This design comes from an exercise in tuning for small area on the open sky130 flow, not from production work.
RTL that was checked went through simulation tests only; none was proved equivalent to the original.
Some runs may be left out. An edit can pass the tests and still lose a function that they never use.
Only the layout flow was run in runs 4 to 6; the RTL was not checked for function there.
In runs 8 to 11 the design's own scripts or RTL, not TritonCTS, make the clock network.
The clock input has no modelled driver; a real chip could not lean on it and would need a root buffer or a full tree.

[flow/run.sh]
#!/bin/bash
# synth_recipe.tcl (not shown) runs the flow's synth.tcl, then flattens the netlist and writes it again
# the make line also repeats each setting of config.mk as NAME=value (left out here)
make -C /OpenROAD-flow-scripts/flow DESIGN_CONFIG=/design/flow/config.mk WORK_HOME=/design/flow/orfs CLKGATE_MAP_FILE= SYNTH_SCRIPT=/design/flow/synth_recipe.tcl finish
[flow/config.mk]
export PLATFORM = sky130hd
export DESIGN_NAME = top
export DESIGN_NICKNAME = top
export VERILOG_FILES = /design/flow/design.v
export SDC_FILE = /design/flow/constraint.sdc
export NUM_CORES = 4
export LEC_CHECK = 0
export CAP_MARGIN = 20
export CORE_MARGIN = 2
export CORE_UTILIZATION = 40
export PLACE_DENSITY = 0.6
export SLEW_MARGIN = 20
[flow/constraint.sdc]
create_clock -name core_clock -period 8.0 [get_ports {iTck}]
set_input_delay 1.6000 -clock core_clock [delete_from_list [all_inputs] [get_ports {iTck}]]
set_output_delay 1.6000 -clock core_clock [all_outputs]
set_load 0.01 [all_outputs]
[flow/design.v]
module config_passer (
    CLK,
    RSTn,
    Empty,
    Data,
    D7_D0,
    RINC,
    WrEn,
    RegAddr
);
parameter AnalyzeInstruction = 1'b0;
parameter ReceiveData = 1'b1;
input Empty;
input CLK;
input RSTn;
input[7:0] Data;
output[7:0] D7_D0;
output RINC;
output WrEn;
output[2:0] RegAddr;
reg state;
reg NextState; 
reg[7:0] D7_D0;
reg WrReg;
reg[2:0] Count;
reg[2:0] RegAddr;
reg RINC;
reg WrEn;
always @(posedge CLK or negedge RSTn) begin
    if(~RSTn)
        state <= AnalyzeInstruction;
    else
        state <= NextState;
end
always @(*) begin
    case(state)
        AnalyzeInstruction:
            if((~Empty) && (Data[2:0] != 0))
                NextState = ReceiveData;
            else
                NextState = AnalyzeInstruction;
        default:
            if((~Empty) && (Count == 1))
                NextState = AnalyzeInstruction;
            else
                NextState = ReceiveData;
    endcase
end
always @(posedge CLK or negedge RSTn) begin
    if(~RSTn)
        RegAddr <= 3'b0;
    else if((~Empty) && (state == AnalyzeInstruction))
        RegAddr <= Data[5:3];
end
always @(posedge CLK or negedge RSTn) begin
    if(~RSTn)
        WrReg <= 1'b0;
    else if((~Empty) && (state == AnalyzeInstruction))
        WrReg <= Data[7];
end
always @(posedge CLK or negedge RSTn) begin
    if(~RSTn)
        Count <= 3'b0;
    else if(state == AnalyzeInstruction && (~Empty)) begin
        Count <= Data[2:0];
    end
    else if(state == ReceiveData && (~Empty)) begin
        Count <= Count -1;
    end
end
always @(*) begin
    D7_D0 = Data;
    RINC = ~Empty;
    WrEn = (~Empty) & WrReg & state;
end
endmodule
module fifo_top(
    iWRST,
    oFULL,
    iWDAT,
    iWINC,
    iWCLK,
    iRRST,
    oEMPT,
    oRDAT,
    iRINC,
    iRCLK
);
parameter DATAWIDTH = 8;
input iWRST;
output oFULL;
input[DATAWIDTH - 1:0] iWDAT;
input iWINC;
input iWCLK;
input iRRST;
output oEMPT;
output[DATAWIDTH - 1:0] oRDAT;
input iRINC;
input iRCLK;
reg oFULL;
reg oEMPT;
wire[DATAWIDTH -1:0] oRDAT;
reg[DATAWIDTH - 1:0] fifoRegs[15:0];
reg C;
wire En;
reg[3:0] rAddr; 
reg[3:0] wAddr; 
reg[4:0] rPtr2D; 
reg[4:0] rPtr1D;
reg[4:0] wPtr2D; 
reg[4:0] wPtr1D;
reg[4:0] rPtr; 
reg[4:0] wPtr; 
reg[4:0] wbin; 
reg[4:0] wbnext; 
reg[4:0] wgnext; 
reg wAddrMsb;
reg[4:0] rbin; 
reg[4:0] rbnext; 
reg[4:0] rgnext; 
reg rAddrMsb;
assign En = (~oFULL) & iWINC;
assign oRDAT = fifoRegs[rAddr];
integer k;
always @(posedge iWCLK or posedge iWRST) begin
    if(iWRST)
	for(k = 0;k < 16;k = k + 1)begin
		fifoRegs[k] <= 0;
	end
    else if(En)
        fifoRegs[wAddr] <= iWDAT; 
end
always @(posedge iWCLK or posedge iWRST) begin
    if(iWRST)
        {rPtr2D,rPtr1D} <= 0;
    else
        {rPtr2D,rPtr1D} <= {rPtr1D,rPtr};
end
integer i;
always @(*) begin
    for(i = 0;i <= 4;i=i+1)
        wbin[i]=^(wPtr>>i);
end
always @(*) begin
    if(~oFULL)
        wbnext = wbin + iWINC;
    else
        wbnext = wbin;
end
always @(*) begin
    wgnext = (wbnext>>1)^wbnext;
end
always @(posedge iWCLK or posedge iWRST) begin
    if(iWRST)
        wAddrMsb <= 0;
    else
        wAddrMsb <= wgnext[4]^wgnext[3];
end
always @ (*) begin
    wAddr = {wAddrMsb,wPtr[2:0]};
end
always @(posedge iWCLK or posedge iWRST) begin
    if(iWRST)
        oFULL <= 0;
    else
        oFULL <= (wgnext == {~rPtr2D[4:3],rPtr2D[2:0]});
end
always @(posedge iWCLK or posedge iWRST) begin
    if(iWRST)
        wPtr <= 0;
    else
        wPtr <= wgnext;
end
always @(posedge iRCLK or posedge iRRST) begin
    if(iRRST)
        {wPtr2D,wPtr1D} <= 0;
    else
        {wPtr2D,wPtr1D} <= {wPtr1D,wPtr};
end
integer j;
always @(*) begin
    for(j = 0;j <= 4;j=j+1)
        rbin[j]=^(rPtr>>j);
end
always @(*) begin
    if(~oEMPT)
        rbnext = rbin + iRINC;
    else
        rbnext = rbin;
end
always @(*) begin
    rgnext = (rbnext>>1)^rbnext;
end
always @(posedge iRCLK or posedge iRRST) begin
    if(iRRST)
        rAddrMsb <= 0;
    else
        rAddrMsb <= rgnext[4]^rgnext[3];
end
always @ (*) begin
    rAddr = {rAddrMsb,rPtr[2:0]};
end
always @(posedge iRCLK or posedge iRRST) begin
    if(iRRST)
        oEMPT <= 1;
    else
        oEMPT <= (rgnext == wPtr2D);
end
always @(posedge iRCLK or posedge iRRST) begin
    if(iRRST)
        rPtr <= 0;
    else
        rPtr <= rgnext;
end
endmodule
module jtag_top(
    iTms,
    iTck,
    iTdi,
    iTrst,
    oTdo,
    oTdoEnable,
    oWrEn,
    iDesync
);
parameter stateLen = 4;
parameter pTestLogicReset = 4'hF;
parameter pRunTestIdle = 4'hC;
parameter pSelectDRScan = 4'h7;
parameter pCaptureDR = 4'h6;
parameter pShiftDR = 4'h2;
parameter pExit1DR = 4'h1;
parameter pPauseDR = 4'h3;
parameter pExit2DR = 4'h0;
parameter pUpdateDR = 4'h5;
parameter pSelectIRScan = 4'h4;
parameter pCaptureIR = 4'hE;
parameter pShiftIR = 4'hA;
parameter pExit1IR = 4'h9;
parameter pPauseIR = 4'hB;
parameter pExit2IR = 4'h8;
parameter pUpdateIR = 4'hD;
parameter instrLen = 4;
parameter BYPASS = 4'b0001;
parameter IDCODE = 4'b0010;
parameter CONFIG = 4'b0100;
parameter IDCODEVALUE = 32'h149511c3;
parameter SYNCWORD = 8'b11110000;
input iTms;
input iTck;
input iTdi;
input iTrst;
output oTdo;
output oTdoEnable;
output oWrEn;
input iDesync;
reg[stateLen - 1:0] currentState;
reg idcodeSelect;
reg bypassSelect;
reg configSelect;
reg oTdo;
reg oTdoEnable;
reg tdoHold;
reg oWrEn;
wire tmsReset;
reg tmsQ1;
reg tmsQ2;
reg tmsQ3;
reg tmsQ4;
reg[instrLen - 1:0] SIR;
reg[instrLen - 1:0] IR;
reg bypassReg;
reg[31:0] IDC;
reg[7:0] SCF;
reg sync;
reg[3:0] sftCnt;
always @(posedge iTck or negedge iTrst) begin
    if (iTrst == 0) begin
    tmsQ1 <= 1'b0;
    tmsQ2 <= 1'b0;
    tmsQ3 <= 1'b0;
    tmsQ4 <= 1'b0;
    end else begin
    tmsQ1 <= iTms;
    tmsQ2 <= tmsQ1;
    tmsQ3 <= tmsQ2;
    tmsQ4 <= tmsQ3;
    end
end
assign tmsReset = iTms & tmsQ1 & tmsQ2 & tmsQ3 & tmsQ4;
always @(posedge iTck or negedge iTrst) begin
    if (iTrst == 0) begin
        currentState <= pTestLogicReset;
    end
    else begin
        case (currentState)
            pTestLogicReset:
                if(iTms)
                    currentState <= pTestLogicReset;
                else
                    currentState <= pRunTestIdle;
            pRunTestIdle:
                if(iTms)
                    currentState <= pSelectDRScan;
                else
                    currentState <= pRunTestIdle;
            pSelectDRScan:
                if(iTms)
                    currentState <= pSelectIRScan;
                else
                    currentState <= pCaptureDR;
            pCaptureDR:
                if(iTms)
                    currentState <= pExit1DR;
                else
                    currentState <= pShiftDR;
            pShiftDR:
                if(iTms)
                    currentState <= pExit1DR;
                else
                    currentState <= pShiftDR;
            pExit1DR:
                if(iTms)
                    currentState <= pUpdateDR;
                else
                    currentState <= pPauseDR;
            pPauseDR:
                if(iTms)
                    currentState <= pExit2DR;
                else
                    currentState <= pPauseDR;
            pExit2DR:
                if(iTms)
                    currentState <= pUpdateDR;
                else
                    currentState <= pShiftDR;
            pUpdateDR:
                if(iTms)
                    currentState <= pSelectDRScan;
                else
                    currentState <= pRunTestIdle;
            pSelectIRScan:
                if(iTms)
                    currentState <= pTestLogicReset;
                else
                    currentState <= pCaptureIR;
            pCaptureIR:
                if(iTms)
                    currentState <= pExit1IR;
                else
                    currentState <= pShiftIR;
            pShiftIR:
                if(iTms)
                    currentState <= pExit1IR;
                else
                    currentState <= pShiftIR;
            pExit1IR:
                if(iTms)
                    currentState <= pUpdateIR;
                else
                    currentState <= pPauseIR;
            pPauseIR:
                if(iTms)
                    currentState <= pExit2IR;
                else
                    currentState <= pPauseIR;
            pExit2IR:
                if(iTms)
                    currentState <= pUpdateIR;
                else
                    currentState <= pShiftIR;
            pUpdateIR:
                if(iTms)
                    currentState <= pSelectDRScan;
                else
                    currentState <= pRunTestIdle;
        endcase
    end
end
always @(posedge iTck or negedge iTrst) begin
    if(iTrst == 0)
        SIR <= BYPASS;
    else if(currentState == pTestLogicReset)
        SIR <= BYPASS;
    else if(currentState == pShiftIR)
        SIR <= {iTdi,SIR[instrLen - 1:1]};
end
always @(posedge iTck or negedge iTrst) begin
    if(iTrst == 0)
        IR <= BYPASS;
    else if(currentState == pTestLogicReset)
        IR <= BYPASS;
    else if(currentState == pUpdateIR)
        IR <= SIR;
end
always @(posedge iTck or negedge iTrst) begin
    if(iTrst == 0)
        bypassReg <= 1'b0;
    else if(currentState == pCaptureDR && IR == BYPASS)
        bypassReg <= 1'b0;
    else if(currentState == pShiftDR && IR == BYPASS)
        bypassReg <= iTdi;
end
always @(posedge iTck or negedge iTrst) begin
    if(iTrst == 0)
        IDC <= 32'b0;
    else if(currentState == pCaptureDR && IR == IDCODE)
        IDC <= IDCODEVALUE;
    else if(currentState == pShiftDR && IR ==IDCODE)
        IDC <= {iTdi,IDC[31:1]};
end
always @(posedge iTck or negedge iTrst) begin
    if(iTrst == 0)
        SCF <= 8'b0;
    else if(currentState == pTestLogicReset)
        SCF <= 8'b0;
    else if(currentState == pShiftDR && IR == CONFIG)
        SCF <= {iTdi,SCF[7:1]};
end
always @(posedge iTck or negedge iTrst) begin
    if(iTrst == 0)
        sync <= 1'b0;
    else if(currentState == pTestLogicReset)
        sync <= 1'b0;
    else if(SCF == SYNCWORD)
        sync <= 1'b1;
    else if(iDesync == 1'b1)
        sync <= 1'b0;
end
always @(posedge iTck or negedge iTrst) begin
    if(iTrst == 0)
        sftCnt <= 0;
    else if(currentState == pTestLogicReset)
        sftCnt <= 0;
    else if(~sync)
        sftCnt <= 0;
    else if (currentState == pShiftDR && IR == CONFIG && sync) begin
            sftCnt <= sftCnt + 1;
    end
end
always @(*) begin
    if(currentState == pShiftDR && IR == CONFIG && sync && sftCnt == 15)
        oWrEn = 1'b1;
    else
        oWrEn = 1'b0;
end
always @(*) begin
    oTdo = tdoHold;
    if(currentState == pShiftIR)
        oTdo = SIR[0];
    else if(currentState == pShiftDR)
        case (IR)
            BYPASS:oTdo = bypassReg;
            IDCODE:oTdo = IDC[0];
            CONFIG:oTdo = SCF[0];
        endcase
end
always @(posedge iTck or negedge iTrst) begin
    if(iTrst == 0)
        tdoHold <= 1'b0;
    else
        tdoHold <= oTdo;
end
always @(*) begin
    if(currentState == pShiftIR)
        oTdoEnable = 1'b0;
    else if(currentState == pShiftDR)
        oTdoEnable = 1'b0;
    else
        oTdoEnable = 1'b1;
end
always @(IR) begin
    idcodeSelect = 1'b0;
    bypassSelect = 1'b0;
    configSelect = 1'b0;
    case (IR)
        IDCODE:idcodeSelect = 1'b1;
        BYPASS:bypassSelect = 1'b1;
        CONFIG:configSelect = 1'b1;
        default:bypassSelect = 1'b1;
    endcase
end
endmodule
module top(
    iTms,
    iTck,
    iTrst,
    iDesync,
    iTdi,
    oRINC,
    WrEn,
    regAddr,
    D7_D0,
    setDataReg_Latch
);
input iTms;
input iTck;
input iTrst;
input iDesync;
input iTdi;
output oRINC;
output WrEn;
output[2:0] regAddr;
output[7:0] D7_D0;
output[7:0] setDataReg_Latch;
wire iTms;
wire iTck;
wire iTdi;
wire iTrst;
wire oTdo;
wire oTdoEnable;
wire oWrEn;
wire iDesync;
wire oFULL;
reg[7:0] setDataReg;
reg[7:0] setDataReg_Latch;
reg wrEnQ;
wire oEMPT;
wire[7:0] oRDAT;
wire iWINC;
wire[7:0] D7_D0;
wire WrEn; 
wire[2:0] regAddr;
wire oRINC;
jtag_top jtag_top_inst(
    .iTms(iTms),
    .iTck(iTck),
    .iTdi(iTdi),
    .iTrst(iTrst),
    .oTdo(oTdo),
    .oTdoEnable(oTdoEnable),
    .oWrEn(oWrEn),
    .iDesync(iDesync)
);
fifo_top fifo_top_inst(
    .iWRST(~iTrst), 
    .oFULL(oFULL),
    .iWDAT(setDataReg_Latch),
    .iWINC(1'b1),
    .iWCLK(iTck),
    .iRRST(~iTrst),
    .oEMPT(oEMPT),
    .oRDAT(oRDAT),
    .iRINC(oRINC),
    .iRCLK(iTck)
);
config_passer config_passer_inst(
    .CLK(iTck),
    .RSTn(iTrst),
    .Empty(oEMPT),
    .Data(oRDAT),
    .D7_D0(D7_D0),
    .RINC(oRINC),
    .WrEn(WrEn),
    .RegAddr(regAddr)
);
always @(posedge iTck or negedge iTrst) begin
    if(~iTrst)
        setDataReg <= 8'b0;
    else if(~oTdoEnable) begin
        setDataReg <= {oTdo,setDataReg[7:1]};
    end  
end
always @(posedge iTck or negedge iTrst) begin
    if(~iTrst)
        wrEnQ <= 1'b0;
    else
        wrEnQ <= oWrEn;
end
always @(posedge iTck or negedge iTrst) begin
    if(~iTrst)
        setDataReg_Latch <= 8'b0;
    else if(wrEnQ & ~oWrEn)
        setDataReg_Latch <= setDataReg;
end
endmodule
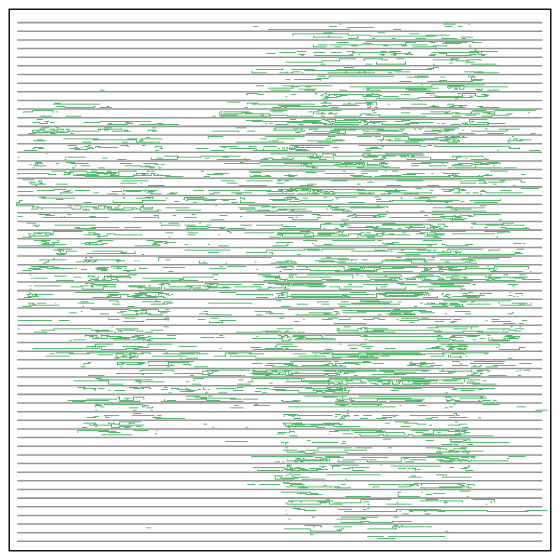
**Above:** run 1 (M1 wires).
Supply wires on this layer in gray.
longest straight run: 46.9 um
main direction: horizontal
nets with wire on the layer: 868
share of all routed wire: 47%
wirelength, routed: 23,500 um
detailed-route via count: 6,848

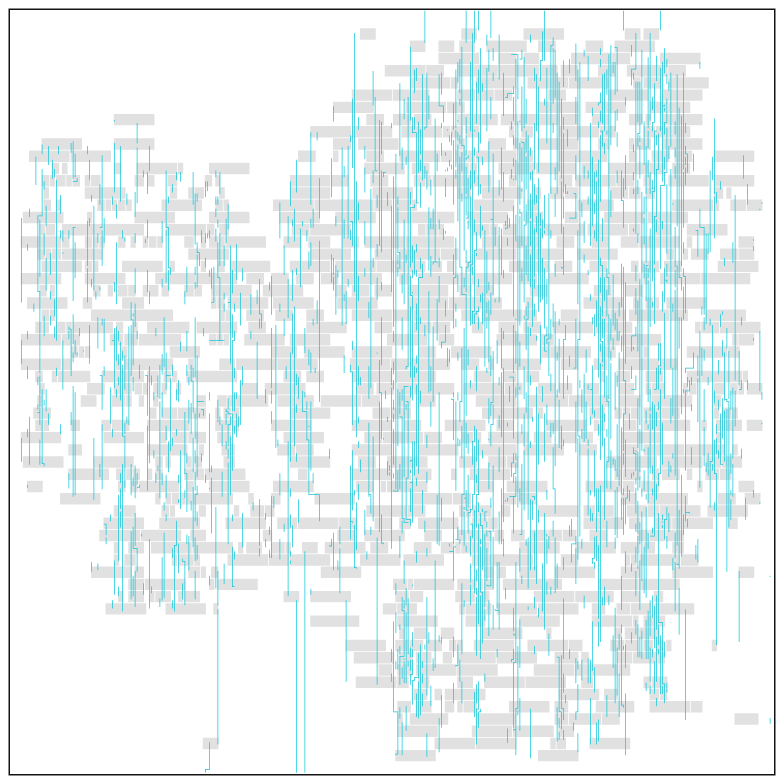
**Above:** run 1 (the metal 2 layer).
Cells faint in the background.
share of all routed wire: 47%
wire length on this layer: 11,100 um
main direction: vertical
nets with wire on the layer: 771
longest straight run: 85.7 um
grt met2 use: 0.281

==> flow_results.org, run 1 <==
** Cells and area
- Layout Nets :: around 930
- The library cell used most frequently in the layout, excluding fill and tap cells, is sky130_fd_sc_hd__dfrtp_1.
- # fillers :: around 2,400
- Registers take approximately 0.006 mm2.
- The area growth from synthesis to layout is 13.7%.
- Number of antenna diodes :: 0
- Leaving out the clock tree, the finished layout contains a buffer count of 34.
- Of all the cell area in the finished design, non-clock buffers hold 0.0278.
- Clock buffers in the final layout number 37.
- Post-route standard cell area excluding fillers :: approximately 0.013 mm2
- Fraction of layout cells with a size suffix above 1 :: 0.232
- The layout has 21 inverters outside the clock class.
- Most frequent cells in the layout :: sky130_fd_sc_hd__dfrtp_1 (239), sky130_fd_sc_hd__mux2_2 (142), sky130_fd_sc_hd__nand2_1 (75)
- Num sequential :: roughly 250
- Share of the core filled with cells :: 0.464
- Largest Register :: fifo_top_inst.fifoRegs
- approximately 580 cells are multi-input combinational gates.
- The register with the most flip-flops in the layout has roughly 130 of them.
- By area, the class that comes first in the final layout consists of flip-flops and latches.

** Timing
- Setup violations remaining at the end of the flow were counted as 0.
- Number of slew-limit violations in the final report :: 0
- At the pin with the least slew margin, the transition time is between 0.8 and 0.9 ns.
- Fin. Hold Viols :: 0
- Summed over all failing endpoints, the final setup total negative slack is 0 ns.
- Relative slew slack :: 0.408

** Run
- Count of maximum capacitance violations :: 0

** Placement
- Cell area reported after detailed placement :: 0.0115 mm2
- DP Worst Slack :: roughly 3.8 ns
- The congestion estimate from routability-driven global placement came to around 0.76.
- In this run the tool buffered the top-level ports with 25 buffer cells.

** Worst setup path
- Number of buffer and inverter stages on the critical path :: 3
- Cell with the largest stage delay on the worst path :: sky130_fd_sc_hd__clkdlybuf4s50_1
- In this run the number of cells on the critical path is 8.
- In this run the critical register-to-register path is captured at fifo_top_inst.oEMPT.
- Of all nets on the critical path, the largest fanout is 32.
- Counting cells, the worst reg-to-reg path comes to 10.
- STA classifies the critical path endpoint as a primary output.
- Setup slack on the worst flop-to-flop path :: ~4.9 ns
- Critical path data required time :: between 6 and 7 ns
- Beginning of the critical path :: fifo_top_inst.rPtr[1]
- Cell Chain, Critical Path :: ha_1 > buf_4 > a222oi_1 > a311oi_1 > a21oi_1 > a31o_2 > inv_1 > clkdlybuf4s50_1
- End point of the critical path :: D7_D0[1]

** Logic synthesis
- Xor/xnor share of the synthesized area :: 0.0285
- By count the netlist is led by sky130_fd_sc_hd__dfrtp_1 (239), sky130_fd_sc_hd__mux2_2 (142), sky130_fd_sc_hd__nand2_1 (75).
- Yosys printed 5 warnings.
- Dominant combinational cell family by area after synthesis :: multiplexers
- Cell taking the most area after synthesis :: sky130_fd_sc_hd__dfrtp_1
- A synthesized cell averages between 10 and 15 um2.
- Seq/Total Area, Yosys :: 0.560
- The number of nets in the synthesized netlist is between 900 and 1,000.
- Number of enable-type register cells in the synthesized netlist :: 0
- Top post-synthesis cells by area :: sky130_fd_sc_hd__dfrtp_1 (54%), sky130_fd_sc_hd__mux2_2 (15%), sky130_fd_sc_hd__nand2_1 (2.6%), sky130_fd_sc_hd__o21ai_0 (2.2%), sky130_fd_sc_hd__dfstp_2 (1.7%)

** Hold path
- The worst hold path terminates at fifo_top_inst.rPtr2D[2].
- Worst hold path startpoint :: fifo_top_inst.rPtr1D[2]
- Hold depth :: 0
- In this run the worst hold path is classified as reg -> reg.

** Clock tree
- After clock tree synthesis, the setup repair step added 0 buffers.
- Clock tree from TritonCTS :: yes
- Clock transition at the registers of the reported paths :: around 0.06 ns
- Clock Latency Late Sink :: about 0.55 ns
- The clock net in this run drives a total of about 250 sinks.
- After clock tree synthesis, the flow added hold-fix buffers numbering 0.
- Clock tree synthesis selected as its root buffer the cell sky130_fd_sc_hd__clkbuf_16.
- Counting the buffers created by CTS gives 28.

** GRT
- For this run, global-route usage on met1 was measured as 0.232.
- First-pass GRT wire length :: 38,800 um
- Global-route layer with the greatest usage :: met2
- For this run, the total global-route usage over all layers was measured as 0.169.
- Entering global routing, the biggest net connects between 150 and 200 pins.

** Drt
- WL/cell :: ~18 um
- Drt first pass iters :: 5
- In this run the remaining antenna-violating nets after routing total 0.
- Top layer in use :: met4
- Vias per std cell :: 5.38
- The routed design uses about 11,000 um of met2 wire.
- Count of routing violations after the opening detailed-route iteration :: approximately 430
- After detailed routing, the number of remaining DRC violations is 0.

** Die
- Die extent in x :: 170 um
- Pin placement for this block handled 26 I/O pins.
- From bottom edge to top edge, the die measures 170 um.

** Status
- Status :: timing/DRC/antenna clean
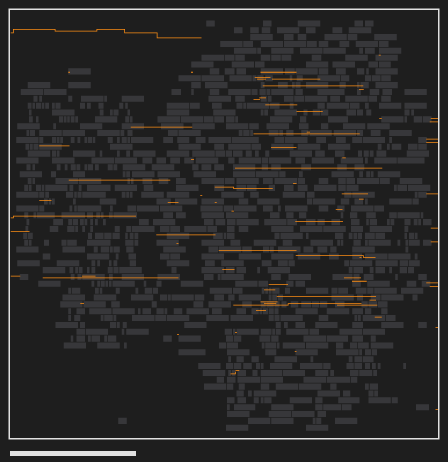
**Above:** run 1 (the metal 3 layer).
The bar under the picture is 50 um long. Cells faint in the background.
nets with wire on the layer: 43
longest straight run: 58.2 um
met3 Usage GRT: 0.0284

## Run 2: files that changed since run 1, shown whole
==> flow/design.v <==
module config_passer (
    CLK,
    RSTn,
    Empty,
    Data,
    D7_D0,
    RINC,
    WrEn,
    RegAddr
);
parameter AnalyzeInstruction = 1'b0;
parameter ReceiveData = 1'b1;
input Empty;
input CLK;
input RSTn;
input[7:0] Data;
output[7:0] D7_D0;
output RINC;
output WrEn;
output[2:0] RegAddr;
reg state;
reg NextState; 
reg WrReg;
reg[2:0] Count;
reg[2:0] RegAddr;
always @(posedge CLK or negedge RSTn) begin
    if(~RSTn)
        state <= AnalyzeInstruction;
    else
        state <= NextState;
end
always @(*) begin
    case(state)
        AnalyzeInstruction:
            if((~Empty) && (Data[2:0] != 0))
                NextState = ReceiveData;
            else
                NextState = AnalyzeInstruction;
        default:
            if((~Empty) && (Count == 1))
                NextState = AnalyzeInstruction;
            else
                NextState = ReceiveData;
    endcase
end
always @(posedge CLK or negedge RSTn) begin
    if(~RSTn)
        RegAddr <= 3'b0;
    else if((~Empty) && (state == AnalyzeInstruction))
        RegAddr <= Data[5:3];
end
always @(posedge CLK) begin
    if((~Empty) && (state == AnalyzeInstruction))
        WrReg <= Data[7];
end
always @(posedge CLK) begin
    if(state == AnalyzeInstruction && (~Empty))
        Count <= Data[2:0];
    else if(state == ReceiveData && (~Empty))
        Count <= Count - 3'd1;
end
assign D7_D0 = Data;
assign RINC = ~Empty;
assign WrEn = (~Empty) & WrReg & state;
endmodule
module fifo_top(
    input        iClk,
    input        iRstn,
    input  [7:0] iWDAT,
    input        iChg,       
    output       oEMPT,
    output [7:0] oRDAT
);
reg [2:0] t;
wire inc = ~t[2] | t[1] | t[0] | iChg;
always @(posedge iClk or negedge iRstn) begin
    if (!iRstn)
        t <= 3'd0;
    else
        t <= {t[2] | (t[1] & t[0]), t[1:0] + {1'b0, inc}};
end
reg [7:0] rdat;
always @(posedge iClk) begin
    if (!(t[2] & (t[1] | t[0])))
        rdat <= iWDAT;
end
assign oEMPT = ~t[2];
assign oRDAT = rdat;
endmodule
module jtag_top(
    input  iTck,
    input  iTrst,
    input  iTms,
    input  iTdi,
    input  iDesync,
    input  tdoHold,      
    output oTdo,         
    output oShift,       
    output oWrEn
);
localparam pTestLogicReset = 4'hF;
localparam pRunTestIdle    = 4'hC;
localparam pSelectDRScan   = 4'h7;
localparam pCaptureDR      = 4'h6;
localparam pShiftDR        = 4'h2;
localparam pExit1DR        = 4'h1;
localparam pPauseDR        = 4'h3;
localparam pExit2DR        = 4'h0;
localparam pUpdateDR       = 4'h5;
localparam pSelectIRScan   = 4'h4;
localparam pCaptureIR      = 4'hE;
localparam pShiftIR        = 4'hA;
localparam pExit1IR        = 4'h9;
localparam pPauseIR        = 4'hB;
localparam pExit2IR        = 4'h8;
localparam pUpdateIR       = 4'hD;
localparam IR_BYPASS = 2'd0;
localparam IR_IDCODE = 2'd1;
localparam IR_CONFIG = 2'd2;
localparam IR_NONE   = 2'd3;
reg [3:0] stN;                       
wire [3:0] st = ~stN;
reg [3:0] nxt;
always @(*) begin
    case (st)
        pTestLogicReset: nxt = iTms ? pTestLogicReset : pRunTestIdle;
        pRunTestIdle:    nxt = iTms ? pSelectDRScan   : pRunTestIdle;
        pSelectDRScan:   nxt = iTms ? pSelectIRScan   : pCaptureDR;
        pCaptureDR:      nxt = iTms ? pExit1DR        : pShiftDR;
        pShiftDR:        nxt = iTms ? pExit1DR        : pShiftDR;
        pExit1DR:        nxt = iTms ? pUpdateDR       : pPauseDR;
        pPauseDR:        nxt = iTms ? pExit2DR        : pPauseDR;
        pExit2DR:        nxt = iTms ? pUpdateDR       : pShiftDR;
        pUpdateDR:       nxt = iTms ? pSelectDRScan   : pRunTestIdle;
        pSelectIRScan:   nxt = iTms ? pTestLogicReset : pCaptureIR;
        pCaptureIR:      nxt = iTms ? pExit1IR        : pShiftIR;
        pShiftIR:        nxt = iTms ? pExit1IR        : pShiftIR;
        pExit1IR:        nxt = iTms ? pUpdateIR       : pPauseIR;
        pPauseIR:        nxt = iTms ? pExit2IR        : pPauseIR;
        pExit2IR:        nxt = iTms ? pUpdateIR       : pShiftIR;
        default:         nxt = iTms ? pSelectDRScan   : pRunTestIdle;  
    endcase
end
always @(posedge iTck or negedge iTrst) begin
    if (!iTrst)
        stN <= 4'h0;
    else
        stN <= ~nxt;
end
wire tlr   = (st == pTestLogicReset);
wire capdr = (st == pCaptureDR);
wire shdr  = (st == pShiftDR);
wire shir  = (st == pShiftIR);
wire updir = (st == pUpdateIR);
reg [3:0] SIR;
reg [1:0] IR;
always @(posedge iTck) begin
    if (tlr)
        SIR <= 4'b0001;
    else if (shir)
        SIR <= {iTdi, SIR[3:1]};
end
always @(posedge iTck) begin
    if (tlr)
        IR <= IR_BYPASS;
    else if (updir)
        case (SIR)
            4'b0001: IR <= IR_BYPASS;
            4'b0010: IR <= IR_IDCODE;
            4'b0100: IR <= IR_CONFIG;
            default: IR <= IR_NONE;
        endcase
end
wire cfg = (IR == IR_CONFIG);
reg [31:0] IDC;
always @(posedge iTck) begin
    if (capdr)
        IDC <= 32'h149511c3;
    else if (shdr)
        IDC <= {iTdi, IDC[31:1]};
end
reg [7:0] SCF;
always @(posedge iTck) begin
    if (tlr)
        SCF <= 8'b0;
    else if (shdr && cfg)
        SCF <= {iTdi, SCF[7:1]};
end
reg sync;
always @(posedge iTck) begin
    if (tlr)
        sync <= 1'b0;
    else if (SCF == 8'hF0)
        sync <= 1'b1;
    else if (iDesync)
        sync <= 1'b0;
end
reg [3:0] sftCnt;
always @(posedge iTck) begin
    if (tlr || !sync)
        sftCnt <= 4'd0;
    else if (shdr && cfg)
        sftCnt <= sftCnt + 4'd1;
end
assign oWrEn = shdr & cfg & sync & (&sftCnt);
reg drTdo;
always @(*) begin
    case (IR)
        IR_BYPASS: drTdo = IDC[31];
        IR_IDCODE: drTdo = IDC[0];
        IR_CONFIG: drTdo = SCF[0];
        default:   drTdo = tdoHold;
    endcase
end
assign oTdo   = shir ? SIR[0] : drTdo;
assign oShift = shir | shdr;
endmodule
module top(
    iTms,
    iTck,
    iTrst,
    iDesync,
    iTdi,
    oRINC,
    WrEn,
    regAddr,
    D7_D0,
    setDataReg_Latch
);
input iTms;
input iTck;
input iTrst;
input iDesync;
input iTdi;
output oRINC;
output WrEn;
output[2:0] regAddr;
output[7:0] D7_D0;
output[7:0] setDataReg_Latch;
wire oTdo;
wire oShift;
wire oWrEn;
wire oEMPT;
wire[7:0] oRDAT;
reg[7:0] setDataReg;
reg[7:0] setDataReg_Latch;
reg wrEnQ;
jtag_top jtag_top_inst(
    .iTck(iTck),
    .iTrst(iTrst),
    .iTms(iTms),
    .iTdi(iTdi),
    .iDesync(iDesync),
    .tdoHold(setDataReg[7]),
    .oTdo(oTdo),
    .oShift(oShift),
    .oWrEn(oWrEn)
);
fifo_top fifo_top_inst(
    .iClk(iTck),
    .iRstn(iTrst),
    .iWDAT(setDataReg_Latch),
    .iChg(wrEnQ),
    .oEMPT(oEMPT),
    .oRDAT(oRDAT)
);
config_passer config_passer_inst(
    .CLK(iTck),
    .RSTn(iTrst),
    .Empty(oEMPT),
    .Data(oRDAT),
    .D7_D0(D7_D0),
    .RINC(oRINC),
    .WrEn(WrEn),
    .RegAddr(regAddr)
);
always @(posedge iTck) begin
    if (oShift)
        setDataReg <= {oTdo, setDataReg[7:1]};
end
always @(posedge iTck or negedge iTrst) begin
    if(~iTrst)
        wrEnQ <= 1'b0;
    else
        wrEnQ <= oWrEn;
end
always @(posedge iTck or negedge iTrst) begin
    if(~iTrst)
        setDataReg_Latch <= 8'b0;
    else if(wrEnQ)
        setDataReg_Latch <= setDataReg;
end
endmodule
==> flow/config.mk <==
export PLATFORM = sky130hd
export DESIGN_NAME = top
export DESIGN_NICKNAME = top
export VERILOG_FILES = /design/flow/design.v
export SDC_FILE = /design/flow/constraint.sdc
export NUM_CORES = 4
export LEC_CHECK = 0
export ABC_AREA = 1
export CAP_MARGIN = 20
export CORE_MARGIN = 2
export CORE_UTILIZATION = 70
export CTS_CLUSTER_DIAMETER = 100
export CTS_CLUSTER_SIZE = 30
export GPL_TIMING_DRIVEN = 0
export PLACE_DENSITY = 0.8
export SLEW_MARGIN = 20
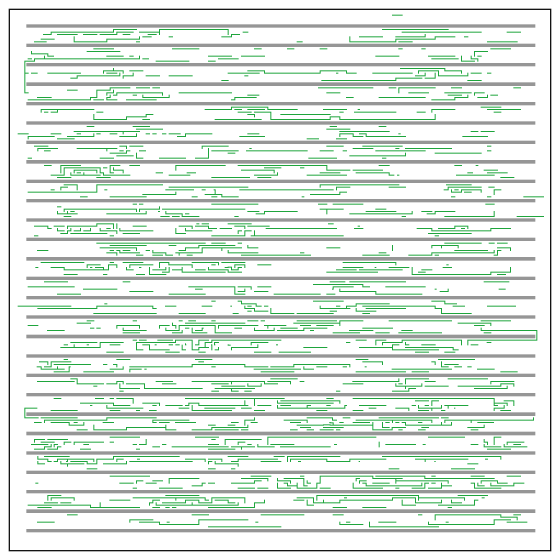
**Above:** run 2 (M1 wires).
Supply wires on this layer in gray.
share of all routed wire: 44%
nets with wire on the layer: 423
wire length on this layer: 3,040 um
detailed-route via count: 2,710
wirelength, routed: 6850 um
fraction of met1 tracks used by global routing: 0.318

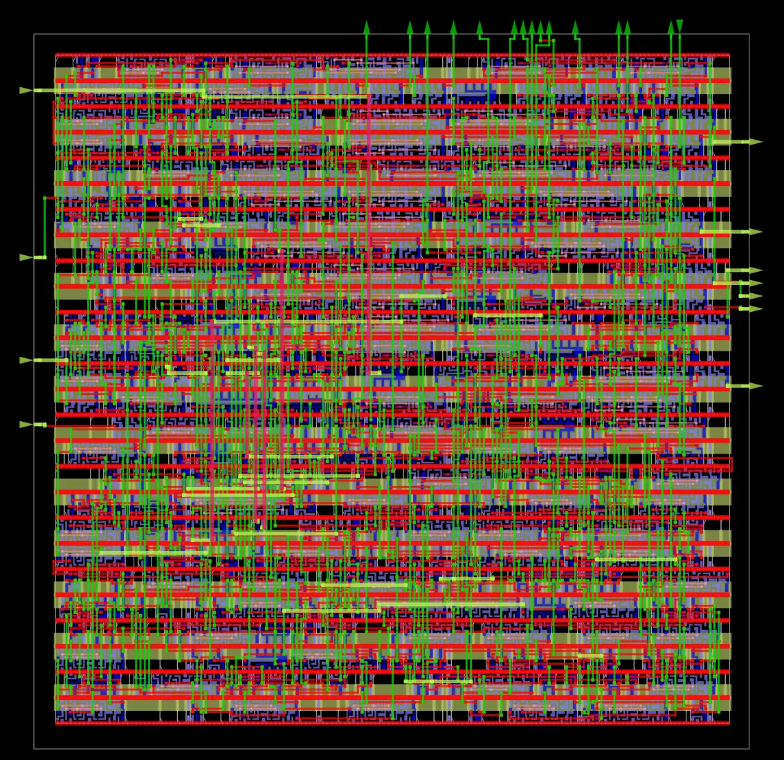
**Above:** run 2 (the routed nets).
met3 wire length: 238 um
WL met1: 3040 um
total length of routed met2 wires: 3450 um
top layer in use: met4

==> run 2 against run 1 <==
- still clean on timing, DRC and antenna
- critical path depth shrank 6
- sequential share of layout area grew 2.0 points
- design area shrank 67%
- final cell count shrank 60%
- clock skew shrank 0.017 ns
- worst setup slack gained 1.8 ns
- die area shrank 80%
- critical path type unchanged
- critical endpoint is now WrEn
==> flow_results.org, run 2 <==
** Cells and area
- The multi-input logic cell count came to 266 (-54%).
- The number of clock-tree buffers in the layout is 12 (-68%).
- The antenna diode count was 0 (unchanged).
- Relative to the synthesized area, the layout overhead comes to 15.1%.
- Num sequential :: 91 (-63%)
- Leaving out fill and tap cells, the most frequent cell in the layout is sky130_fd_sc_hd__nand2_1.
- Non-clock buffer total of the final layout :: 40 (+18%)
- By area, flip-flops and latches come first.
- The summed area of non-filler cells in the final layout is 0.00414 mm2 (-67%).
- Seq. cell area :: 0.00212 mm2 (-66%)
- Flip-flop count of the largest register, all copies and words added :: 32 (-75%)
- Layout Nets :: 451 (-51%)
- Largest Register :: jtag_top_inst.IDC
- The non-clock buffering overhead in the final layout came to 0.0792 (+0.0514).
- Most frequent cells in the layout :: sky130_fd_sc_hd__nand2_1 (99), sky130_fd_sc_hd__nor2_1 (59), sky130_fd_sc_hd__dfxtp_1 (51)
- The count of inverters other than clock inverters in the layout came to 30 (+43%).
- The number of fill cells in the layout came to 331 (-86%).

** Timing
- Final setup fails :: 0 (unchanged)
- The setup TNS after final layout came to 0 ns (unchanged).
- Fin. Hold Viols :: 0 (unchanged)
- The worst relative slew slack was 0.379 (-0.0289).
- The max-slew violation count is 0 (unchanged).
- Tightest Pin Transition :: 0.928 ns (+0.0404 ns)

** GRT
- The global-route usage over all layers is 0.257 (+0.0876).
- Maximum number of pins on one net before global-route repair :: 21 (-86%)
- Global-route layer with the greatest usage :: met2
- Grt met2 use :: 0.442 (+0.161)

** Drt
- Detail Route Antenna Nets :: 0 (unchanged)
- The length of the first detailed-routing pass in iterations was 6 (+1).
- The per-cell routed wire length was 13.3 um (-28%).
- Count of routing violations after the opening detailed-route iteration :: 198 (-54%)
- The via density per instance was 5.28 (-1.9%).
- Detailed-route DRC error count :: 0 (unchanged)

** Worst setup path
- The depth of the most critical reg-to-reg path came to 5 (-5).
- Setup slack on the worst flop-to-flop path :: 6.39 ns (+1.46 ns)
- Tracing the worst setup path back leads to its startpoint at fifo_top_inst.t[2].
- Number of buffer and inverter stages on the critical path :: 1 (-2)
- STA classifies the critical path endpoint as a primary output.
- Crit Path Max Fanout :: 5 (-84%)
- Cell Chain, Critical Path :: and3_1 > clkdlybuf4s50_1
- Critical path data required time :: 6.40 ns (about the same)
- Cell with the largest stage delay on the worst path :: sky130_fd_sc_hd__clkdlybuf4s50_1
- Following the worst setup path forward leads to its endpoint at WrEn.

** Placement
- The number of port buffers is 25 (unchanged).
- The cell area after placement was 0.00393 mm2 (-66%).

** Clock tree
- Clock buffer count from CTS :: 9 (-68%)
- The number of buffers inserted by post-CTS setup repair was 0 (unchanged).
- Clock transition at the registers of the reported paths :: 0.09 ns (+0.03 ns)
- The root buffer cell chosen for the clock tree is sky130_fd_sc_hd__clkbuf_8.

** Logic synthesis
- Ranked by instance count, the synthesized netlist is headed by sky130_fd_sc_hd__nand2_1 (99), sky130_fd_sc_hd__nor2_1 (59), sky130_fd_sc_hd__dfxtp_1 (51).
- Syn nets :: 415 (-55%)
- Seq/Total Area, Yosys :: 0.590 (+0.0301)
- The yosys synthesis warning count was 4 (-1).
- The synthesized design spends more area on one cell type than any other, namely sky130_fd_sc_hd__dfxtp_1.
- The number of flops mapped to enable cells by yosys is 20 (+20).
- The average cell area after synthesis came to 8.95 um2 (-26%).
- Xor/xnor share of the synthesized area :: 0.00487 (-0.0237)

** Hold path
- In this run the most critical hold path is launched from setDataReg[5].
- The path with the worst hold slack has its endpoint at setDataReg[4].
- Path category of the worst min-delay check :: reg -> reg
- The cell count of the worst hold path came to 0 (unchanged).

** Die
- The height of the die came to 75.7 um (-55%).
- The horizontal die dimension was 75.7 um (-55%).
- Number of primary I/O pins :: 26 (unchanged)

** Run
- Count of maximum capacitance violations :: 0 (unchanged)

** Status
- Status :: timing/DRC/antenna clean
==> run 2 -> run 3 <==
==> flow/config.mk (replaced) <==
export PLATFORM = sky130hd
export DESIGN_NAME = top
export DESIGN_NICKNAME = top
export VERILOG_FILES = /design/flow/design.v
export SDC_FILE = /design/flow/constraint.sdc
export NUM_CORES = 4
export LEC_CHECK = 0
export CAP_MARGIN = 20
export CORE_MARGIN = 2
export CORE_UTILIZATION = 40
export PLACE_DENSITY = 0.6
export SLEW_MARGIN = 20
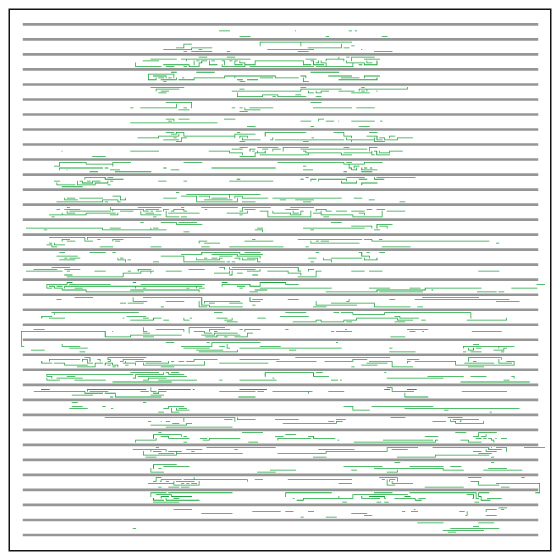
**Above:** run 3 (M1 wires).
Supply wires on this layer in gray.
longest straight run: 24.8 um
share of all routed wire: 50%
wire length on this layer: 3,020 um
main direction: horizontal
nets with wire on the layer: 347
detailed-route via count: 2,424
wirelength, routed: 6040 um

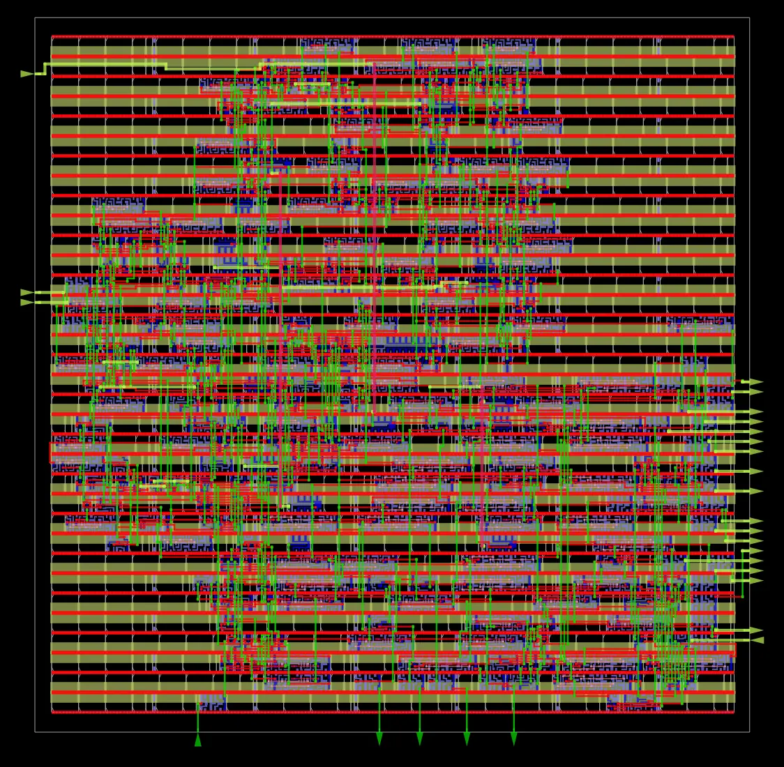
**Above:** run 3 (the routed nets).
met3 wire length: 232 um
All-Layer GR Usage: 0.133
total length of routed met2 wires: 2670 um
WL/cell: 12.6 um
WL met1: 3020 um

==> run 3 against run 2 <==
- sequential cell count is the same
- highest routed layer unchanged
- via count shrank 11%
- utilization shrank 35 points
- synthesized area shrank 2.1%
- critical endpoint unchanged
- clock skew grew 0.0054 ns
- first-iteration DRC count shrank 36%
==> flow_results.org, run 3 <==
** Cells and area
- Flip-flop count of the largest register, all copies and words added :: 32 (unchanged)
- Compared with the post-synthesis result, the final layout area differs by 14.8%.
- The number of clock-tree buffers in the layout is 9 (-3).
- Num sequential :: 91 (unchanged)
- Among all cell classes, the greatest summed area belongs to flip-flops and latches.
- The final-stage net count was 380 (-16%).
- The summed area of non-filler cells in the final layout came to 0.00404 mm2 (-2.4%).
- # fillers :: 820 (+150%)
- The sequential cell area came to 0.00212 mm2 (unchanged).
- The multi-input logic cell count came to 227 (-15%).
- Number of antenna diodes :: 0 (unchanged)
- Most common cell after layout, fill and taps aside :: sky130_fd_sc_hd__nand2_1

** Die
- The number of top-level design ports is 26 (unchanged).
- Die extent in x :: 97.8 um (+29%)

** Timing
- The worst relative slew slack is 0.358 (-0.0219).
- The count of final setup violators came to 0 (unchanged).
- The count of final hold-check violations is 0 (unchanged).
- The setup TNS after final layout came to 0 ns (unchanged).
- Tightest Pin Transition :: 0.961 ns (+0.0327 ns)

** Status
- Status :: timing/DRC/antenna clean

** Run
- Count of maximum capacitance violations :: 0 (unchanged)

** Hold path
- The tightest min-delay check is of the reg -> reg type.
- The worst hold path terminates at jtag_top_inst.IDC[17].

** Clock tree
- The clock edge transition at the registers on the reported setup and hold paths was 0.10 ns (about the same).
- The number of buffers created by CTS came to 9 (unchanged).
- Clock tree synthesis selected as its root buffer the cell sky130_fd_sc_hd__clkbuf_8.

** Worst setup path
- The buffers plus inverters on the worst setup path was 1 (unchanged).
- The reg2reg setup slack is 6.16 ns (-0.23 ns).
- Category of the worst setup path capture point :: primary output

** GRT
- Fraction of met1 tracks used by global routing :: 0.175 (-0.143)
- Maximum number of pins on one net before global-route repair :: 43 (+100%)
- Grt met2 use :: 0.204 (-0.237)

** Logic synthesis
- Syn nets :: 363 (-13%)
- Warnings from Yosys :: 4 (unchanged)
- Number of enable-type register cells in the synthesized netlist :: 20 (unchanged)
- Cell taking the most area after synthesis :: sky130_fd_sc_hd__dfxtp_1
- In the synthesized netlist, the cells that appear most often are sky130_fd_sc_hd__nand2_1 (79), sky130_fd_sc_hd__dfxtp_1 (51), sky130_fd_sc_hd__a21oi_1 (31).
- The register area share after synthesis was 0.603 (+0.0128).

** Drt
- The post-route DRC violation count was 0 (unchanged).
- Drt first pass iters :: 4 (-2)
- Vias per std cell :: 5.05 (-4.4%)
- Top layer in use :: met4

** Placement
- Cell area reported after detailed placement :: 0.00382 mm2 (-2.8%)
- Port-buffer cells :: 25 (unchanged)
==> run 3 -> run 4 <==
--- a/flow/design.v
+++ b/flow/design.v
@@ -174,9 +174,8 @@
 wire cfg = (IR == IR_CONFIG);
 reg [31:0] IDC;
-always @(posedge iTck) begin
-    if (capdr)
-        IDC <= 32'h149511c3;
-    else if (shdr)
-        IDC <= {iTdi, IDC[31:1]};
+wire idcHold = ~(capdr | shdr);
+always @(posedge iTck) begin
+    IDC <= ({32{shdr}} & {iTdi, IDC[31:1]}) | ({32{idcHold}} & IDC) |
+           ({32{capdr}} & 32'h149511c3);
 end
 reg [7:0] SCF;
==> flow/flow/run.sh (new file) <==
#!/bin/bash
# Own layout flow: the standard flow with port buffers of the smallest buffer
# cell and a smaller clock tree without dummy loads.
export BUFFER_PORTS_ARGS="-buffer_cell sky130_fd_sc_hd__buf_1"
export CTS_ARGS="-sink_clustering_enable -repair_clock_nets -dont_use_dummy_load -sink_clustering_size 50 -sink_clustering_max_diameter 200 -buf_list sky130_fd_sc_hd__clkbuf_16"
bash standard.sh > standard.log 2>&1
==> flow/standard.sh (new file) <==
#!/bin/bash
# synth_recipe.tcl (not shown) runs the flow's synth.tcl, then flattens the netlist and writes it again
# the make line also repeats each setting of config.mk as NAME=value (left out here)
make -C /OpenROAD-flow-scripts/flow DESIGN_CONFIG=/design/flow/config.mk WORK_HOME=/design/flow/orfs CLKGATE_MAP_FILE= SYNTH_SCRIPT=/design/flow/synth_recipe.tcl "${@:-finish}"
--- a/flow/config.mk
+++ b/flow/config.mk
@@ -8,5 +8,5 @@
 export CAP_MARGIN = 20
 export CORE_MARGIN = 2
-export CORE_UTILIZATION = 40
-export PLACE_DENSITY = 0.6
+export CORE_UTILIZATION = 75
+export PLACE_DENSITY = 0.8
 export SLEW_MARGIN = 20
removed: flow/run.sh
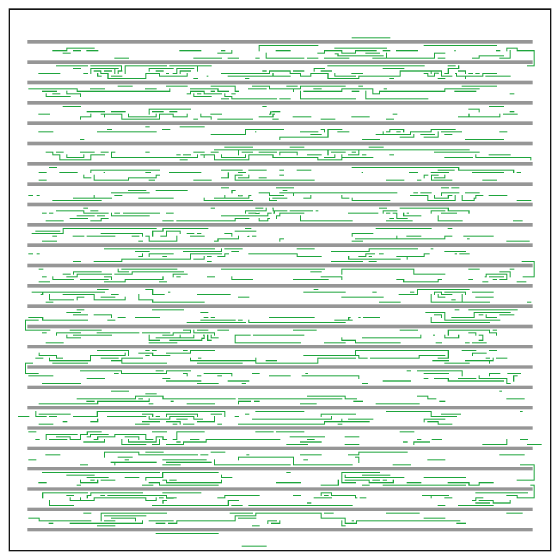
**Above:** run 4 (M1 wires).
Supply wires on this layer in gray.
main direction: horizontal
longest straight run: 34.0 um
detailed-route via count: 2,393
wirelength, routed: 6160 um

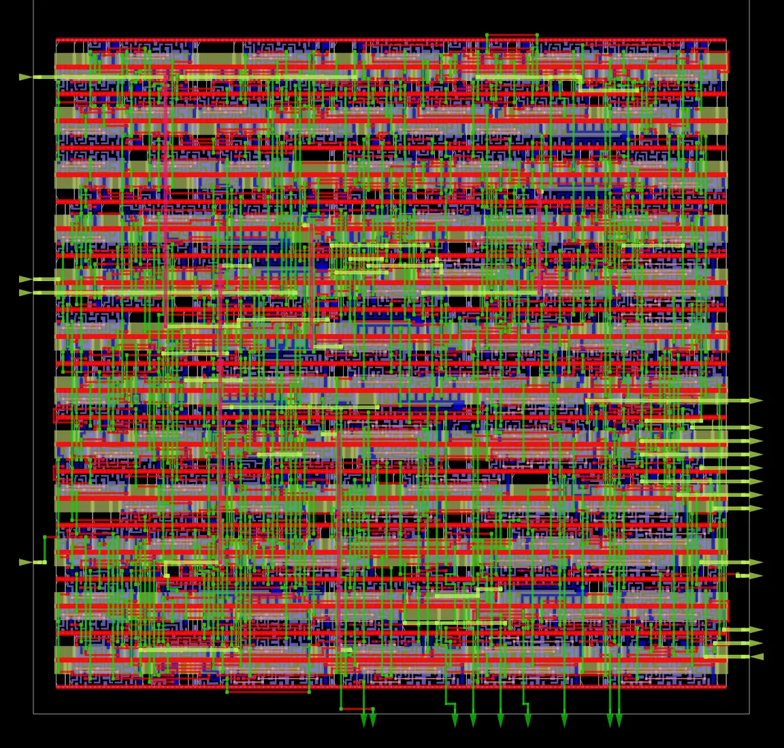
**Above:** run 4 (the routed nets).
total length of routed met2 wires: 3080 um
WL/cell: 15.0 um

==> run 4 against run 3 <==
- design area fell by 5.8%
- hold slack improved by 0.0020 ns
- sequential cell count unchanged
- maximum frequency up 17%
- count of clock-buffer cells in the layout is the same
- register-to-register slack got worse by 0.45 ns
- critical endpoint unchanged
==> flow_results.org, run 4 <==
** Drt
- The via density per instance is 5.84 (+16%).
- Met3 wire length :: 300 um (+29%)
- Detailed-route DRC error count :: 0 (unchanged)
- The highest layer touched by signal routing is met4.
- The length of the first detailed-routing pass in iterations was 5 (+1).
- WL met1 :: 2670 um (-11%)
- The count of nets left with antenna violations once routing finished came out at 0.

** Cells and area
- The number of fill cells in the layout came to 226 (-72%).
- Count of clock buffers in the final design :: 9 (unchanged)
- Total number of multi-input combinational cells :: 221 (-2.6%)
- Layout overhead on the synthesized area :: 8.95%
- Count of non-CTS inverters in the layout :: 11
- Of the total standard cell area in the layout, the multi-input combinational portion is 0.328.
- The antenna diode count was 0 (unchanged).
- Fraction of layout cells with a size suffix above 1 :: 0.0810
- Num sequential :: 91 (unchanged)
- The flip-flop count of the largest register after layout is 32 (unchanged).
- Most common cell after layout, fill and taps aside :: sky130_fd_sc_hd__nand2_1
- Ranked by total area, the top cell class in this layout is flip-flops and latches.
- The sequential cell area was 0.00212 mm2 (unchanged).
- Summing all multi-input logic gate instances after layout gives around 0.0012 mm2.
- For this run, the share of the core covered by cells in the final layout is 0.862.
- The final-stage net count is 373 (-1.8%).
- Data-path buffer share of cell area in the final layout :: 0.0270
- Share of cell area taken by flip-flops and latches :: 0.558
- Post-route standard cell area excluding fillers :: 0.00381 mm2 (-5.8%)
- ClkCell Share :: 0.0592

** Worst setup path
- Critical path data required time :: ~6.4 ns
- On the worst path, the slowest cell contributes a delay of a little over 0.5 ns.
- STA puts the critical path data arrival time at ~1.2 ns.
- The critical path crosses 2 cells after its start point.
- Cell with the largest stage delay on the worst path :: sky130_fd_sc_hd__dfrtp_1
- STA classifies the critical path startpoint as a register.
- Number of buffer and inverter stages on the critical path :: 1 (unchanged)
- The worst setup path is captured at a primary output.
- Setup slack on the worst flop-to-flop path :: 5.71 ns (-0.45 ns)
- Kind of critical path :: reg -> out

** Placement
- The cell area after placement came to 0.00358 mm2 (-6.4%).
- DP Worst Slack :: around 5.5 ns
- Half-perimeter wire length after placement :: 3860 um
- The number of port buffers is 25 (unchanged).

** Clock tree
- CTS saw 91 sinks.
- Once the clock tree was built, the resizer swapped 0 gates to a different size.
- The number of setup buffers added after CTS is 0.
- Maximum root-to-sink buffer count :: 2
- The clock edge transition at the registers on the reported setup and hold paths is 0.06 ns (-0.04 ns).
- The number of buffers created by CTS came to 9 (unchanged).
- The cell sitting at the root of the clock tree is a sky130_fd_sc_hd__clkbuf_16.
- The later pin in the worst-skew pair is clocked with a latency of 0.33 ns.
- The clock tree synthesis step divided the H-tree into 3 levels.

** Logic synthesis
- Seq/Total Area, Yosys :: 0.607 (+0.00453)
- Most common library cells after synthesis :: sky130_fd_sc_hd__nand2_1 (69), sky130_fd_sc_hd__dfxtp_1 (51), sky130_fd_sc_hd__o21ai_0 (43)
- Number of enable-type register cells in the synthesized netlist :: 20 (unchanged)
- Cell taking the most area after synthesis :: sky130_fd_sc_hd__dfxtp_1
- The net count of the mapped netlist came to 355 (-2.2%).
- Synthesis handed over a netlist of approximately 340 instances.
- After synthesis, the netlist uses 46 different library cells.
- The compound-cell area share of the yosys netlist came to 0.111.
- The yosys synthesis warning count came to 4 (unchanged).
- Fraction of synthesized area in multiplexers :: 0.0527
- By instance count, the leading cell after synthesis is sky130_fd_sc_hd__nand2_1.

** GRT
- The number of antenna violations at the first check in global routing is 0.
- For met3 alone, demand over resource in global routing was 0.0639.
- The met1 track demand over resource in global routing came to 0.329 (+0.154).
- Maximum number of pins on one net before global-route repair :: 65 (+51%)
- The global-route usage over all layers is 0.262 (+0.130).
- Global-route congestion overflow total :: 0
- The global routing met2 resource utilization came to 0.440 (+0.236).

** Timing
- Final setup slack of the worst path :: 5.23 ns
- The actual slew at the worst max-slew pin was 1.02 ns (+0.0613 ns).
- The count of final hold-check violations is 0 (unchanged).
- Setup TNS after final layout :: 0 ns (unchanged)
- Based on the critical path, the design can be clocked at up to 360 MHz.
- Of the available clock period, the critical path in the final layout requires 0.347.
- The count of final setup violators is 0 (unchanged).
- Setup repair after global routing left no endpoint under its margin.
- Relative slew slack :: 0.319 (-0.0388)
- Hold WS :: 0.450 ns

** Die
- The horizontal die dimension was 72.3 um (-26%).
- The number of top-level design ports came to 26 (unchanged).
- Total core area :: ~0.0044 mm2

** Hold path
- Hold depth :: 0
- The worst hold path belongs to the class reg -> reg.
- The worst hold path begins at setDataReg[6].
- For hold timing, the worst endpoint is setDataReg[5].

** Status
- Status :: timing/DRC/antenna clean

** Run
- Count of maximum capacitance violations :: 0 (unchanged)
==> run 4 -> run 5 <==
==> flow/flow/run.sh (replaced) <==
#!/bin/bash
# Own layout flow: the standard flow with port buffers of the smallest buffer
# cell and a smaller clock tree without dummy loads.
export BUFFER_PORTS_ARGS="-buffer_cell sky130_fd_sc_hd__buf_1"
export CTS_ARGS="-sink_clustering_enable -repair_clock_nets -dont_use_dummy_load -sink_clustering_size 30 -sink_clustering_max_diameter 150 -buf_list sky130_fd_sc_hd__clkbuf_8"
bash standard.sh > standard.log 2>&1
--- a/flow/config.mk
+++ b/flow/config.mk
@@ -9,4 +9,5 @@
 export CORE_MARGIN = 2
 export CORE_UTILIZATION = 75
+export GPL_TIMING_DRIVEN = 0
 export PLACE_DENSITY = 0.8
 export SLEW_MARGIN = 20
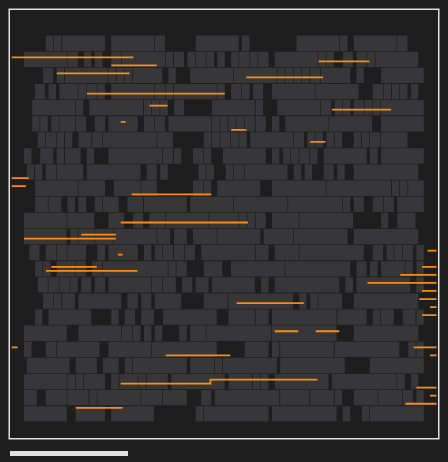
**Above:** run 5 (the metal 3 layer).
The bar under the picture is 20 um long. Cells faint in the background.
wire length on this layer: 295 um
main direction: horizontal
wirelength, routed: 6520 um
detailed-route via count: 2,512
met3 Usage GRT: 0.0556

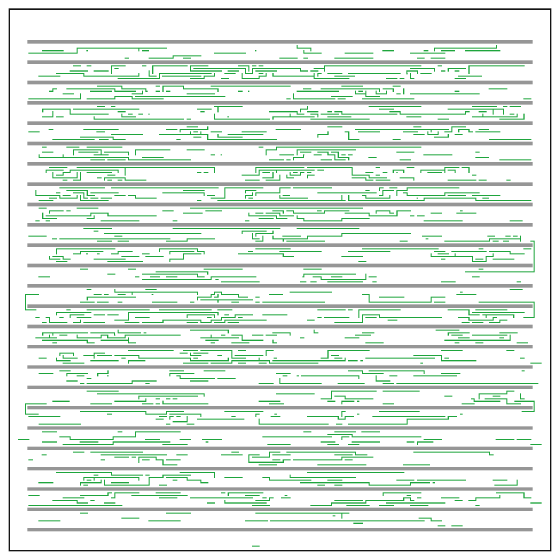
**Above:** run 5 (M1 wires).
Supply wires on this layer in gray.
nets with wire on the layer: 361
wire length on this layer: 2,830 um
longest straight run: 23.0 um
fraction of met1 tracks used by global routing: 0.380

==> run 5 against run 4 <==
- critical path type unchanged
- still clean on timing, DRC and antenna
- maximum frequency is 0.86% lower
- non-clock buffer count is 18 higher
- global-route usage grew 2.5 points
- sequential cell count unchanged
- synthesized cell count did not move
- highest routed layer unchanged
- design area fell by 0.76%
- final cell count is 4.4% higher
==> flow_results.org, run 5 <==
** Status
- Status :: timing/DRC/antenna clean

** Timing
- The count of final hold-check violations came to 0 (unchanged).
- The final period utilization is 0.350 (+0.00301).
- The count of final setup violators is 0 (unchanged).
- The worst hold slack came to 0.443 ns (-0.00719 ns).
- Relative slew slack :: 0.564 (+0.245)

** Cells and area
- The number of clock-tree buffers in the layout came to 9 (unchanged).
- Compared with the post-synthesis result, the final layout area differs by 8.13%.
- Fraction of layout cells with a size suffix above 1 :: 0.0878 (+0.00676)
- ClkCell Share :: 0.0328 (-0.0264)
- The area of the multi-input gates was 0.00125 mm2 (unchanged).
- The non-clock buffering overhead in the final layout is 0.0464 (+0.0194).
- The multi-input logic cell count came to 221 (unchanged).
- Share of cell area taken by flip-flops and latches :: 0.562 (+0.00425)
- Most common cell after layout, fill and taps aside :: sky130_fd_sc_hd__nand2_1
- Flip-flop count of the largest register, all copies and words added :: 32 (unchanged)
- The summed area of non-filler cells in the final layout came to 0.00378 mm2 (-0.76%).

** Drt
- The detailed-routed wire length on met3 came to 295 um (-1.7%).
- Top layer in use :: met4
- The count of antenna-violating nets left after detailed routing came to 0 (unchanged).
- The post-route DRC violation count was 0 (unchanged).
- Vias per std cell :: 5.87 (+0.56%)
- Drt first pass iters :: 4 (-1)

** Placement
- DP Worst Slack :: 5.43 ns (-0.0409 ns)
- Cell area reported after detailed placement :: 0.00365 mm2 (+2.0%)
- The number of port buffers came to 25 (unchanged).

** Logic synthesis
- The number of distinct library cell variants in the gate-level netlist after synthesis is 46 (unchanged).
- Number of enable-type register cells in the synthesized netlist :: 20 (unchanged)
- Share of the synthesized area in compound gates (AO/OA/AOI/OAI) :: 0.111 (unchanged)
- The register area share after synthesis is 0.607 (unchanged).

** Worst setup path
- The longest individual stage delay on the worst path was 0.51 ns (about the same).
- Kind of critical path :: reg -> out
- The buffers plus inverters on the worst setup path came to 1 (unchanged).
- The largest individual stage delay along the critical path comes from the cell sky130_fd_sc_hd__dfrtp_1.
- The critical path data required time was 6.40 ns (about the same).

** Die
- Number of primary I/O pins :: 26 (unchanged)
- Die extent in x :: 72.3 um (unchanged)

** Hold path
- Path category of the worst min-delay check :: reg -> reg
- The path with the worst hold slack has its endpoint at jtag_top_inst.IDC[21].
- The startpoint identified for the worst hold timing path is jtag_top_inst.IDC[22].

** Clock tree
- Maximum root-to-sink buffer count :: 2 (unchanged)
- Post-CTS setup-driven buffer insertion count :: 0 (unchanged)
- In this run the clock root is driven by a sky130_fd_sc_hd__clkbuf_8.
- The number of buffers created by CTS is 9 (unchanged).

** GRT
- Maximum number of pins on one net before global-route repair :: 21 (-68%)
- The global-route usage over all layers is 0.287 (+0.0247).
==> run 5 -> run 6 <==
--- a/flow/design.v
+++ b/flow/design.v
@@ -1,66 +1,37 @@
 module config_passer (
-    CLK,
-    RSTn,
-    Empty,
-    Data,
-    D7_D0,
-    RINC,
-    WrEn,
-    RegAddr
-);
-parameter AnalyzeInstruction = 1'b0;
-parameter ReceiveData = 1'b1;
-input Empty;
-input CLK;
-input RSTn;
-input[7:0] Data;
-output[7:0] D7_D0;
-output RINC;
-output WrEn;
-output[2:0] RegAddr;
-reg state;
-reg NextState; 
+    input        CLK,
+    input        RSTn,
+    input        Empty,
+    input  [7:0] Data,
+    output [7:0] D7_D0,
+    output       RINC,
+    output       WrEn,
+    output [2:0] RegAddr
+);
+reg [2:0] Count;
+reg [2:0] RegAddr;
 reg WrReg;
-reg[2:0] Count;
-reg[2:0] RegAddr;
+wire analyze = (Count == 3'd0);
 always @(posedge CLK or negedge RSTn) begin
-    if(~RSTn)
-        state <= AnalyzeInstruction;
-    else
-        state <= NextState;
-end
-always @(*) begin
-    case(state)
-        AnalyzeInstruction:
-            if((~Empty) && (Data[2:0] != 0))
-                NextState = ReceiveData;
-            else
-                NextState = AnalyzeInstruction;
-        default:
-            if((~Empty) && (Count == 1))
-                NextState = AnalyzeInstruction;
-            else
-                NextState = ReceiveData;
-    endcase
+    if (~RSTn)
+        Count <= 3'd0;
+    else if (!analyze)
+        Count <= Count - 3'd1;
+    else if (!Empty)
+        Count <= Data[2:0];
 end
 always @(posedge CLK or negedge RSTn) begin
-    if(~RSTn)
+    if (~RSTn)
         RegAddr <= 3'b0;
-    else if((~Empty) && (state == AnalyzeInstruction))
+    else if (analyze && !Empty)
         RegAddr <= Data[5:3];
 end
 always @(posedge CLK) begin
-    if((~Empty) && (state == AnalyzeInstruction))
+    if (analyze)
         WrReg <= Data[7];
 end
-always @(posedge CLK) begin
-    if(state == AnalyzeInstruction && (~Empty))
-        Count <= Data[2:0];
-    else if(state == ReceiveData && (~Empty))
-        Count <= Count - 3'd1;
-end
 assign D7_D0 = Data;
-assign RINC = ~Empty;
-assign WrEn = (~Empty) & WrReg & state;
+assign RINC  = ~Empty;
+assign WrEn  = WrReg & ~analyze;
 endmodule
 module fifo_top(
@@ -155,9 +126,9 @@
 reg [3:0] SIR;
 reg [1:0] IR;
-always @(posedge iTck) begin
-    if (tlr)
-        SIR <= 4'b0001;
-    else if (shir)
-        SIR <= {iTdi, SIR[3:1]};
+wire sirShift = shir;                   
+wire sirHold  = ~(shir | tlr);
+always @(posedge iTck) begin
+    SIR <= ({4{sirShift}} & {iTdi, SIR[3:1]}) | ({4{sirHold}} & SIR) |
+           {3'b000, tlr};
 end
 always @(posedge iTck) begin
@@ -180,9 +151,8 @@
 end
 reg [7:0] SCF;
-always @(posedge iTck) begin
-    if (tlr)
-        SCF <= 8'b0;
-    else if (shdr && cfg)
-        SCF <= {iTdi, SCF[7:1]};
+wire scfShift = shdr & cfg;             
+wire scfHold  = ~(scfShift | tlr);
+always @(posedge iTck) begin
+    SCF <= ({8{scfShift}} & {iTdi, SCF[7:1]}) | ({8{scfHold}} & SCF);
 end
 reg sync;
==> flow/flow/run.sh (replaced) <==
#!/bin/bash
# Own layout flow: the standard ORFS flow (standard.sh) with
#  - an area-oriented ABC script for the combinational logic (abc_area.script
#    here replaces ORFS's; registers are mapped exactly as in the standard
#    synthesis, before ABC runs),
#  - port buffers of the smallest buffer cell,
#  - clock tree synthesis without dummy loads.
# Each tool's output goes to the ORFS logs; make's output to standard.log.
set -e
HERE=$(pwd)
rm -rf "$HERE/scripts"
cp -r "$FLOW_HOME/scripts" "$HERE/scripts"
cp "$HERE/flow/abc_area.script" "$HERE/scripts/abc_area.script"
export SCRIPTS_DIR="$HERE/scripts"
export BUFFER_PORTS_ARGS="-buffer_cell sky130_fd_sc_hd__buf_1"
export CTS_ARGS="-sink_clustering_enable -repair_clock_nets -dont_use_dummy_load"
bash standard.sh > standard.log 2>&1
==> flow/flow/abc_area.script (new file) <==
strash
balance
rewrite
refactor
balance
rewrite
rewrite -z
balance
refactor -z
rewrite -z
balance
dch -f
amap
topo
--- a/flow/config.mk
+++ b/flow/config.mk
@@ -6,4 +6,5 @@
 export NUM_CORES = 4
 export LEC_CHECK = 0
+export ABC_AREA = 1
 export CAP_MARGIN = 20
 export CORE_MARGIN = 2
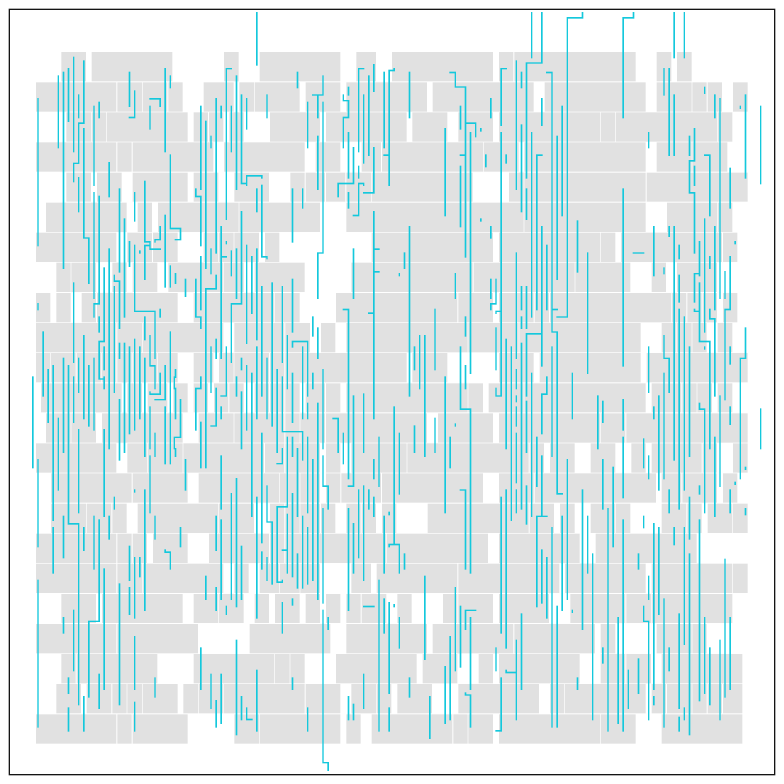
**Above:** run 6 (the metal 2 layer).
Cells faint in the background.
share of all routed wire: 50%
main direction: vertical
wire length on this layer: 2,760 um
nets with wire on the layer: 296
wirelength, routed: 5500 um
grt met2 use: 0.420
detailed-route via count: 2,160

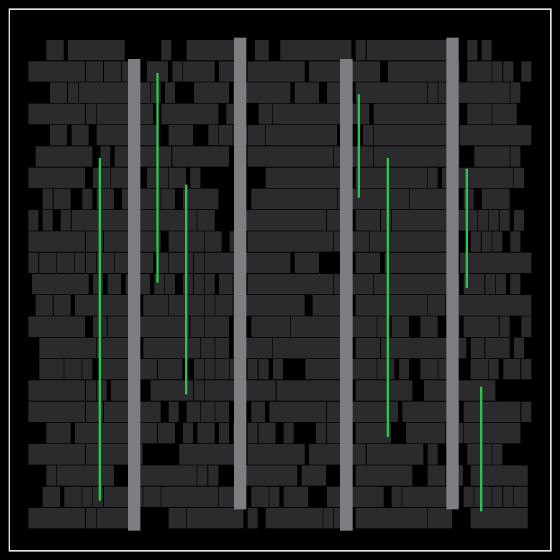
**Above:** run 6 (signal wires on met4).
Supply wires on this layer in gray. Cells faint in the background.
share of all routed wire: 3.2%
longest straight run: 43.5 um
wire length on this layer: 175 um
main direction: vertical
nets with wire on the layer: 6

==> run 6 against run 5 <==
- register-to-register slack got worse by 1.3 ns
- design area fell by 7.9%
- utilization rose by 0.76 points
- critical path depth rose by 4
- synthesized cell count fell by 18%
- hold slack barely moved
- maximum frequency fell by 14%
- count of clock-buffer cells in the layout did not move
==> flow_results.org, run 6 <==
** Status
- The run finished with no timing, DRC or antenna violations.

** Worst setup path
- Tracing the worst setup path back leads to its startpoint at config_passer_inst.Count[0].
- Count of cell instances traversed by the critical path :: 6
- R2R Path End :: jtag_top_inst.SCF[0]
- The slowest stage of the critical path is the sky130_fd_sc_hd__dfrtp_1 cell.
- Setup slack on the worst flop-to-flop path :: between 5 and 6 ns
- The critical path data required time came to 6.40 ns (about the same).
- The longest individual stage delay on the worst path is 0.39 ns (-0.12 ns).
- The buffers plus inverters on the worst setup path came to 3 (+2).
- Count of cells along the worst register-to-register path :: 7
- The setup path with the least slack is of type reg -> out.

** Placement
- DP Worst Slack :: 4.71 ns (-0.729 ns)
- Cell area reported after detailed placement :: 0.00335 mm2 (-8.3%)
- Port-buffer cells :: 25 (unchanged)

** Hold path
- The worst hold path was traced through 0 stages.
- The min-delay analysis places its worst path in the category reg -> reg.
- The path with the worst hold slack has its endpoint at setDataReg[6].
- The startpoint identified for the worst hold timing path is setDataReg[7].

** Logic synthesis
- Ranked by instance count, the synthesized netlist is headed by sky130_fd_sc_hd__clkinv_1 (64), sky130_fd_sc_hd__dfxtp_1 (51), sky130_fd_sc_hd__o22ai_1 (32).
- The compound-cell area share of the yosys netlist was 0.178 (+0.0671).
- Area share of fa/ha/maj cells after synthesis :: 0.0315
- Number of enable-type register cells in the synthesized netlist :: 17 (-15%)
- The number of distinct library cell variants in the gate-level netlist after synthesis was 28 (-39%).
- The register area share after synthesis is 0.656 (+0.0484).

** Clock tree
- The number of buffers created by CTS is 9 (unchanged).
- Maximum root-to-sink buffer count :: 2 (unchanged)
- Root buffer selected by CTS :: sky130_fd_sc_hd__clkbuf_8
- Cts repair resizes :: 0
- Post-CTS setup-driven buffer insertion count :: 0 (unchanged)

** Drt
- After detailed routing, the met2 layer carries between 2000 and 3000 um of wire.
- The length of the first detailed-routing pass in iterations is 4 (unchanged).
- Met3 wire length :: 221 um (-25%)
- Top layer in use :: met4
- Detail Route Antenna Nets :: 0 (unchanged)
- Detailed-route DRC error count :: 0 (unchanged)
- Vias per std cell :: 5.92 (+0.83%)

** Cells and area
- Layout overhead on the synthesized area :: 9.58%
- The flip-flop count of the largest register after layout was 32 (unchanged).
- Summing all flip-flop and latch instances after layout gives between 0.002 and 0.0025 mm2.
- Count of clock buffers in the final design :: 9 (unchanged)
- The fraction of area in registers is 0.599 (+0.0368).
- The area of the multi-input gates is 860 um2 (-31%).
- ClkCell Share :: 0.0356 (+0.00282)
- Total number of multi-input combinational cells :: 126 (-43%)
- The non-clock buffering overhead in the final layout came to 0.0317 (-0.0147).
- The share of final-layout standard cells stronger than drive strength 1 came to 0.0413 (-0.0465).
- Leaving out fill and tap cells, the most frequent cell in the layout is sky130_fd_sc_hd__clkinv_1.
- In the layout the commonest cells are sky130_fd_sc_hd__clkinv_1 (64), sky130_fd_sc_hd__dfxtp_1 (51), sky130_fd_sc_hd__o22ai_1 (32).
- The summed area of non-filler cells in the final layout was 0.00348 mm2 (-7.9%).

** GRT
- The met1 track demand over resource in global routing is 0.298 (-0.0819).
- The largest net degree at the start of global routing was 34 (+62%).
- Met3 Usage GRT :: 0.0658 (+0.0102)
- Initial antenna violation count :: 0
- The global-route usage over all layers was 0.253 (-0.0342).

** Run
- The tool flagged a number of max-cap violations equal to 0.

** Timing
- The worst relative slew slack was 0.571 (+0.00717).
- The count of final setup violators came to 0 (unchanged).
- Setup repair after global routing missed its margin :: false
- Ratio of final minimum period to clock period :: 0.406 (+0.0566)
- Fin. Hold Viols :: 0 (unchanged)
- Hold WS :: 0.444 ns (+0.000472 ns)

** Die
- Die extent in x :: 69.1 um (-4.4%)
- The number of top-level design ports came to 26 (unchanged).
- Total number of tap cells :: 50
- Die area :: between 0.004 and 0.005 mm2
==> run 6 -> run 7 <==
--- a/flow/design.v
+++ b/flow/design.v
@@ -7,8 +7,7 @@
     output       RINC,
     output       WrEn,
-    output [2:0] RegAddr
+    output reg [2:0] RegAddr
 );
 reg [2:0] Count;
-reg [2:0] RegAddr;
 reg WrReg;
 wire analyze = (Count == 3'd0);
@@ -123,36 +122,35 @@
 wire shdr  = (st == pShiftDR);
 wire shir  = (st == pShiftIR);
-wire updir = (st == pUpdateIR);
-reg [3:0] SIR;
-reg [1:0] IR;
+reg [3:0] SIRn;                         
+wire [3:0] SIR = ~SIRn;
 wire sirShift = shir;                   
 wire sirHold  = ~(shir | tlr);
 always @(posedge iTck) begin
-    SIR <= ({4{sirShift}} & {iTdi, SIR[3:1]}) | ({4{sirHold}} & SIR) |
-           {3'b000, tlr};
-end
-always @(posedge iTck) begin
-    if (tlr)
-        IR <= IR_BYPASS;
-    else if (updir)
-        case (SIR)
-            4'b0001: IR <= IR_BYPASS;
-            4'b0010: IR <= IR_IDCODE;
-            4'b0100: IR <= IR_CONFIG;
-            default: IR <= IR_NONE;
-        endcase
+    SIRn <= ~(({4{sirShift}} & {iTdi, SIR[3:1]}) | ({4{sirHold}} & SIR) |
+              {3'b000, tlr});
+end
+reg [1:0] IR;
+always @(*) begin
+    case (SIR)
+        4'b0001: IR = IR_BYPASS;
+        4'b0010: IR = IR_IDCODE;
+        4'b0100: IR = IR_CONFIG;
+        default: IR = IR_NONE;
+    endcase
 end
 wire cfg = (IR == IR_CONFIG);
-reg [31:0] IDC;
+reg [31:0] IDCn;
+wire [31:0] IDC = ~IDCn;
 wire idcHold = ~(capdr | shdr);
 always @(posedge iTck) begin
-    IDC <= ({32{shdr}} & {iTdi, IDC[31:1]}) | ({32{idcHold}} & IDC) |
-           ({32{capdr}} & 32'h149511c3);
-end
-reg [7:0] SCF;
+    IDCn <= ~(({32{shdr}} & {iTdi, IDC[31:1]}) | ({32{idcHold}} & IDC) |
+              ({32{capdr}} & 32'h149511c3));
+end
+reg [7:0] SCFn;                         
+wire [7:0] SCF = ~SCFn;
 wire scfShift = shdr & cfg;             
 wire scfHold  = ~(scfShift | tlr);
 always @(posedge iTck) begin
-    SCF <= ({8{scfShift}} & {iTdi, SCF[7:1]}) | ({8{scfHold}} & SCF);
+    SCFn <= ~(({8{scfShift}} & {iTdi, SCF[7:1]}) | ({8{scfHold}} & SCF));
 end
 reg sync;
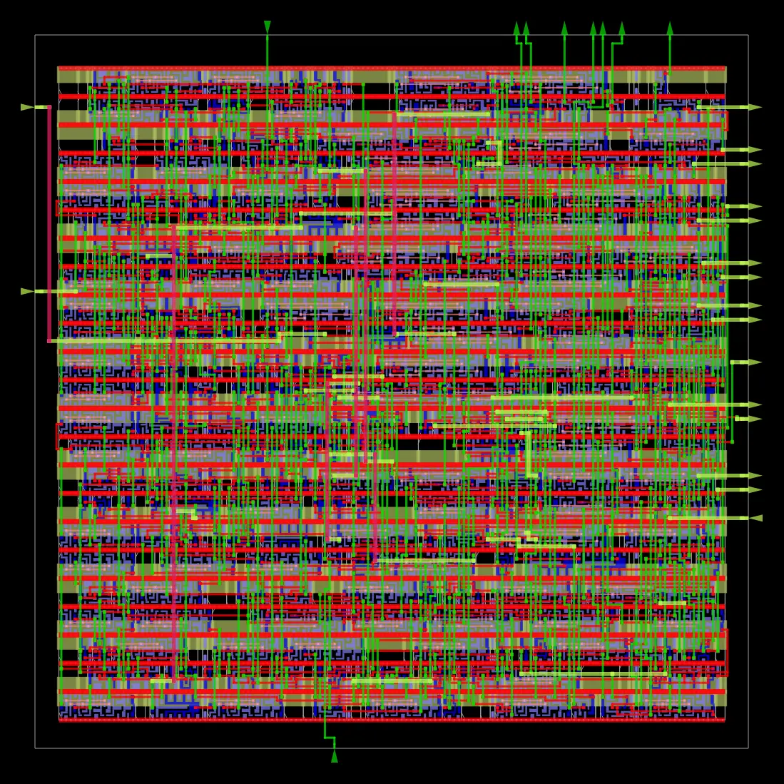
**Above:** run 7 (the routed nets).
WL met1: 2420 um
met3 wire length: 252 um

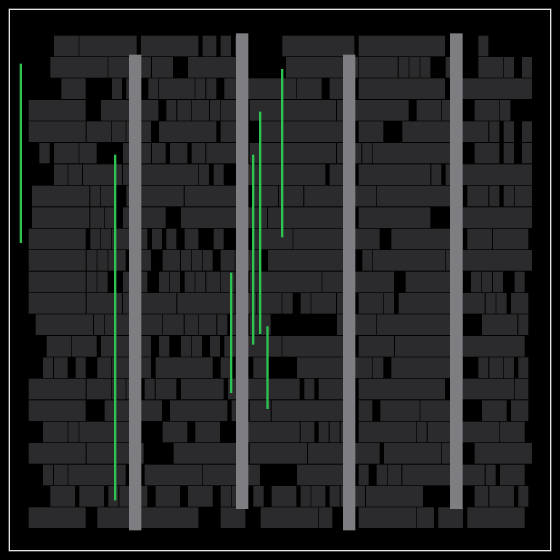
**Above:** run 7 (signal wires on met4).
Supply wires on this layer in gray. Cells faint in the background.
nets with wire on the layer: 6
share of all routed wire: 2.7%
main direction: vertical
longest straight run: 43.5 um
wire length on this layer: 164 um
wirelength, routed: 6060 um
detailed-route via count: 2,199

==> run 7 against run 6 <==
- critical endpoint is now jtag_top_inst.SCFn[7]
- synthesized cell count fell by 1.8%
- via count rose by 1.8%
- register-to-register slack got worse by 0.55 ns
- worst setup slack got worse by 0.17 ns
==> flow_results.org, run 7 <==
** Worst setup path
- Count of cells along the worst register-to-register path :: 8 (+1)
- The buffers plus inverters on the worst setup path came to 3 (unchanged).
- The critical path data required time is 8.26 ns (+1.86 ns).
- The longest individual stage delay on the worst path came to 0.77 ns (+0.38 ns).
- Tracing the worst setup path back leads to its startpoint at jtag_top_inst.stN[2].
- Setup slack on the worst flop-to-flop path :: 4.58 ns (-0.55 ns)
- Kind of critical path :: reg -> reg
- The endpoint identified for the worst register-to-register timing path is jtag_top_inst.SCFn[7].
- The largest individual stage delay along the critical path comes from the cell sky130_fd_sc_hd__clkinv_1.
- The number of stages on the worst setup path came to 8 (+2).

** Drt
- Drt first pass iters :: 4 (unchanged)
- Detailed-route DRC error count :: 0 (unchanged)
- The via density per instance is 6.11 (+3.2%).
- The detailed router used layers up to and including met4.
- The met2 wirelength from detailed routing is 3220 um (+17%).
- Detail Route Antenna Nets :: 0 (unchanged)

** Logic synthesis
- Most common library cells after synthesis :: sky130_fd_sc_hd__dfxtp_1 (49), sky130_fd_sc_hd__nor2_1 (49), sky130_fd_sc_hd__clkinv_1 (31)
- Of the post-synthesis cell area, the dominant cell type holds 0.315.
- In this run, synthesis produced a sequential element count of 88.
- The number of nets handed over by synthesis was approximately 290.
- By area the synthesized netlist is led by sky130_fd_sc_hd__dfxtp_1 (31%), sky130_fd_sc_hd__dfrtp_1 (18%), sky130_fd_sc_hd__edfxtp_1 (16%), sky130_fd_sc_hd__o22a_1 (7.6%), sky130_fd_sc_hd__nor2_1 (5.9%).
- Synthesized area per cell :: ~11 um2
- The largest total area in the synthesized netlist belongs to sky130_fd_sc_hd__dfxtp_1.
- The number of flops mapped to enable cells by yosys came to 17 (unchanged).
- Area share of fa/ha/maj cells after synthesis :: 0.0321 (+0.000569)
- Share of the synthesized area in compound gates (AO/OA/AOI/OAI) :: 0.160 (-0.0177)
- Unique masters post-synth :: 25 (-11%)
- The register area share after synthesis is 0.655 (-0.000997).

** Timing
- Minimum clock period :: roughly 3.4 ns
- Worst clock skew :: roughly 0.021 ns
- The final period utilization came to 0.427 (+0.0207).
- Setup repair after global routing left no endpoint under its margin.
- For the pin with the worst max-slew slack, the measured transition is about 0.85 ns.
- Fin. Hold Viols :: 0 (unchanged)
- The worst hold slack came to 0.444 ns (+0.000605 ns).
- The worst relative slew slack is 0.427 (-0.144).
- Final setup fails :: 0 (unchanged)

** Cells and area
- The library cell used most frequently in the layout, excluding fill and tap cells, is sky130_fd_sc_hd__dfxtp_1.
- The non-clock buffering overhead in the final layout came to 0.0322 (+0.000568).
- Share of cell area taken by flip-flops and latches :: 0.598 (-0.000978)
- Layout Nets :: about 330
- For this run, the share of the core covered by cells in the final layout is 0.854.
- Flip-flop count of the largest register, all copies and words added :: 32 (unchanged)
- The clock-cell share of area was 0.0363 (+0.000639).
- Layout overhead on the synthesized area :: 9.59% (about the same)
- Seq. cell area :: 0.00204 mm2 (-1.9%)
- The top cell types in the final layout, fill and taps aside, are sky130_fd_sc_hd__dfxtp_1 (49), sky130_fd_sc_hd__nor2_1 (48), sky130_fd_sc_hd__clkinv_1 (31).
- The share of final-layout standard cells stronger than drive strength 1 was 0.0387 (-0.00256).
- The number of clock-tree buffers in the layout is 9 (unchanged).
- Total number of multi-input combinational cells :: 156 (+24%)
- The summed area of non-filler cells in the final layout is 0.00342 mm2 (-1.8%).
- The area of the multi-input gates was 962 um2 (+12%).

** Placement
- Half-perimeter wire length after placement :: 3970 um
- The post-placement setup slack was 4.67 ns (-0.0311 ns).
- Once placement completed, the tool counted placed cells totaling ~350.
- Cell area reported after detailed placement :: 0.00329 mm2 (-1.7%)
- Port-buffer cells :: 25 (unchanged)

** Hold path
- The path with the worst hold slack has its endpoint at jtag_top_inst.SCFn[1].
- The cell count of the worst hold path was 2 (+2).
- The worst hold path belongs to the class reg -> reg.
- The worst hold path begins at jtag_top_inst.SCFn[2].

** Clock tree
- The number of buffers inserted by post-CTS setup repair is 0 (unchanged).
- Cts repair resizes :: 0 (unchanged)
- H-tree levels :: 3
- Root buffer selected by CTS :: sky130_fd_sc_hd__clkbuf_8
- At the later pin of the worst-skew pair, clock insertion delay measures roughly 0.34 ns.
- The number of buffers created by CTS came to 9 (unchanged).
- The largest buffer count on any clock path was 2 (unchanged).

** Die
- Die extent in x :: 68.5 um (-0.84%)
- Total number of tap cells :: 50 (unchanged)
- Die area :: 0.00469 mm2 (-1.7%)
- Number of standard-cell rows in the floorplan :: 23
- Number of primary I/O pins :: 26 (unchanged)

** GRT
- The global routing met2 resource utilization is 0.507 (+0.0873).
- Maximum number of pins on one net before global-route repair :: 33 (-2.9%)
- The number of antenna violations at the first check in global routing came to 0 (unchanged).
- The global routing met3 resource utilization came to 0.0576 (-0.00822).
- Fraction of met1 tracks used by global routing :: 0.318 (+0.0201)
- All-Layer GR Usage :: 0.286 (+0.0329)
- First-pass GRT wire length :: 9290 um

** Status
- Status :: timing/DRC/antenna clean

** Run
- The number of max-capacitance violations reported is 0 (unchanged).
==> run 7 -> run 8 <==
--- a/flow/flow/run.sh
+++ b/flow/flow/run.sh
@@ -5,5 +5,7 @@
 #    synthesis, before ABC runs),
 #  - port buffers of the smallest buffer cell,
-#  - clock tree synthesis without dummy loads.
+#  - a small two-level clock tree built by manual_cts.tcl in place of
+#    TritonCTS: the clock port drives one root buffer, which drives a few leaf
+#    buffers, each at the centre of a cluster of flip-flops.
 # Each tool's output goes to the ORFS logs; make's output to standard.log.
 set -e
@@ -12,6 +14,11 @@
 cp -r "$FLOW_HOME/scripts" "$HERE/scripts"
 cp "$HERE/flow/abc_area.script" "$HERE/scripts/abc_area.script"
+sed -i 's|^log_cmd clock_tree_synthesis {\*}\$cts_args|source $::env(MANUAL_CTS_TCL)|' "$HERE/scripts/cts.tcl"
+grep -q MANUAL_CTS_TCL "$HERE/scripts/cts.tcl"
 export SCRIPTS_DIR="$HERE/scripts"
+export MANUAL_CTS_TCL="$HERE/flow/manual_cts.tcl"
+export MANUAL_CTS_K=${MANUAL_CTS_K:-6}
+export MANUAL_CTS_LEAF=${MANUAL_CTS_LEAF:-sky130_fd_sc_hd__clkbuf_8}
+export MANUAL_CTS_ROOT=${MANUAL_CTS_ROOT:-sky130_fd_sc_hd__clkbuf_4}
 export BUFFER_PORTS_ARGS="-buffer_cell sky130_fd_sc_hd__buf_1"
-export CTS_ARGS="-sink_clustering_enable -repair_clock_nets -dont_use_dummy_load"
 bash standard.sh > standard.log 2>&1
==> flow/flow/manual_cts.tcl (new file) <==
# Manual two-level clock tree: the clock port drives one root buffer, which
# drives K leaf buffers, each placed at the centroid of a k-means cluster of
# flip-flop clock pins. Env: CTS_K, CTS_LEAF, CTS_ROOT.
proc manual_cts {clkname K leafcell rootcell} {
  set block [ord::get_db_block]
  set db [ord::get_db]
  set clknet [$block findNet $clkname]
  set sinks {}
  foreach it [$clknet getITerms] {
    set bb [[$it getInst] getBBox]
    lappend sinks [list $it [expr ([$bb xMin]+[$bb xMax])/2] [expr ([$bb yMin]+[$bb yMax])/2]]
  }
  set n [llength $sinks]
  # k-means, initial centres spread over the sorted-by-x list
  set sorted [lsort -integer -index 1 $sinks]
  set cx {}; set cy {}
  for {set k 0} {$k < $K} {incr k} {
    set s [lindex $sorted [expr int(($k + 0.5) * $n / $K)]]
    lappend cx [lindex $s 1]; lappend cy [lindex $s 2]
  }
  for {set iter 0} {$iter < 50} {incr iter} {
    set assign {}
    foreach s $sinks {
      set best 0; set bd 1e30
      for {set k 0} {$k < $K} {incr k} {
        set d [expr abs([lindex $s 1]-[lindex $cx $k]) + abs([lindex $s 2]-[lindex $cy $k])]
        if {$d < $bd} {set bd $d; set best $k}
      }
      lappend assign $best
    }
    set nx {}; set ny {}
    for {set k 0} {$k < $K} {incr k} {
      set sx 0.0; set sy 0.0; set c 0
      foreach s $sinks a $assign { if {$a == $k} { set sx [expr $sx+[lindex $s 1]]; set sy [expr $sy+[lindex $s 2]]; incr c } }
      if {$c > 0} { lappend nx [expr int($sx/$c)]; lappend ny [expr int($sy/$c)] } else { lappend nx [lindex $cx $k]; lappend ny [lindex $cy $k] }
    }
    set cx $nx; set cy $ny
  }
  set rootm [$db findMaster $rootcell]
  set leafm [$db findMaster $leafcell]
  set root [odb::dbInst_create $block $rootm clkbuf_root]
  set rootnet [odb::dbNet_create $block clknet_root]
  $rootnet setSigType CLOCK
  [$root findITerm A] connect $clknet
  [$root findITerm X] connect $rootnet
  set rx 0; set ry 0
  for {set k 0} {$k < $K} {incr k} {
    set leaf [odb::dbInst_create $block $leafm clkbuf_leaf_$k]
    set net [odb::dbNet_create $block clknet_leaf_$k]
    $net setSigType CLOCK
    [$leaf findITerm A] connect $rootnet
    [$leaf findITerm X] connect $net
    foreach s $sinks a $assign {
      if {$a == $k} { set it [lindex $s 0]; $it disconnect; $it connect $net }
    }
    $leaf setLocation [lindex $cx $k] [lindex $cy $k]
    $leaf setPlacementStatus PLACED
    set rx [expr $rx + [lindex $cx $k]]; set ry [expr $ry + [lindex $cy $k]]
  }
  $root setLocation [expr $rx / $K] [expr $ry / $K]
  $root setPlacementStatus PLACED
}

manual_cts iTck $::env(MANUAL_CTS_K) $::env(MANUAL_CTS_LEAF) $::env(MANUAL_CTS_ROOT)
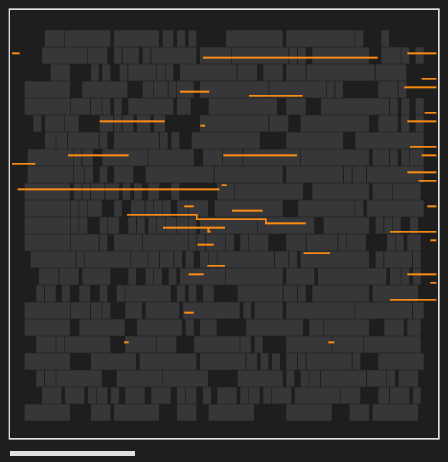
**Above:** run 8 (the metal 3 layer).
The bar under the picture is 20 um long. Cells faint in the background.
share of all routed wire: 3.9%
longest straight run: 32.0 um
wire length on this layer: 218 um
nets with wire on the layer: 27
detailed-route via count: 2,144
met3 Usage GRT: 0.0247
wirelength, routed: 5590 um

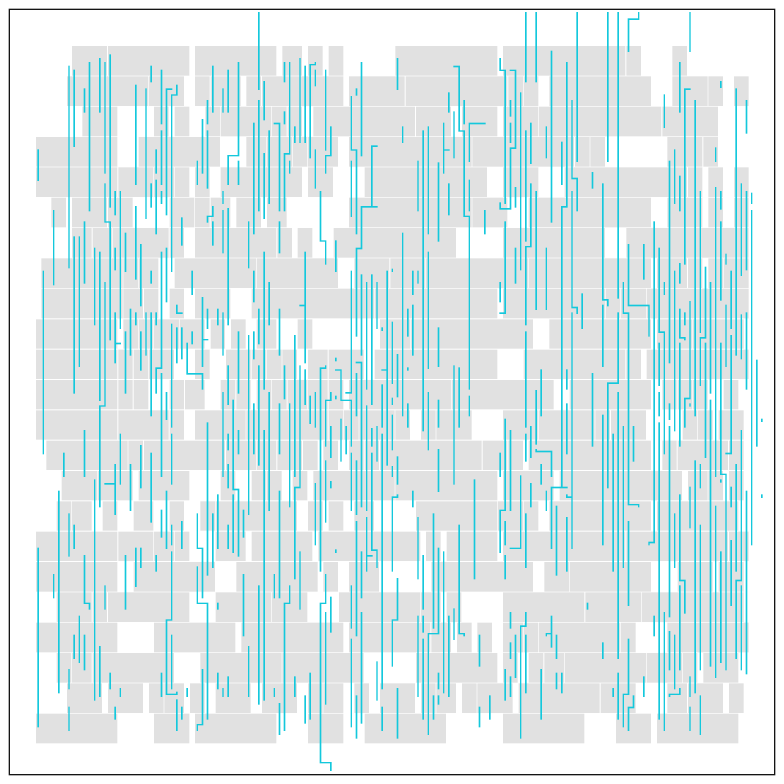
**Above:** run 8 (the metal 2 layer).
Cells faint in the background.
wire length on this layer: 2,930 um
longest straight run: 29.9 um
main direction: vertical
share of all routed wire: 52%
nets with wire on the layer: 280
grt met2 use: 0.460

==> run 8 against run 7 <==
- clock skew is 0.022 ns higher
- sequential share of layout area is 0.60 points higher
- critical path depth is 3 lower
- synthesized cell count stayed put
- synthesized area stayed put
- critical path type is now reg -> out
==> flow_results.org, run 8 <==
** Status
- The flow ran to the end and the layout has no timing, DRC or antenna violations.

** Clock tree
- The number of resized instances in the post-cts repair step was 0 (unchanged).

** Timing
- The worst hold slack was 0.413 ns (-0.0316 ns).
- Fin. Hold Viols :: 0 (unchanged)
- The clock period minus final worst setup slack came to 3.37 ns (-0.0423 ns).
- The final period utilization is 0.422 (-0.00529).

** Placement
- The estimated wirelength of the detail-placed design came to 3970 um (unchanged).
- The total instance count after detailed placement came to 351 (unchanged).

** Logic synthesis
- The number of flops mapped to enable cells by yosys is 17 (unchanged).
- Cell taking the most area after synthesis :: sky130_fd_sc_hd__dfxtp_1
- Most common library cells after synthesis :: sky130_fd_sc_hd__dfxtp_1 (49), sky130_fd_sc_hd__nor2_1 (49), sky130_fd_sc_hd__clkinv_1 (31)
- Synthesized area per cell :: 11.3 um2 (unchanged)
- Top post-synthesis cells by area :: sky130_fd_sc_hd__dfxtp_1 (31%), sky130_fd_sc_hd__dfrtp_1 (18%), sky130_fd_sc_hd__edfxtp_1 (16%), sky130_fd_sc_hd__o22a_1 (7.6%), sky130_fd_sc_hd__nor2_1 (5.9%)
- The number of synthesized register bits is 88 (unchanged).
- Area share of fa/ha/maj cells after synthesis :: 0.0321 (unchanged)
- Unique masters post-synth :: 25 (unchanged)
- Seq/Total Area, Yosys :: 0.655 (unchanged)
- Share of the synthesized area in the top cell type :: 0.315 (unchanged)

** Drt
- The via density per instance came to 5.99 (-2.0%).
- Drt first pass iters :: 4 (unchanged)
- Top layer in use :: met4
- Detail Route Antenna Nets :: 0 (unchanged)

** Worst setup path
- The buffers plus inverters on the worst setup path came to 2 (-1).
- R2R Path End :: jtag_top_inst.SCFn[7]
- Beginning of the critical path :: config_passer_inst.Count[0]
- Count of cell instances traversed by the critical path :: 5 (-3)
- Kind of critical path :: reg -> out
- The critical path data required time is 6.40 ns (-1.86 ns).

** GRT
- First-pass GRT wire length :: 8670 um (-6.8%)
- All-Layer GR Usage :: 0.243 (-0.0425)

** Cells and area
- The sequential cell area was 0.00204 mm2 (unchanged).
- The final-stage net count was 323 (-0.62%).
- Most common cell after layout, fill and taps aside :: sky130_fd_sc_hd__dfxtp_1
- Share of cell area taken by flip-flops and latches :: 0.604 (+0.00597)

** Die
- The number of top-level design ports came to 26 (unchanged).

** Run
- Count of maximum capacitance violations :: 0 (unchanged)

** Hold path
- The worst hold path begins at setDataReg[7].
- The cell count of the worst hold path was 0 (-2).
==> run 8 -> run 9 <==
--- a/flow/flow/run.sh
+++ b/flow/flow/run.sh
@@ -7,5 +7,5 @@
 #  - a small two-level clock tree built by manual_cts.tcl in place of
 #    TritonCTS: the clock port drives one root buffer, which drives a few leaf
-#    buffers, each at the centre of a cluster of flip-flops.
+#    buffers, each driving an equal share of the flip-flops.
 # Each tool's output goes to the ORFS logs; make's output to standard.log.
 set -e
@@ -18,7 +18,7 @@
 export SCRIPTS_DIR="$HERE/scripts"
 export MANUAL_CTS_TCL="$HERE/flow/manual_cts.tcl"
-export MANUAL_CTS_K=${MANUAL_CTS_K:-6}
-export MANUAL_CTS_LEAF=${MANUAL_CTS_LEAF:-sky130_fd_sc_hd__clkbuf_8}
-export MANUAL_CTS_ROOT=${MANUAL_CTS_ROOT:-sky130_fd_sc_hd__clkbuf_4}
+export MANUAL_CTS_K=${MANUAL_CTS_K:-8}
+export MANUAL_CTS_LEAF=${MANUAL_CTS_LEAF:-sky130_fd_sc_hd__buf_4}
+export MANUAL_CTS_ROOT=${MANUAL_CTS_ROOT:-sky130_fd_sc_hd__buf_2}
 export BUFFER_PORTS_ARGS="-buffer_cell sky130_fd_sc_hd__buf_1"
 bash standard.sh > standard.log 2>&1
==> flow/flow/manual_cts.tcl (replaced) <==
# Manual two-level clock tree. The clock port drives one root buffer, which
# drives K leaf buffers. The flip-flops are split into K groups of nearly equal
# size by recursive bisection along the longer side of each group's bounding
# box; each leaf buffer drives one group and is placed at the group's centre.
proc cts_split {sinks K} {
  if {$K <= 1} { return [list $sinks] }
  set xs {}; set ys {}
  foreach s $sinks { lappend xs [lindex $s 1]; lappend ys [lindex $s 2] }
  set xs [lsort -integer $xs]; set ys [lsort -integer $ys]
  set w [expr [lindex $xs end] - [lindex $xs 0]]
  set h [expr [lindex $ys end] - [lindex $ys 0]]
  set idx [expr {$w >= $h ? 1 : 2}]
  set sorted [lsort -integer -index $idx $sinks]
  set k1 [expr $K / 2]
  set n [llength $sorted]
  set n1 [expr int(round(double($n) * $k1 / $K))]
  set a [lrange $sorted 0 [expr $n1 - 1]]
  set b [lrange $sorted $n1 end]
  return [concat [cts_split $a $k1] [cts_split $b [expr $K - $k1]]]
}

proc manual_cts {clkname K leafcell rootcell} {
  set block [ord::get_db_block]
  set db [ord::get_db]
  set clknet [$block findNet $clkname]
  set sinks {}
  foreach it [$clknet getITerms] {
    set bb [[$it getInst] getBBox]
    lappend sinks [list $it [expr ([$bb xMin]+[$bb xMax])/2] [expr ([$bb yMin]+[$bb yMax])/2]]
  }
  set groups [cts_split $sinks $K]
  set rootm [$db findMaster $rootcell]
  set leafm [$db findMaster $leafcell]
  set root [odb::dbInst_create $block $rootm clkbuf_root]
  set rootnet [odb::dbNet_create $block clknet_root]
  $rootnet setSigType CLOCK
  [$root findITerm A] connect $clknet
  [$root findITerm X] connect $rootnet
  set rx 0; set ry 0; set k 0
  foreach g $groups {
    set leaf [odb::dbInst_create $block $leafm clkbuf_leaf_$k]
    set net [odb::dbNet_create $block clknet_leaf_$k]
    $net setSigType CLOCK
    [$leaf findITerm A] connect $rootnet
    [$leaf findITerm X] connect $net
    set sx 0; set sy 0
    foreach s $g {
      set it [lindex $s 0]; $it disconnect; $it connect $net
      incr sx [lindex $s 1]; incr sy [lindex $s 2]
    }
    set cx [expr $sx / [llength $g]]; set cy [expr $sy / [llength $g]]
    $leaf setLocation $cx $cy
    $leaf setPlacementStatus PLACED
    incr rx $cx; incr ry $cy; incr k
  }
  $root setLocation [expr $rx / $k] [expr $ry / $k]
  $root setPlacementStatus PLACED
}

manual_cts iTck $::env(MANUAL_CTS_K) $::env(MANUAL_CTS_LEAF) $::env(MANUAL_CTS_ROOT)
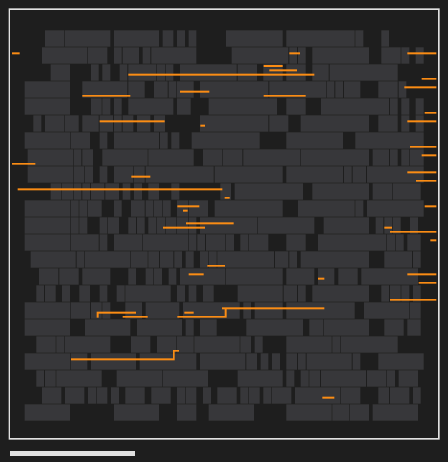
**Above:** run 9 (the metal 3 layer).
The bar under the picture is 20 um long. Cells faint in the background.
nets with wire on the layer: 33
share of all routed wire: 4.3%
met3 Usage GRT: 0.0280
detailed-route via count: 2,146
wirelength, routed: 5580 um

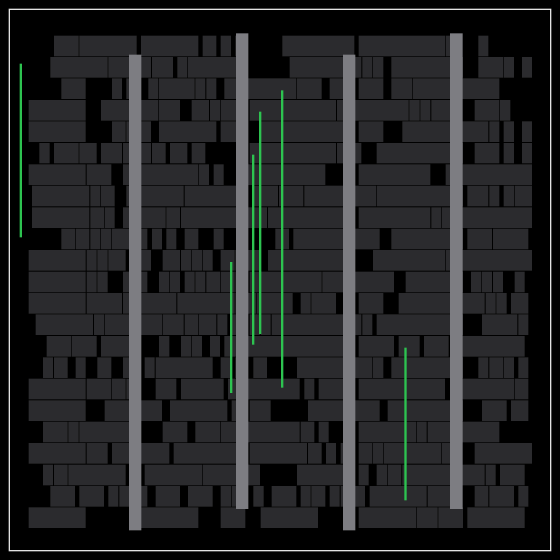
**Above:** run 9 (signal wires on met4).
Supply wires on this layer in gray. Cells faint in the background.
main direction: vertical
wire length on this layer: 146 um
longest straight run: 37.4 um
nets with wire on the layer: 5
share of all routed wire: 2.6%

==> run 9 against run 8 <==
- maximum frequency down 0.67%
- global-route usage about the same
- critical endpoint unchanged
- largest cell class unchanged
- critical path depth unchanged
- still clean on timing, DRC and antenna
- first-iteration DRC count down 9.8%
- utilization down 0.63 points
- final cell count up 0.56%
- routed wire length down 0.18%
- synthesized area unchanged
==> flow_results.org, run 9 <==
** Timing
- Ratio of final minimum period to clock period :: 0.425 (+0.00283)
- Hold WS :: 0.456 ns (+0.0439 ns)
- For the final database, setup skew stands at around 0.006 ns.
- Relative slew slack :: 0.386
- Fin. Hold Viols :: 0 (unchanged)
- Minimum clock period :: 3.40 ns (+0.0226 ns)
- Setup repair after global routing missed its margin :: false

** Clock tree
- Number of buffers inserted by hold repair at cts :: 0
- The number of resized instances in the post-cts repair step came to 0 (unchanged).

** Cells and area
- Most frequent cells in the layout :: sky130_fd_sc_hd__dfxtp_1 (49), sky130_fd_sc_hd__nor2_1 (48), sky130_fd_sc_hd__clkinv_1 (31)
- The final-stage net count was 325 (+0.62%).
- Num sequential :: 88
- The library cell used most frequently in the layout, excluding fill and tap cells, is sky130_fd_sc_hd__dfxtp_1.
- ~160 cells are multi-input combinational gates.
- Seq. cell area :: 0.00204 mm2 (unchanged)
- Share of cell area taken by flip-flops and latches :: 0.608 (+0.00450)
- Leaving out the clock tree, the finished layout contains an inverter count of 31.
- Share of cell area taken by multi-input logic gates :: 0.287
- Once layout is complete, the utilization of the core stands at 0.840.
- Flip-flop count of the largest register, all copies and words added :: 32

** Drt
- Signal routing reaches up to met4.
- Total length of routed met2 wires :: 2850 um
- Drt first pass iters :: 4 (unchanged)
- After detailed routing, the average wire length per cell comes to about 15 um.
- Vias per std cell :: 5.96 (-0.46%)
- The count of antenna-violating nets left after detailed routing was 0 (unchanged).

** Placement
- Placer Congestion :: 0.850
- Half-perimeter wire length after placement :: 3970 um (unchanged)
- Port-buffer cells :: 25
- The total instance count after detailed placement is 351 (unchanged).

** GRT
- All-Layer GR Usage :: 0.244 (+0.000441)
- Fraction of met1 tracks used by global routing :: 0.295
- The global routing stage identified its most utilized layer as met2.
- Grt met2 use :: 0.451 (-0.00962)
- First-pass GRT wire length :: 8700 um (+0.39%)

** Worst setup path
- Kind of critical path :: reg -> out
- Cell with the largest stage delay on the worst path :: sky130_fd_sc_hd__nor2b_1
- The most numerous cell type found on the critical path is sky130_fd_sc_hd__nor2b_1.
- Startpoint class of the critical path :: register
- Max incr delay on CP :: 0.43 ns
- The buffers plus inverters on the worst setup path is 2 (unchanged).
- The endpoint identified for the worst register-to-register timing path is jtag_top_inst.SCFn[7].
- The critical path data required time was 6.40 ns (about the same).
- Setup slack on the worst flop-to-flop path :: around 4.6 ns
- Beginning of the critical path :: config_passer_inst.Count[0]
- Count of cell instances traversed by the critical path :: 5 (unchanged)
- End point of the critical path :: WrEn

** Logic synthesis
- By area the synthesized netlist is led by sky130_fd_sc_hd__dfxtp_1 (31%), sky130_fd_sc_hd__dfrtp_1 (18%), sky130_fd_sc_hd__edfxtp_1 (16%), sky130_fd_sc_hd__o22a_1 (7.6%), sky130_fd_sc_hd__nor2_1 (5.9%).
- The area share of the largest cell type after synthesis came to 0.315 (unchanged).
- Number of enable-type register cells in the synthesized netlist :: 17 (unchanged)
- Synthesized area per cell :: 11.3 um2 (unchanged)
- Summing every instance area after synthesis gives slightly above 0.003 mm2.
- Unique masters post-synth :: 25 (unchanged)
- After synthesis, the largest family of logic cells by area is compound AO/OA/AOI/OAI gates.
- Seq/Total Area, Yosys :: 0.655 (unchanged)
- Most common library cells after synthesis :: sky130_fd_sc_hd__dfxtp_1 (49), sky130_fd_sc_hd__nor2_1 (49), sky130_fd_sc_hd__clkinv_1 (31)
- The number of synthesized register bits came to 88 (unchanged).
- Of the total synthesized cell area, the portion taken by AND, OR, NAND and NOR gates is 0.116.
- Cell taking the most area after synthesis :: sky130_fd_sc_hd__dfxtp_1
- The adder and majority cell fraction of the synthesized area was 0.0321 (unchanged).

** Run
- Count of maximum capacitance violations :: 0 (unchanged)

** Die
- Starting Density :: 0.779
- Number of primary I/O pins :: 26 (unchanged)
- Total number of tap cells :: 50
- Measured along the y axis, the die boundary spans slightly below 70 um.
- The die covers approximately 0.0047 mm2.
- In this run the core area contains 23 standard-cell rows.

** Status
- Status :: timing/DRC/antenna clean

** Hold path
- The worst hold path begins at setDataReg[7].
- The cell count of the worst hold path came to 0 (unchanged).
- In this run the worst hold path is classified as reg -> reg.
==> run 9 -> run 10 <==
--- a/flow/config.mk
+++ b/flow/config.mk
@@ -7,8 +7,8 @@
 export LEC_CHECK = 0
 export ABC_AREA = 1
-export CAP_MARGIN = 20
+export CAP_MARGIN = 0
 export CORE_MARGIN = 2
 export CORE_UTILIZATION = 75
 export GPL_TIMING_DRIVEN = 0
 export PLACE_DENSITY = 0.8
-export SLEW_MARGIN = 20
+export SLEW_MARGIN = 0
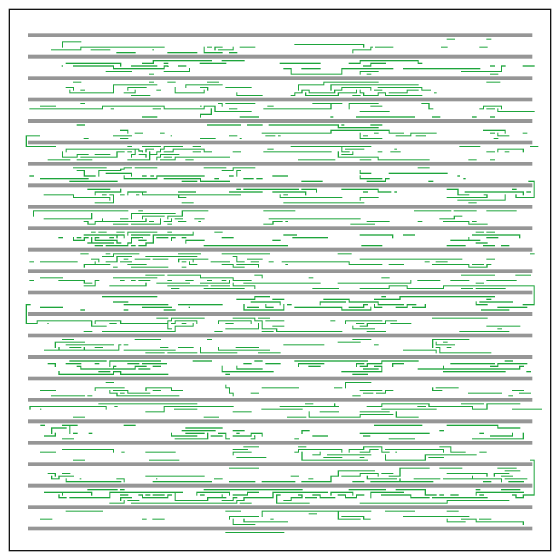
**Above:** run 10 (M1 wires).
Supply wires on this layer in gray.
wire length on this layer: 2,390 um
nets with wire on the layer: 297
main direction: horizontal
fraction of met1 tracks used by global routing: 0.289
detailed-route via count: 2,152
wirelength, routed: 5630 um

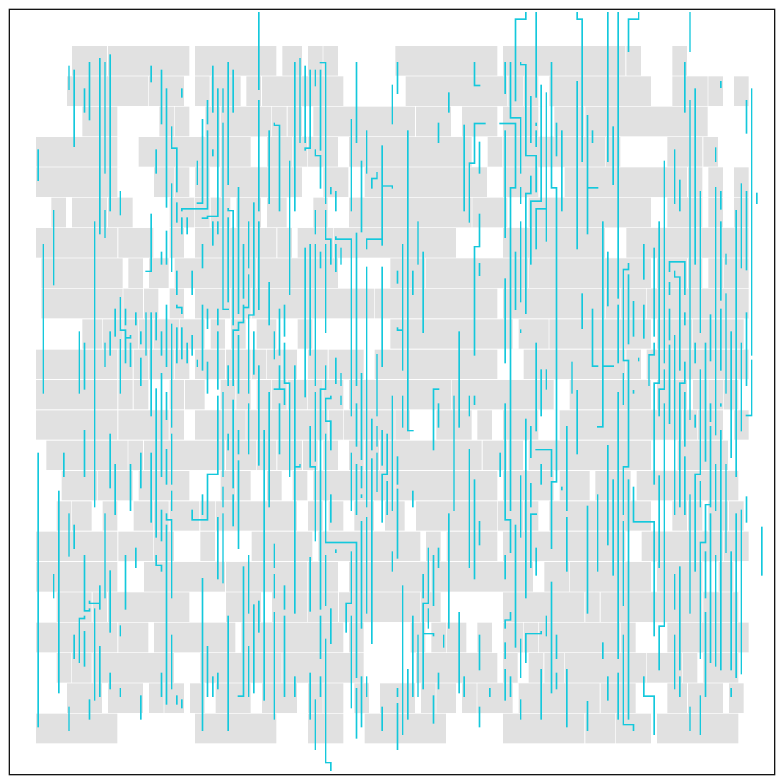
**Above:** run 10 (the metal 2 layer).
Cells faint in the background.
main direction: vertical
nets with wire on the layer: 281
longest straight run: 28.9 um
wire length on this layer: 2,870 um
share of all routed wire: 51%
grt met2 use: 0.445

==> run 10 against run 9 <==
- clock skew increased by 0.0038 ns
- critical path depth unchanged
- register-to-register slack improved by 0.02 ns
- design area is 0.30% higher
- synthesized cell count is the same
- global-route usage down 0.36 points
- sequential cell count unchanged
==> flow_results.org, run 10 <==
** Timing
- Ratio of final minimum period to clock period :: 0.421 (-0.00393)
- Setup repair after global routing left no endpoint under its margin.
- The post-route clock skew came to 0.00984 ns (+0.00383 ns).
- The count of final hold-check violations came to 0 (unchanged).
- The clock period minus final worst setup slack was 3.37 ns (-0.0315 ns).
- The worst relative slew slack was 0.419 (+0.0336).

** Logic synthesis
- Summed over all instances, the cell type with the most area after synthesis is sky130_fd_sc_hd__dfxtp_1.
- The area share of the largest cell type after synthesis came to 0.315 (unchanged).
- Unique masters post-synth :: 25 (unchanged)
- Number of enable-type register cells in the synthesized netlist :: 17 (unchanged)
- Dominant combinational cell family by area after synthesis :: compound AO/OA/AOI/OAI gates
- Flops & latches, synth :: 88 (unchanged)

** Worst setup path
- Beginning of the critical path :: config_passer_inst.Count[0]
- The reg2reg setup slack is 4.65 ns (+0.02 ns).
- Critical path data required time :: 6.40 ns (about the same)
- In this run the critical register-to-register path is captured at jtag_top_inst.SCFn[7].
- CP most frequent cell :: sky130_fd_sc_hd__nor2b_1
- The number of stages on the worst setup path is 5 (unchanged).
- Max incr delay on CP :: 0.41 ns (-0.02 ns)
- The worst setup path is launched from a register.

** Die
- Total number of tap cells :: 50 (unchanged)
- The total number of placement rows came to 23 (unchanged).
- The number of top-level design ports came to 26 (unchanged).
- The height of the die came to 68.5 um (unchanged).

** Placement
- The number of port buffers came to 25 (unchanged).
- Placer Congestion :: 0.850 (unchanged)
- The estimated wirelength of the detail-placed design was 4010 um (+0.91%).

** GRT
- The global routing stage identified its most utilized layer as met2.
- The global routing met3 resource utilization was 0.0197 (-0.00822).
- The global-route usage over all layers is 0.240 (-0.00364).

** Drt
- Total length of routed met2 wires :: 2870 um (+0.74%)
- WL/cell :: 15.6 um (+0.58%)
- The length of the first detailed-routing pass in iterations was 4 (unchanged).
- The count of antenna-violating nets left after detailed routing is 0 (unchanged).

** Hold path
- The cell count of the worst hold path came to 0 (unchanged).
- The worst hold path belongs to the class reg -> reg.

** Cells and area
- Seq. cell area :: 0.00204 mm2 (unchanged)
- Count of non-CTS inverters in the layout :: 31 (unchanged)
- The final design utilization is 0.842 (+0.00250).
- The share of the final layout cell area in multi-input gates was 0.286 (-0.000851).
- Most frequent cells in the layout :: sky130_fd_sc_hd__dfxtp_1 (49), sky130_fd_sc_hd__nor2_1 (48), sky130_fd_sc_hd__clkinv_1 (31)

** Status
- The run finished with no timing, DRC or antenna violations.

** Run
- Count of maximum capacitance violations :: 0 (unchanged)
==> run 10 -> run 11 <==
==> flow/flow/abc_area.script (replaced) <==
strash
&get -n
&deepsyn -T 30
&put
dch -f
amap
topo
--- a/flow/config.mk
+++ b/flow/config.mk
@@ -7,8 +7,8 @@
 export LEC_CHECK = 0
 export ABC_AREA = 1
-export CAP_MARGIN = 0
+export CAP_MARGIN = 20
 export CORE_MARGIN = 2
 export CORE_UTILIZATION = 75
 export GPL_TIMING_DRIVEN = 0
 export PLACE_DENSITY = 0.8
-export SLEW_MARGIN = 0
+export SLEW_MARGIN = 20
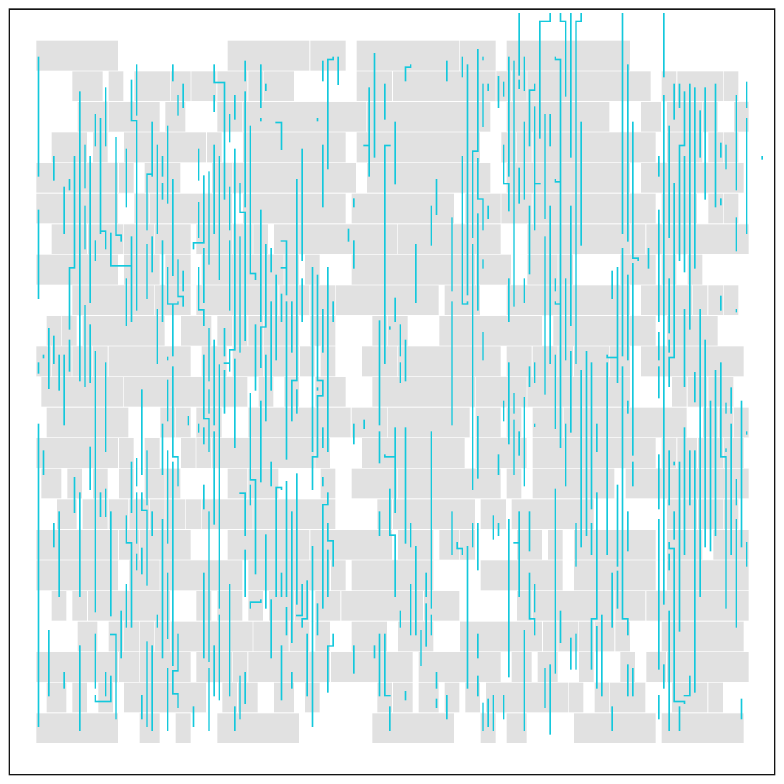
**Above:** run 11 (the metal 2 layer).
Cells faint in the background.
share of all routed wire: 51%
nets with wire on the layer: 266
wire length on this layer: 2,660 um
main direction: vertical
longest straight run: 45.2 um
detailed-route via count: 2,020
grt met2 use: 0.443

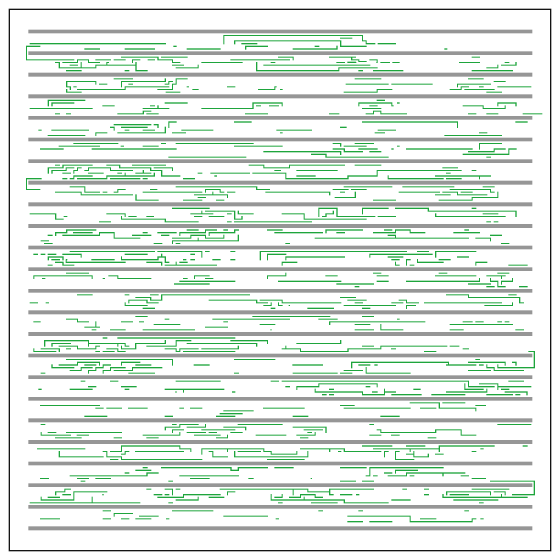
**Above:** run 11 (M1 wires).
Supply wires on this layer in gray.
wire length on this layer: 2,300 um
share of all routed wire: 44%
main direction: horizontal
fraction of met1 tracks used by global routing: 0.308
wirelength, routed: 5250 um

==> run 11 against run 10 <==
- still clean
- via count fell by 6.1%
- maximum frequency fell by 10%
- worst setup slack got worse by 0.39 ns
- critical endpoint is now jtag_top_inst.SCFn[6]
==> flow_results.org, run 11 <==
** Worst setup path
- Critical path data required time :: 8.37 ns (+1.97 ns)
- Kind of critical path :: reg -> reg
- Count of cell instances traversed by the critical path :: 9 (+4)
- Crit Path Max Fanout :: 32
- On the critical path the largest part of the delay comes from simple AND/OR/NAND/NOR gates.
- Startpoint class of the critical path :: register
- In this run the critical register-to-register path is captured at jtag_top_inst.SCFn[6].
- Beginning of the critical path :: jtag_top_inst.stN[1]
- Count of cells along the worst register-to-register path :: 9
- Walking the worst path, the cells encountered are clkinv_1 > nand2_1 > nor2_1 > buf_6 > nand2_1 > nor2_1 > clkinv_1 > o21ai_0 > o22a_1.
- The longest individual stage delay on the worst path came to 0.64 ns (+0.23 ns).
- Setup slack on the worst flop-to-flop path :: 4.24 ns (-0.41 ns)

** Drt
- Detail Route Antenna Nets :: 0 (unchanged)
- Detailed routing placed a total of between 150 and 200 um of wire on met3.
- WL/cell :: 15.0 um (-3.7%)
- The length of the first detailed-routing pass in iterations is 4 (unchanged).
- For this run, design rule violations remaining after detail routing come to 0.
- Total length of routed met2 wires :: 2660 um (-7.2%)
- The highest layer touched by signal routing is met4.

** Timing
- Setup repair after global routing left no endpoint under its margin.
- The clock period minus final worst setup slack came to 3.76 ns (+0.394 ns).
- The final period utilization came to 0.470 (+0.0493).
- The post-route clock skew was 0.00770 ns (-0.00214 ns).
- Fin. Hold Viols :: 0 (unchanged)
- Relative slew slack :: 0.362 (-0.0572)
- Hold WS :: around 0.44 ns

** Cells and area
- Most frequent cells in the layout :: sky130_fd_sc_hd__dfxtp_1 (49), sky130_fd_sc_hd__clkinv_1 (35), sky130_fd_sc_hd__nor2_1 (26)
- Final cell count without fillers :: 350
- More flip-flops sit in one register than any other, and that register is jtag_top_inst.IDCn.
- Num sequential :: between 80 and 90
- The repair_antennas step left the layout with diodes totalling 0.
- The share of the final layout cell area in multi-input gates came to 0.271 (-0.0142).
- The count of inverters other than clock inverters in the layout was 35 (+13%).
- Seq. cell area :: 0.00204 mm2 (unchanged)
- Share of the core filled with cells :: 0.832 (-0.00997)

** Hold path
- The cell count of the worst hold path came to 2 (+2).
- WHS Endpoint :: jtag_top_inst.IDCn[21]
- Path category of the worst min-delay check :: reg -> reg

** Clock tree
- After clock tree synthesis, the clock-pin slew on the worst setup and hold paths is about 0.1 ns.

** GRT
- The global routing stage identified its most utilized layer as met2.
- The global routing met3 resource utilization is 0.0197 (unchanged).
- The global-route usage over all layers came to 0.239 (-0.00147).

** Placement
- Cell area reported after detailed placement :: ~0.0032 mm2
- The number of port buffers came to 25 (unchanged).
- The estimated wirelength of the detail-placed design came to 3840 um (-4.2%).
- The routability congestion estimate came to 0.817 (-3.9%).

** Die
- The total number of placement rows was 23 (unchanged).
- Die extent in y :: 68.0 um (-0.72%)
- The number of tap cells inserted came to 50 (unchanged).
- The number of top-level design ports is 26 (unchanged).

** Logic synthesis
- The number of synthesized register bits came to 88 (unchanged).
- Synthesized cell area :: roughly 0.0031 mm2
- Simple-Gate Fraction of Synth Area :: 0.0778
- The number of distinct library cell variants in the gate-level netlist after synthesis is 29 (+16%).
- Dominant combinational cell family by area after synthesis :: compound AO/OA/AOI/OAI gates
- Share of the synthesized area in the top cell type :: 0.319 (+0.00487)
- sky130_fd_sc_hd__dfxtp_1 takes more of the synthesized area than any other cell.
- The number of flops mapped to enable cells by yosys came to 17 (unchanged).

** Status
- Status :: timing/DRC/antenna clean

** Run
- Count of maximum capacitance violations :: 0 (unchanged)

==> notes/layouts.md <==
Pictures saved along the way, in no particular order.

Sequential cells colored by netlist name.
The bar under the picture is 20 um long. Other sequential cells in the stronger gray, the rest of the logic in the fainter gray.
picture 1
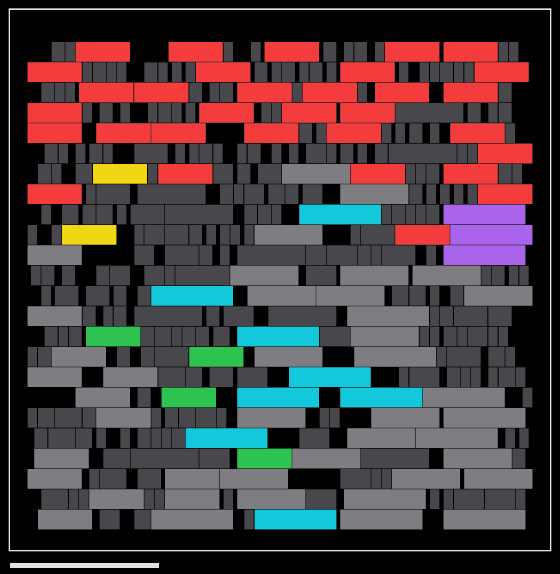
picture 2
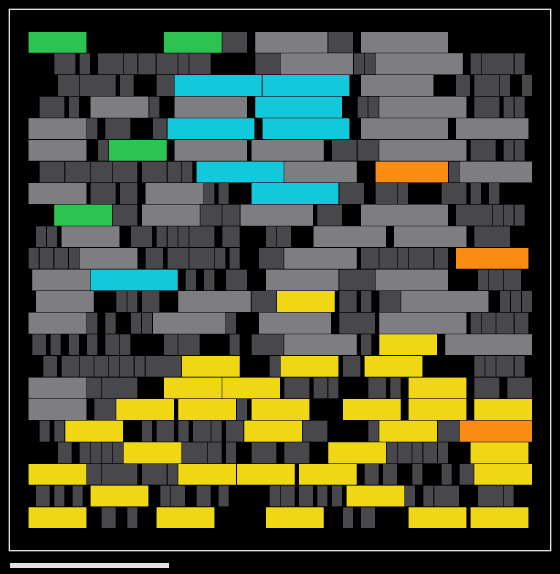
picture 3
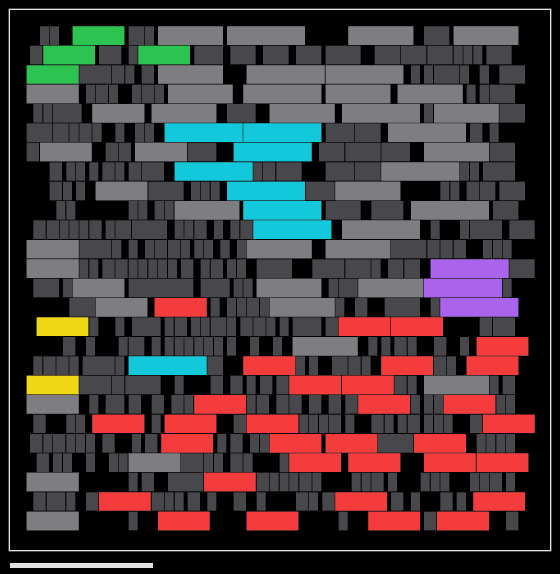
picture 4
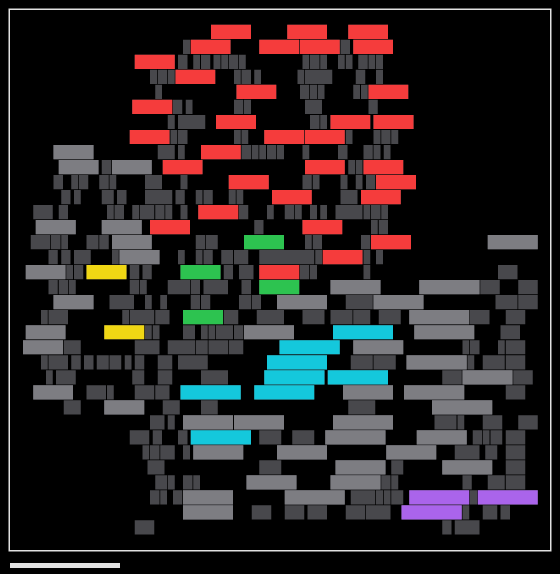
picture 3: run 2
picture 2: run 11
picture 1: run 4
picture 4: run 3
- fewest cells: picture 2

Key to picture 2:
| color | name in the netlist | sequential cells |
|---|---|---|
| orange | `config_passer_inst.Count` | 3 |
| cyan | `setDataReg` | 8 |
| green | `jtag_top_inst.sftCnt` | 4 |
| yellow | `jtag_top_inst.IDCn` | 32 |

==> re-timing with driven ports <==
How much do the figures lean on ideal ports? The routed layouts below were timed once more, with nothing changed but the port constraints.
Step 1 assumes that a clkbuf_16 drives the clock port and a buf_2 every other input.
Step 2 adds t to the input delays and takes it off the output delays; t is the mean of the earliest and latest rising clock arrival at the registers after step 1. Input paths then give back, and output paths get back, about the clock's delay inside the block.
a / b / c = ideal ports / drivers / drivers and shift; a / b = the first two.
run | shift t [ns] | setup slack, ns | worst setup path at the end | pins driven straight from the clock port
run 1 | 0.578 | 3.128 / 3.084 / 3.662 | register to output | 1
run 2 | 0.371 | 4.926 / 4.898 / 5.133 | input to register | 1
run 3 | 0.394 | 4.759 / 4.726 / 5.120 | register to output | 1
run 4 | 0.353 | 5.226 / 5.195 / 5.548 | register to output | 1
run 5 | 0.374 | 5.202 / 5.174 / 5.549 | register to output | 1
run 6 | 0.373 | 4.749 / 4.720 / 5.093 | register to output | 1
run 7 | 0.356 | 4.584 / 4.584 / 4.584 | register to register | 1
run 8 | 0.424 | 4.626 / 4.602 / 4.644 | register to register | 1
run 9 | 0.452 | 4.603 / 4.580 / 4.632 | register to register | 1
run 10 | 0.453 | 4.635 / 4.608 / 4.646 | register to register | 1
run 11 | 0.443 | 4.240 / 4.240 / 4.240 | register to register | 1
After both steps every run listed still meets setup and hold.
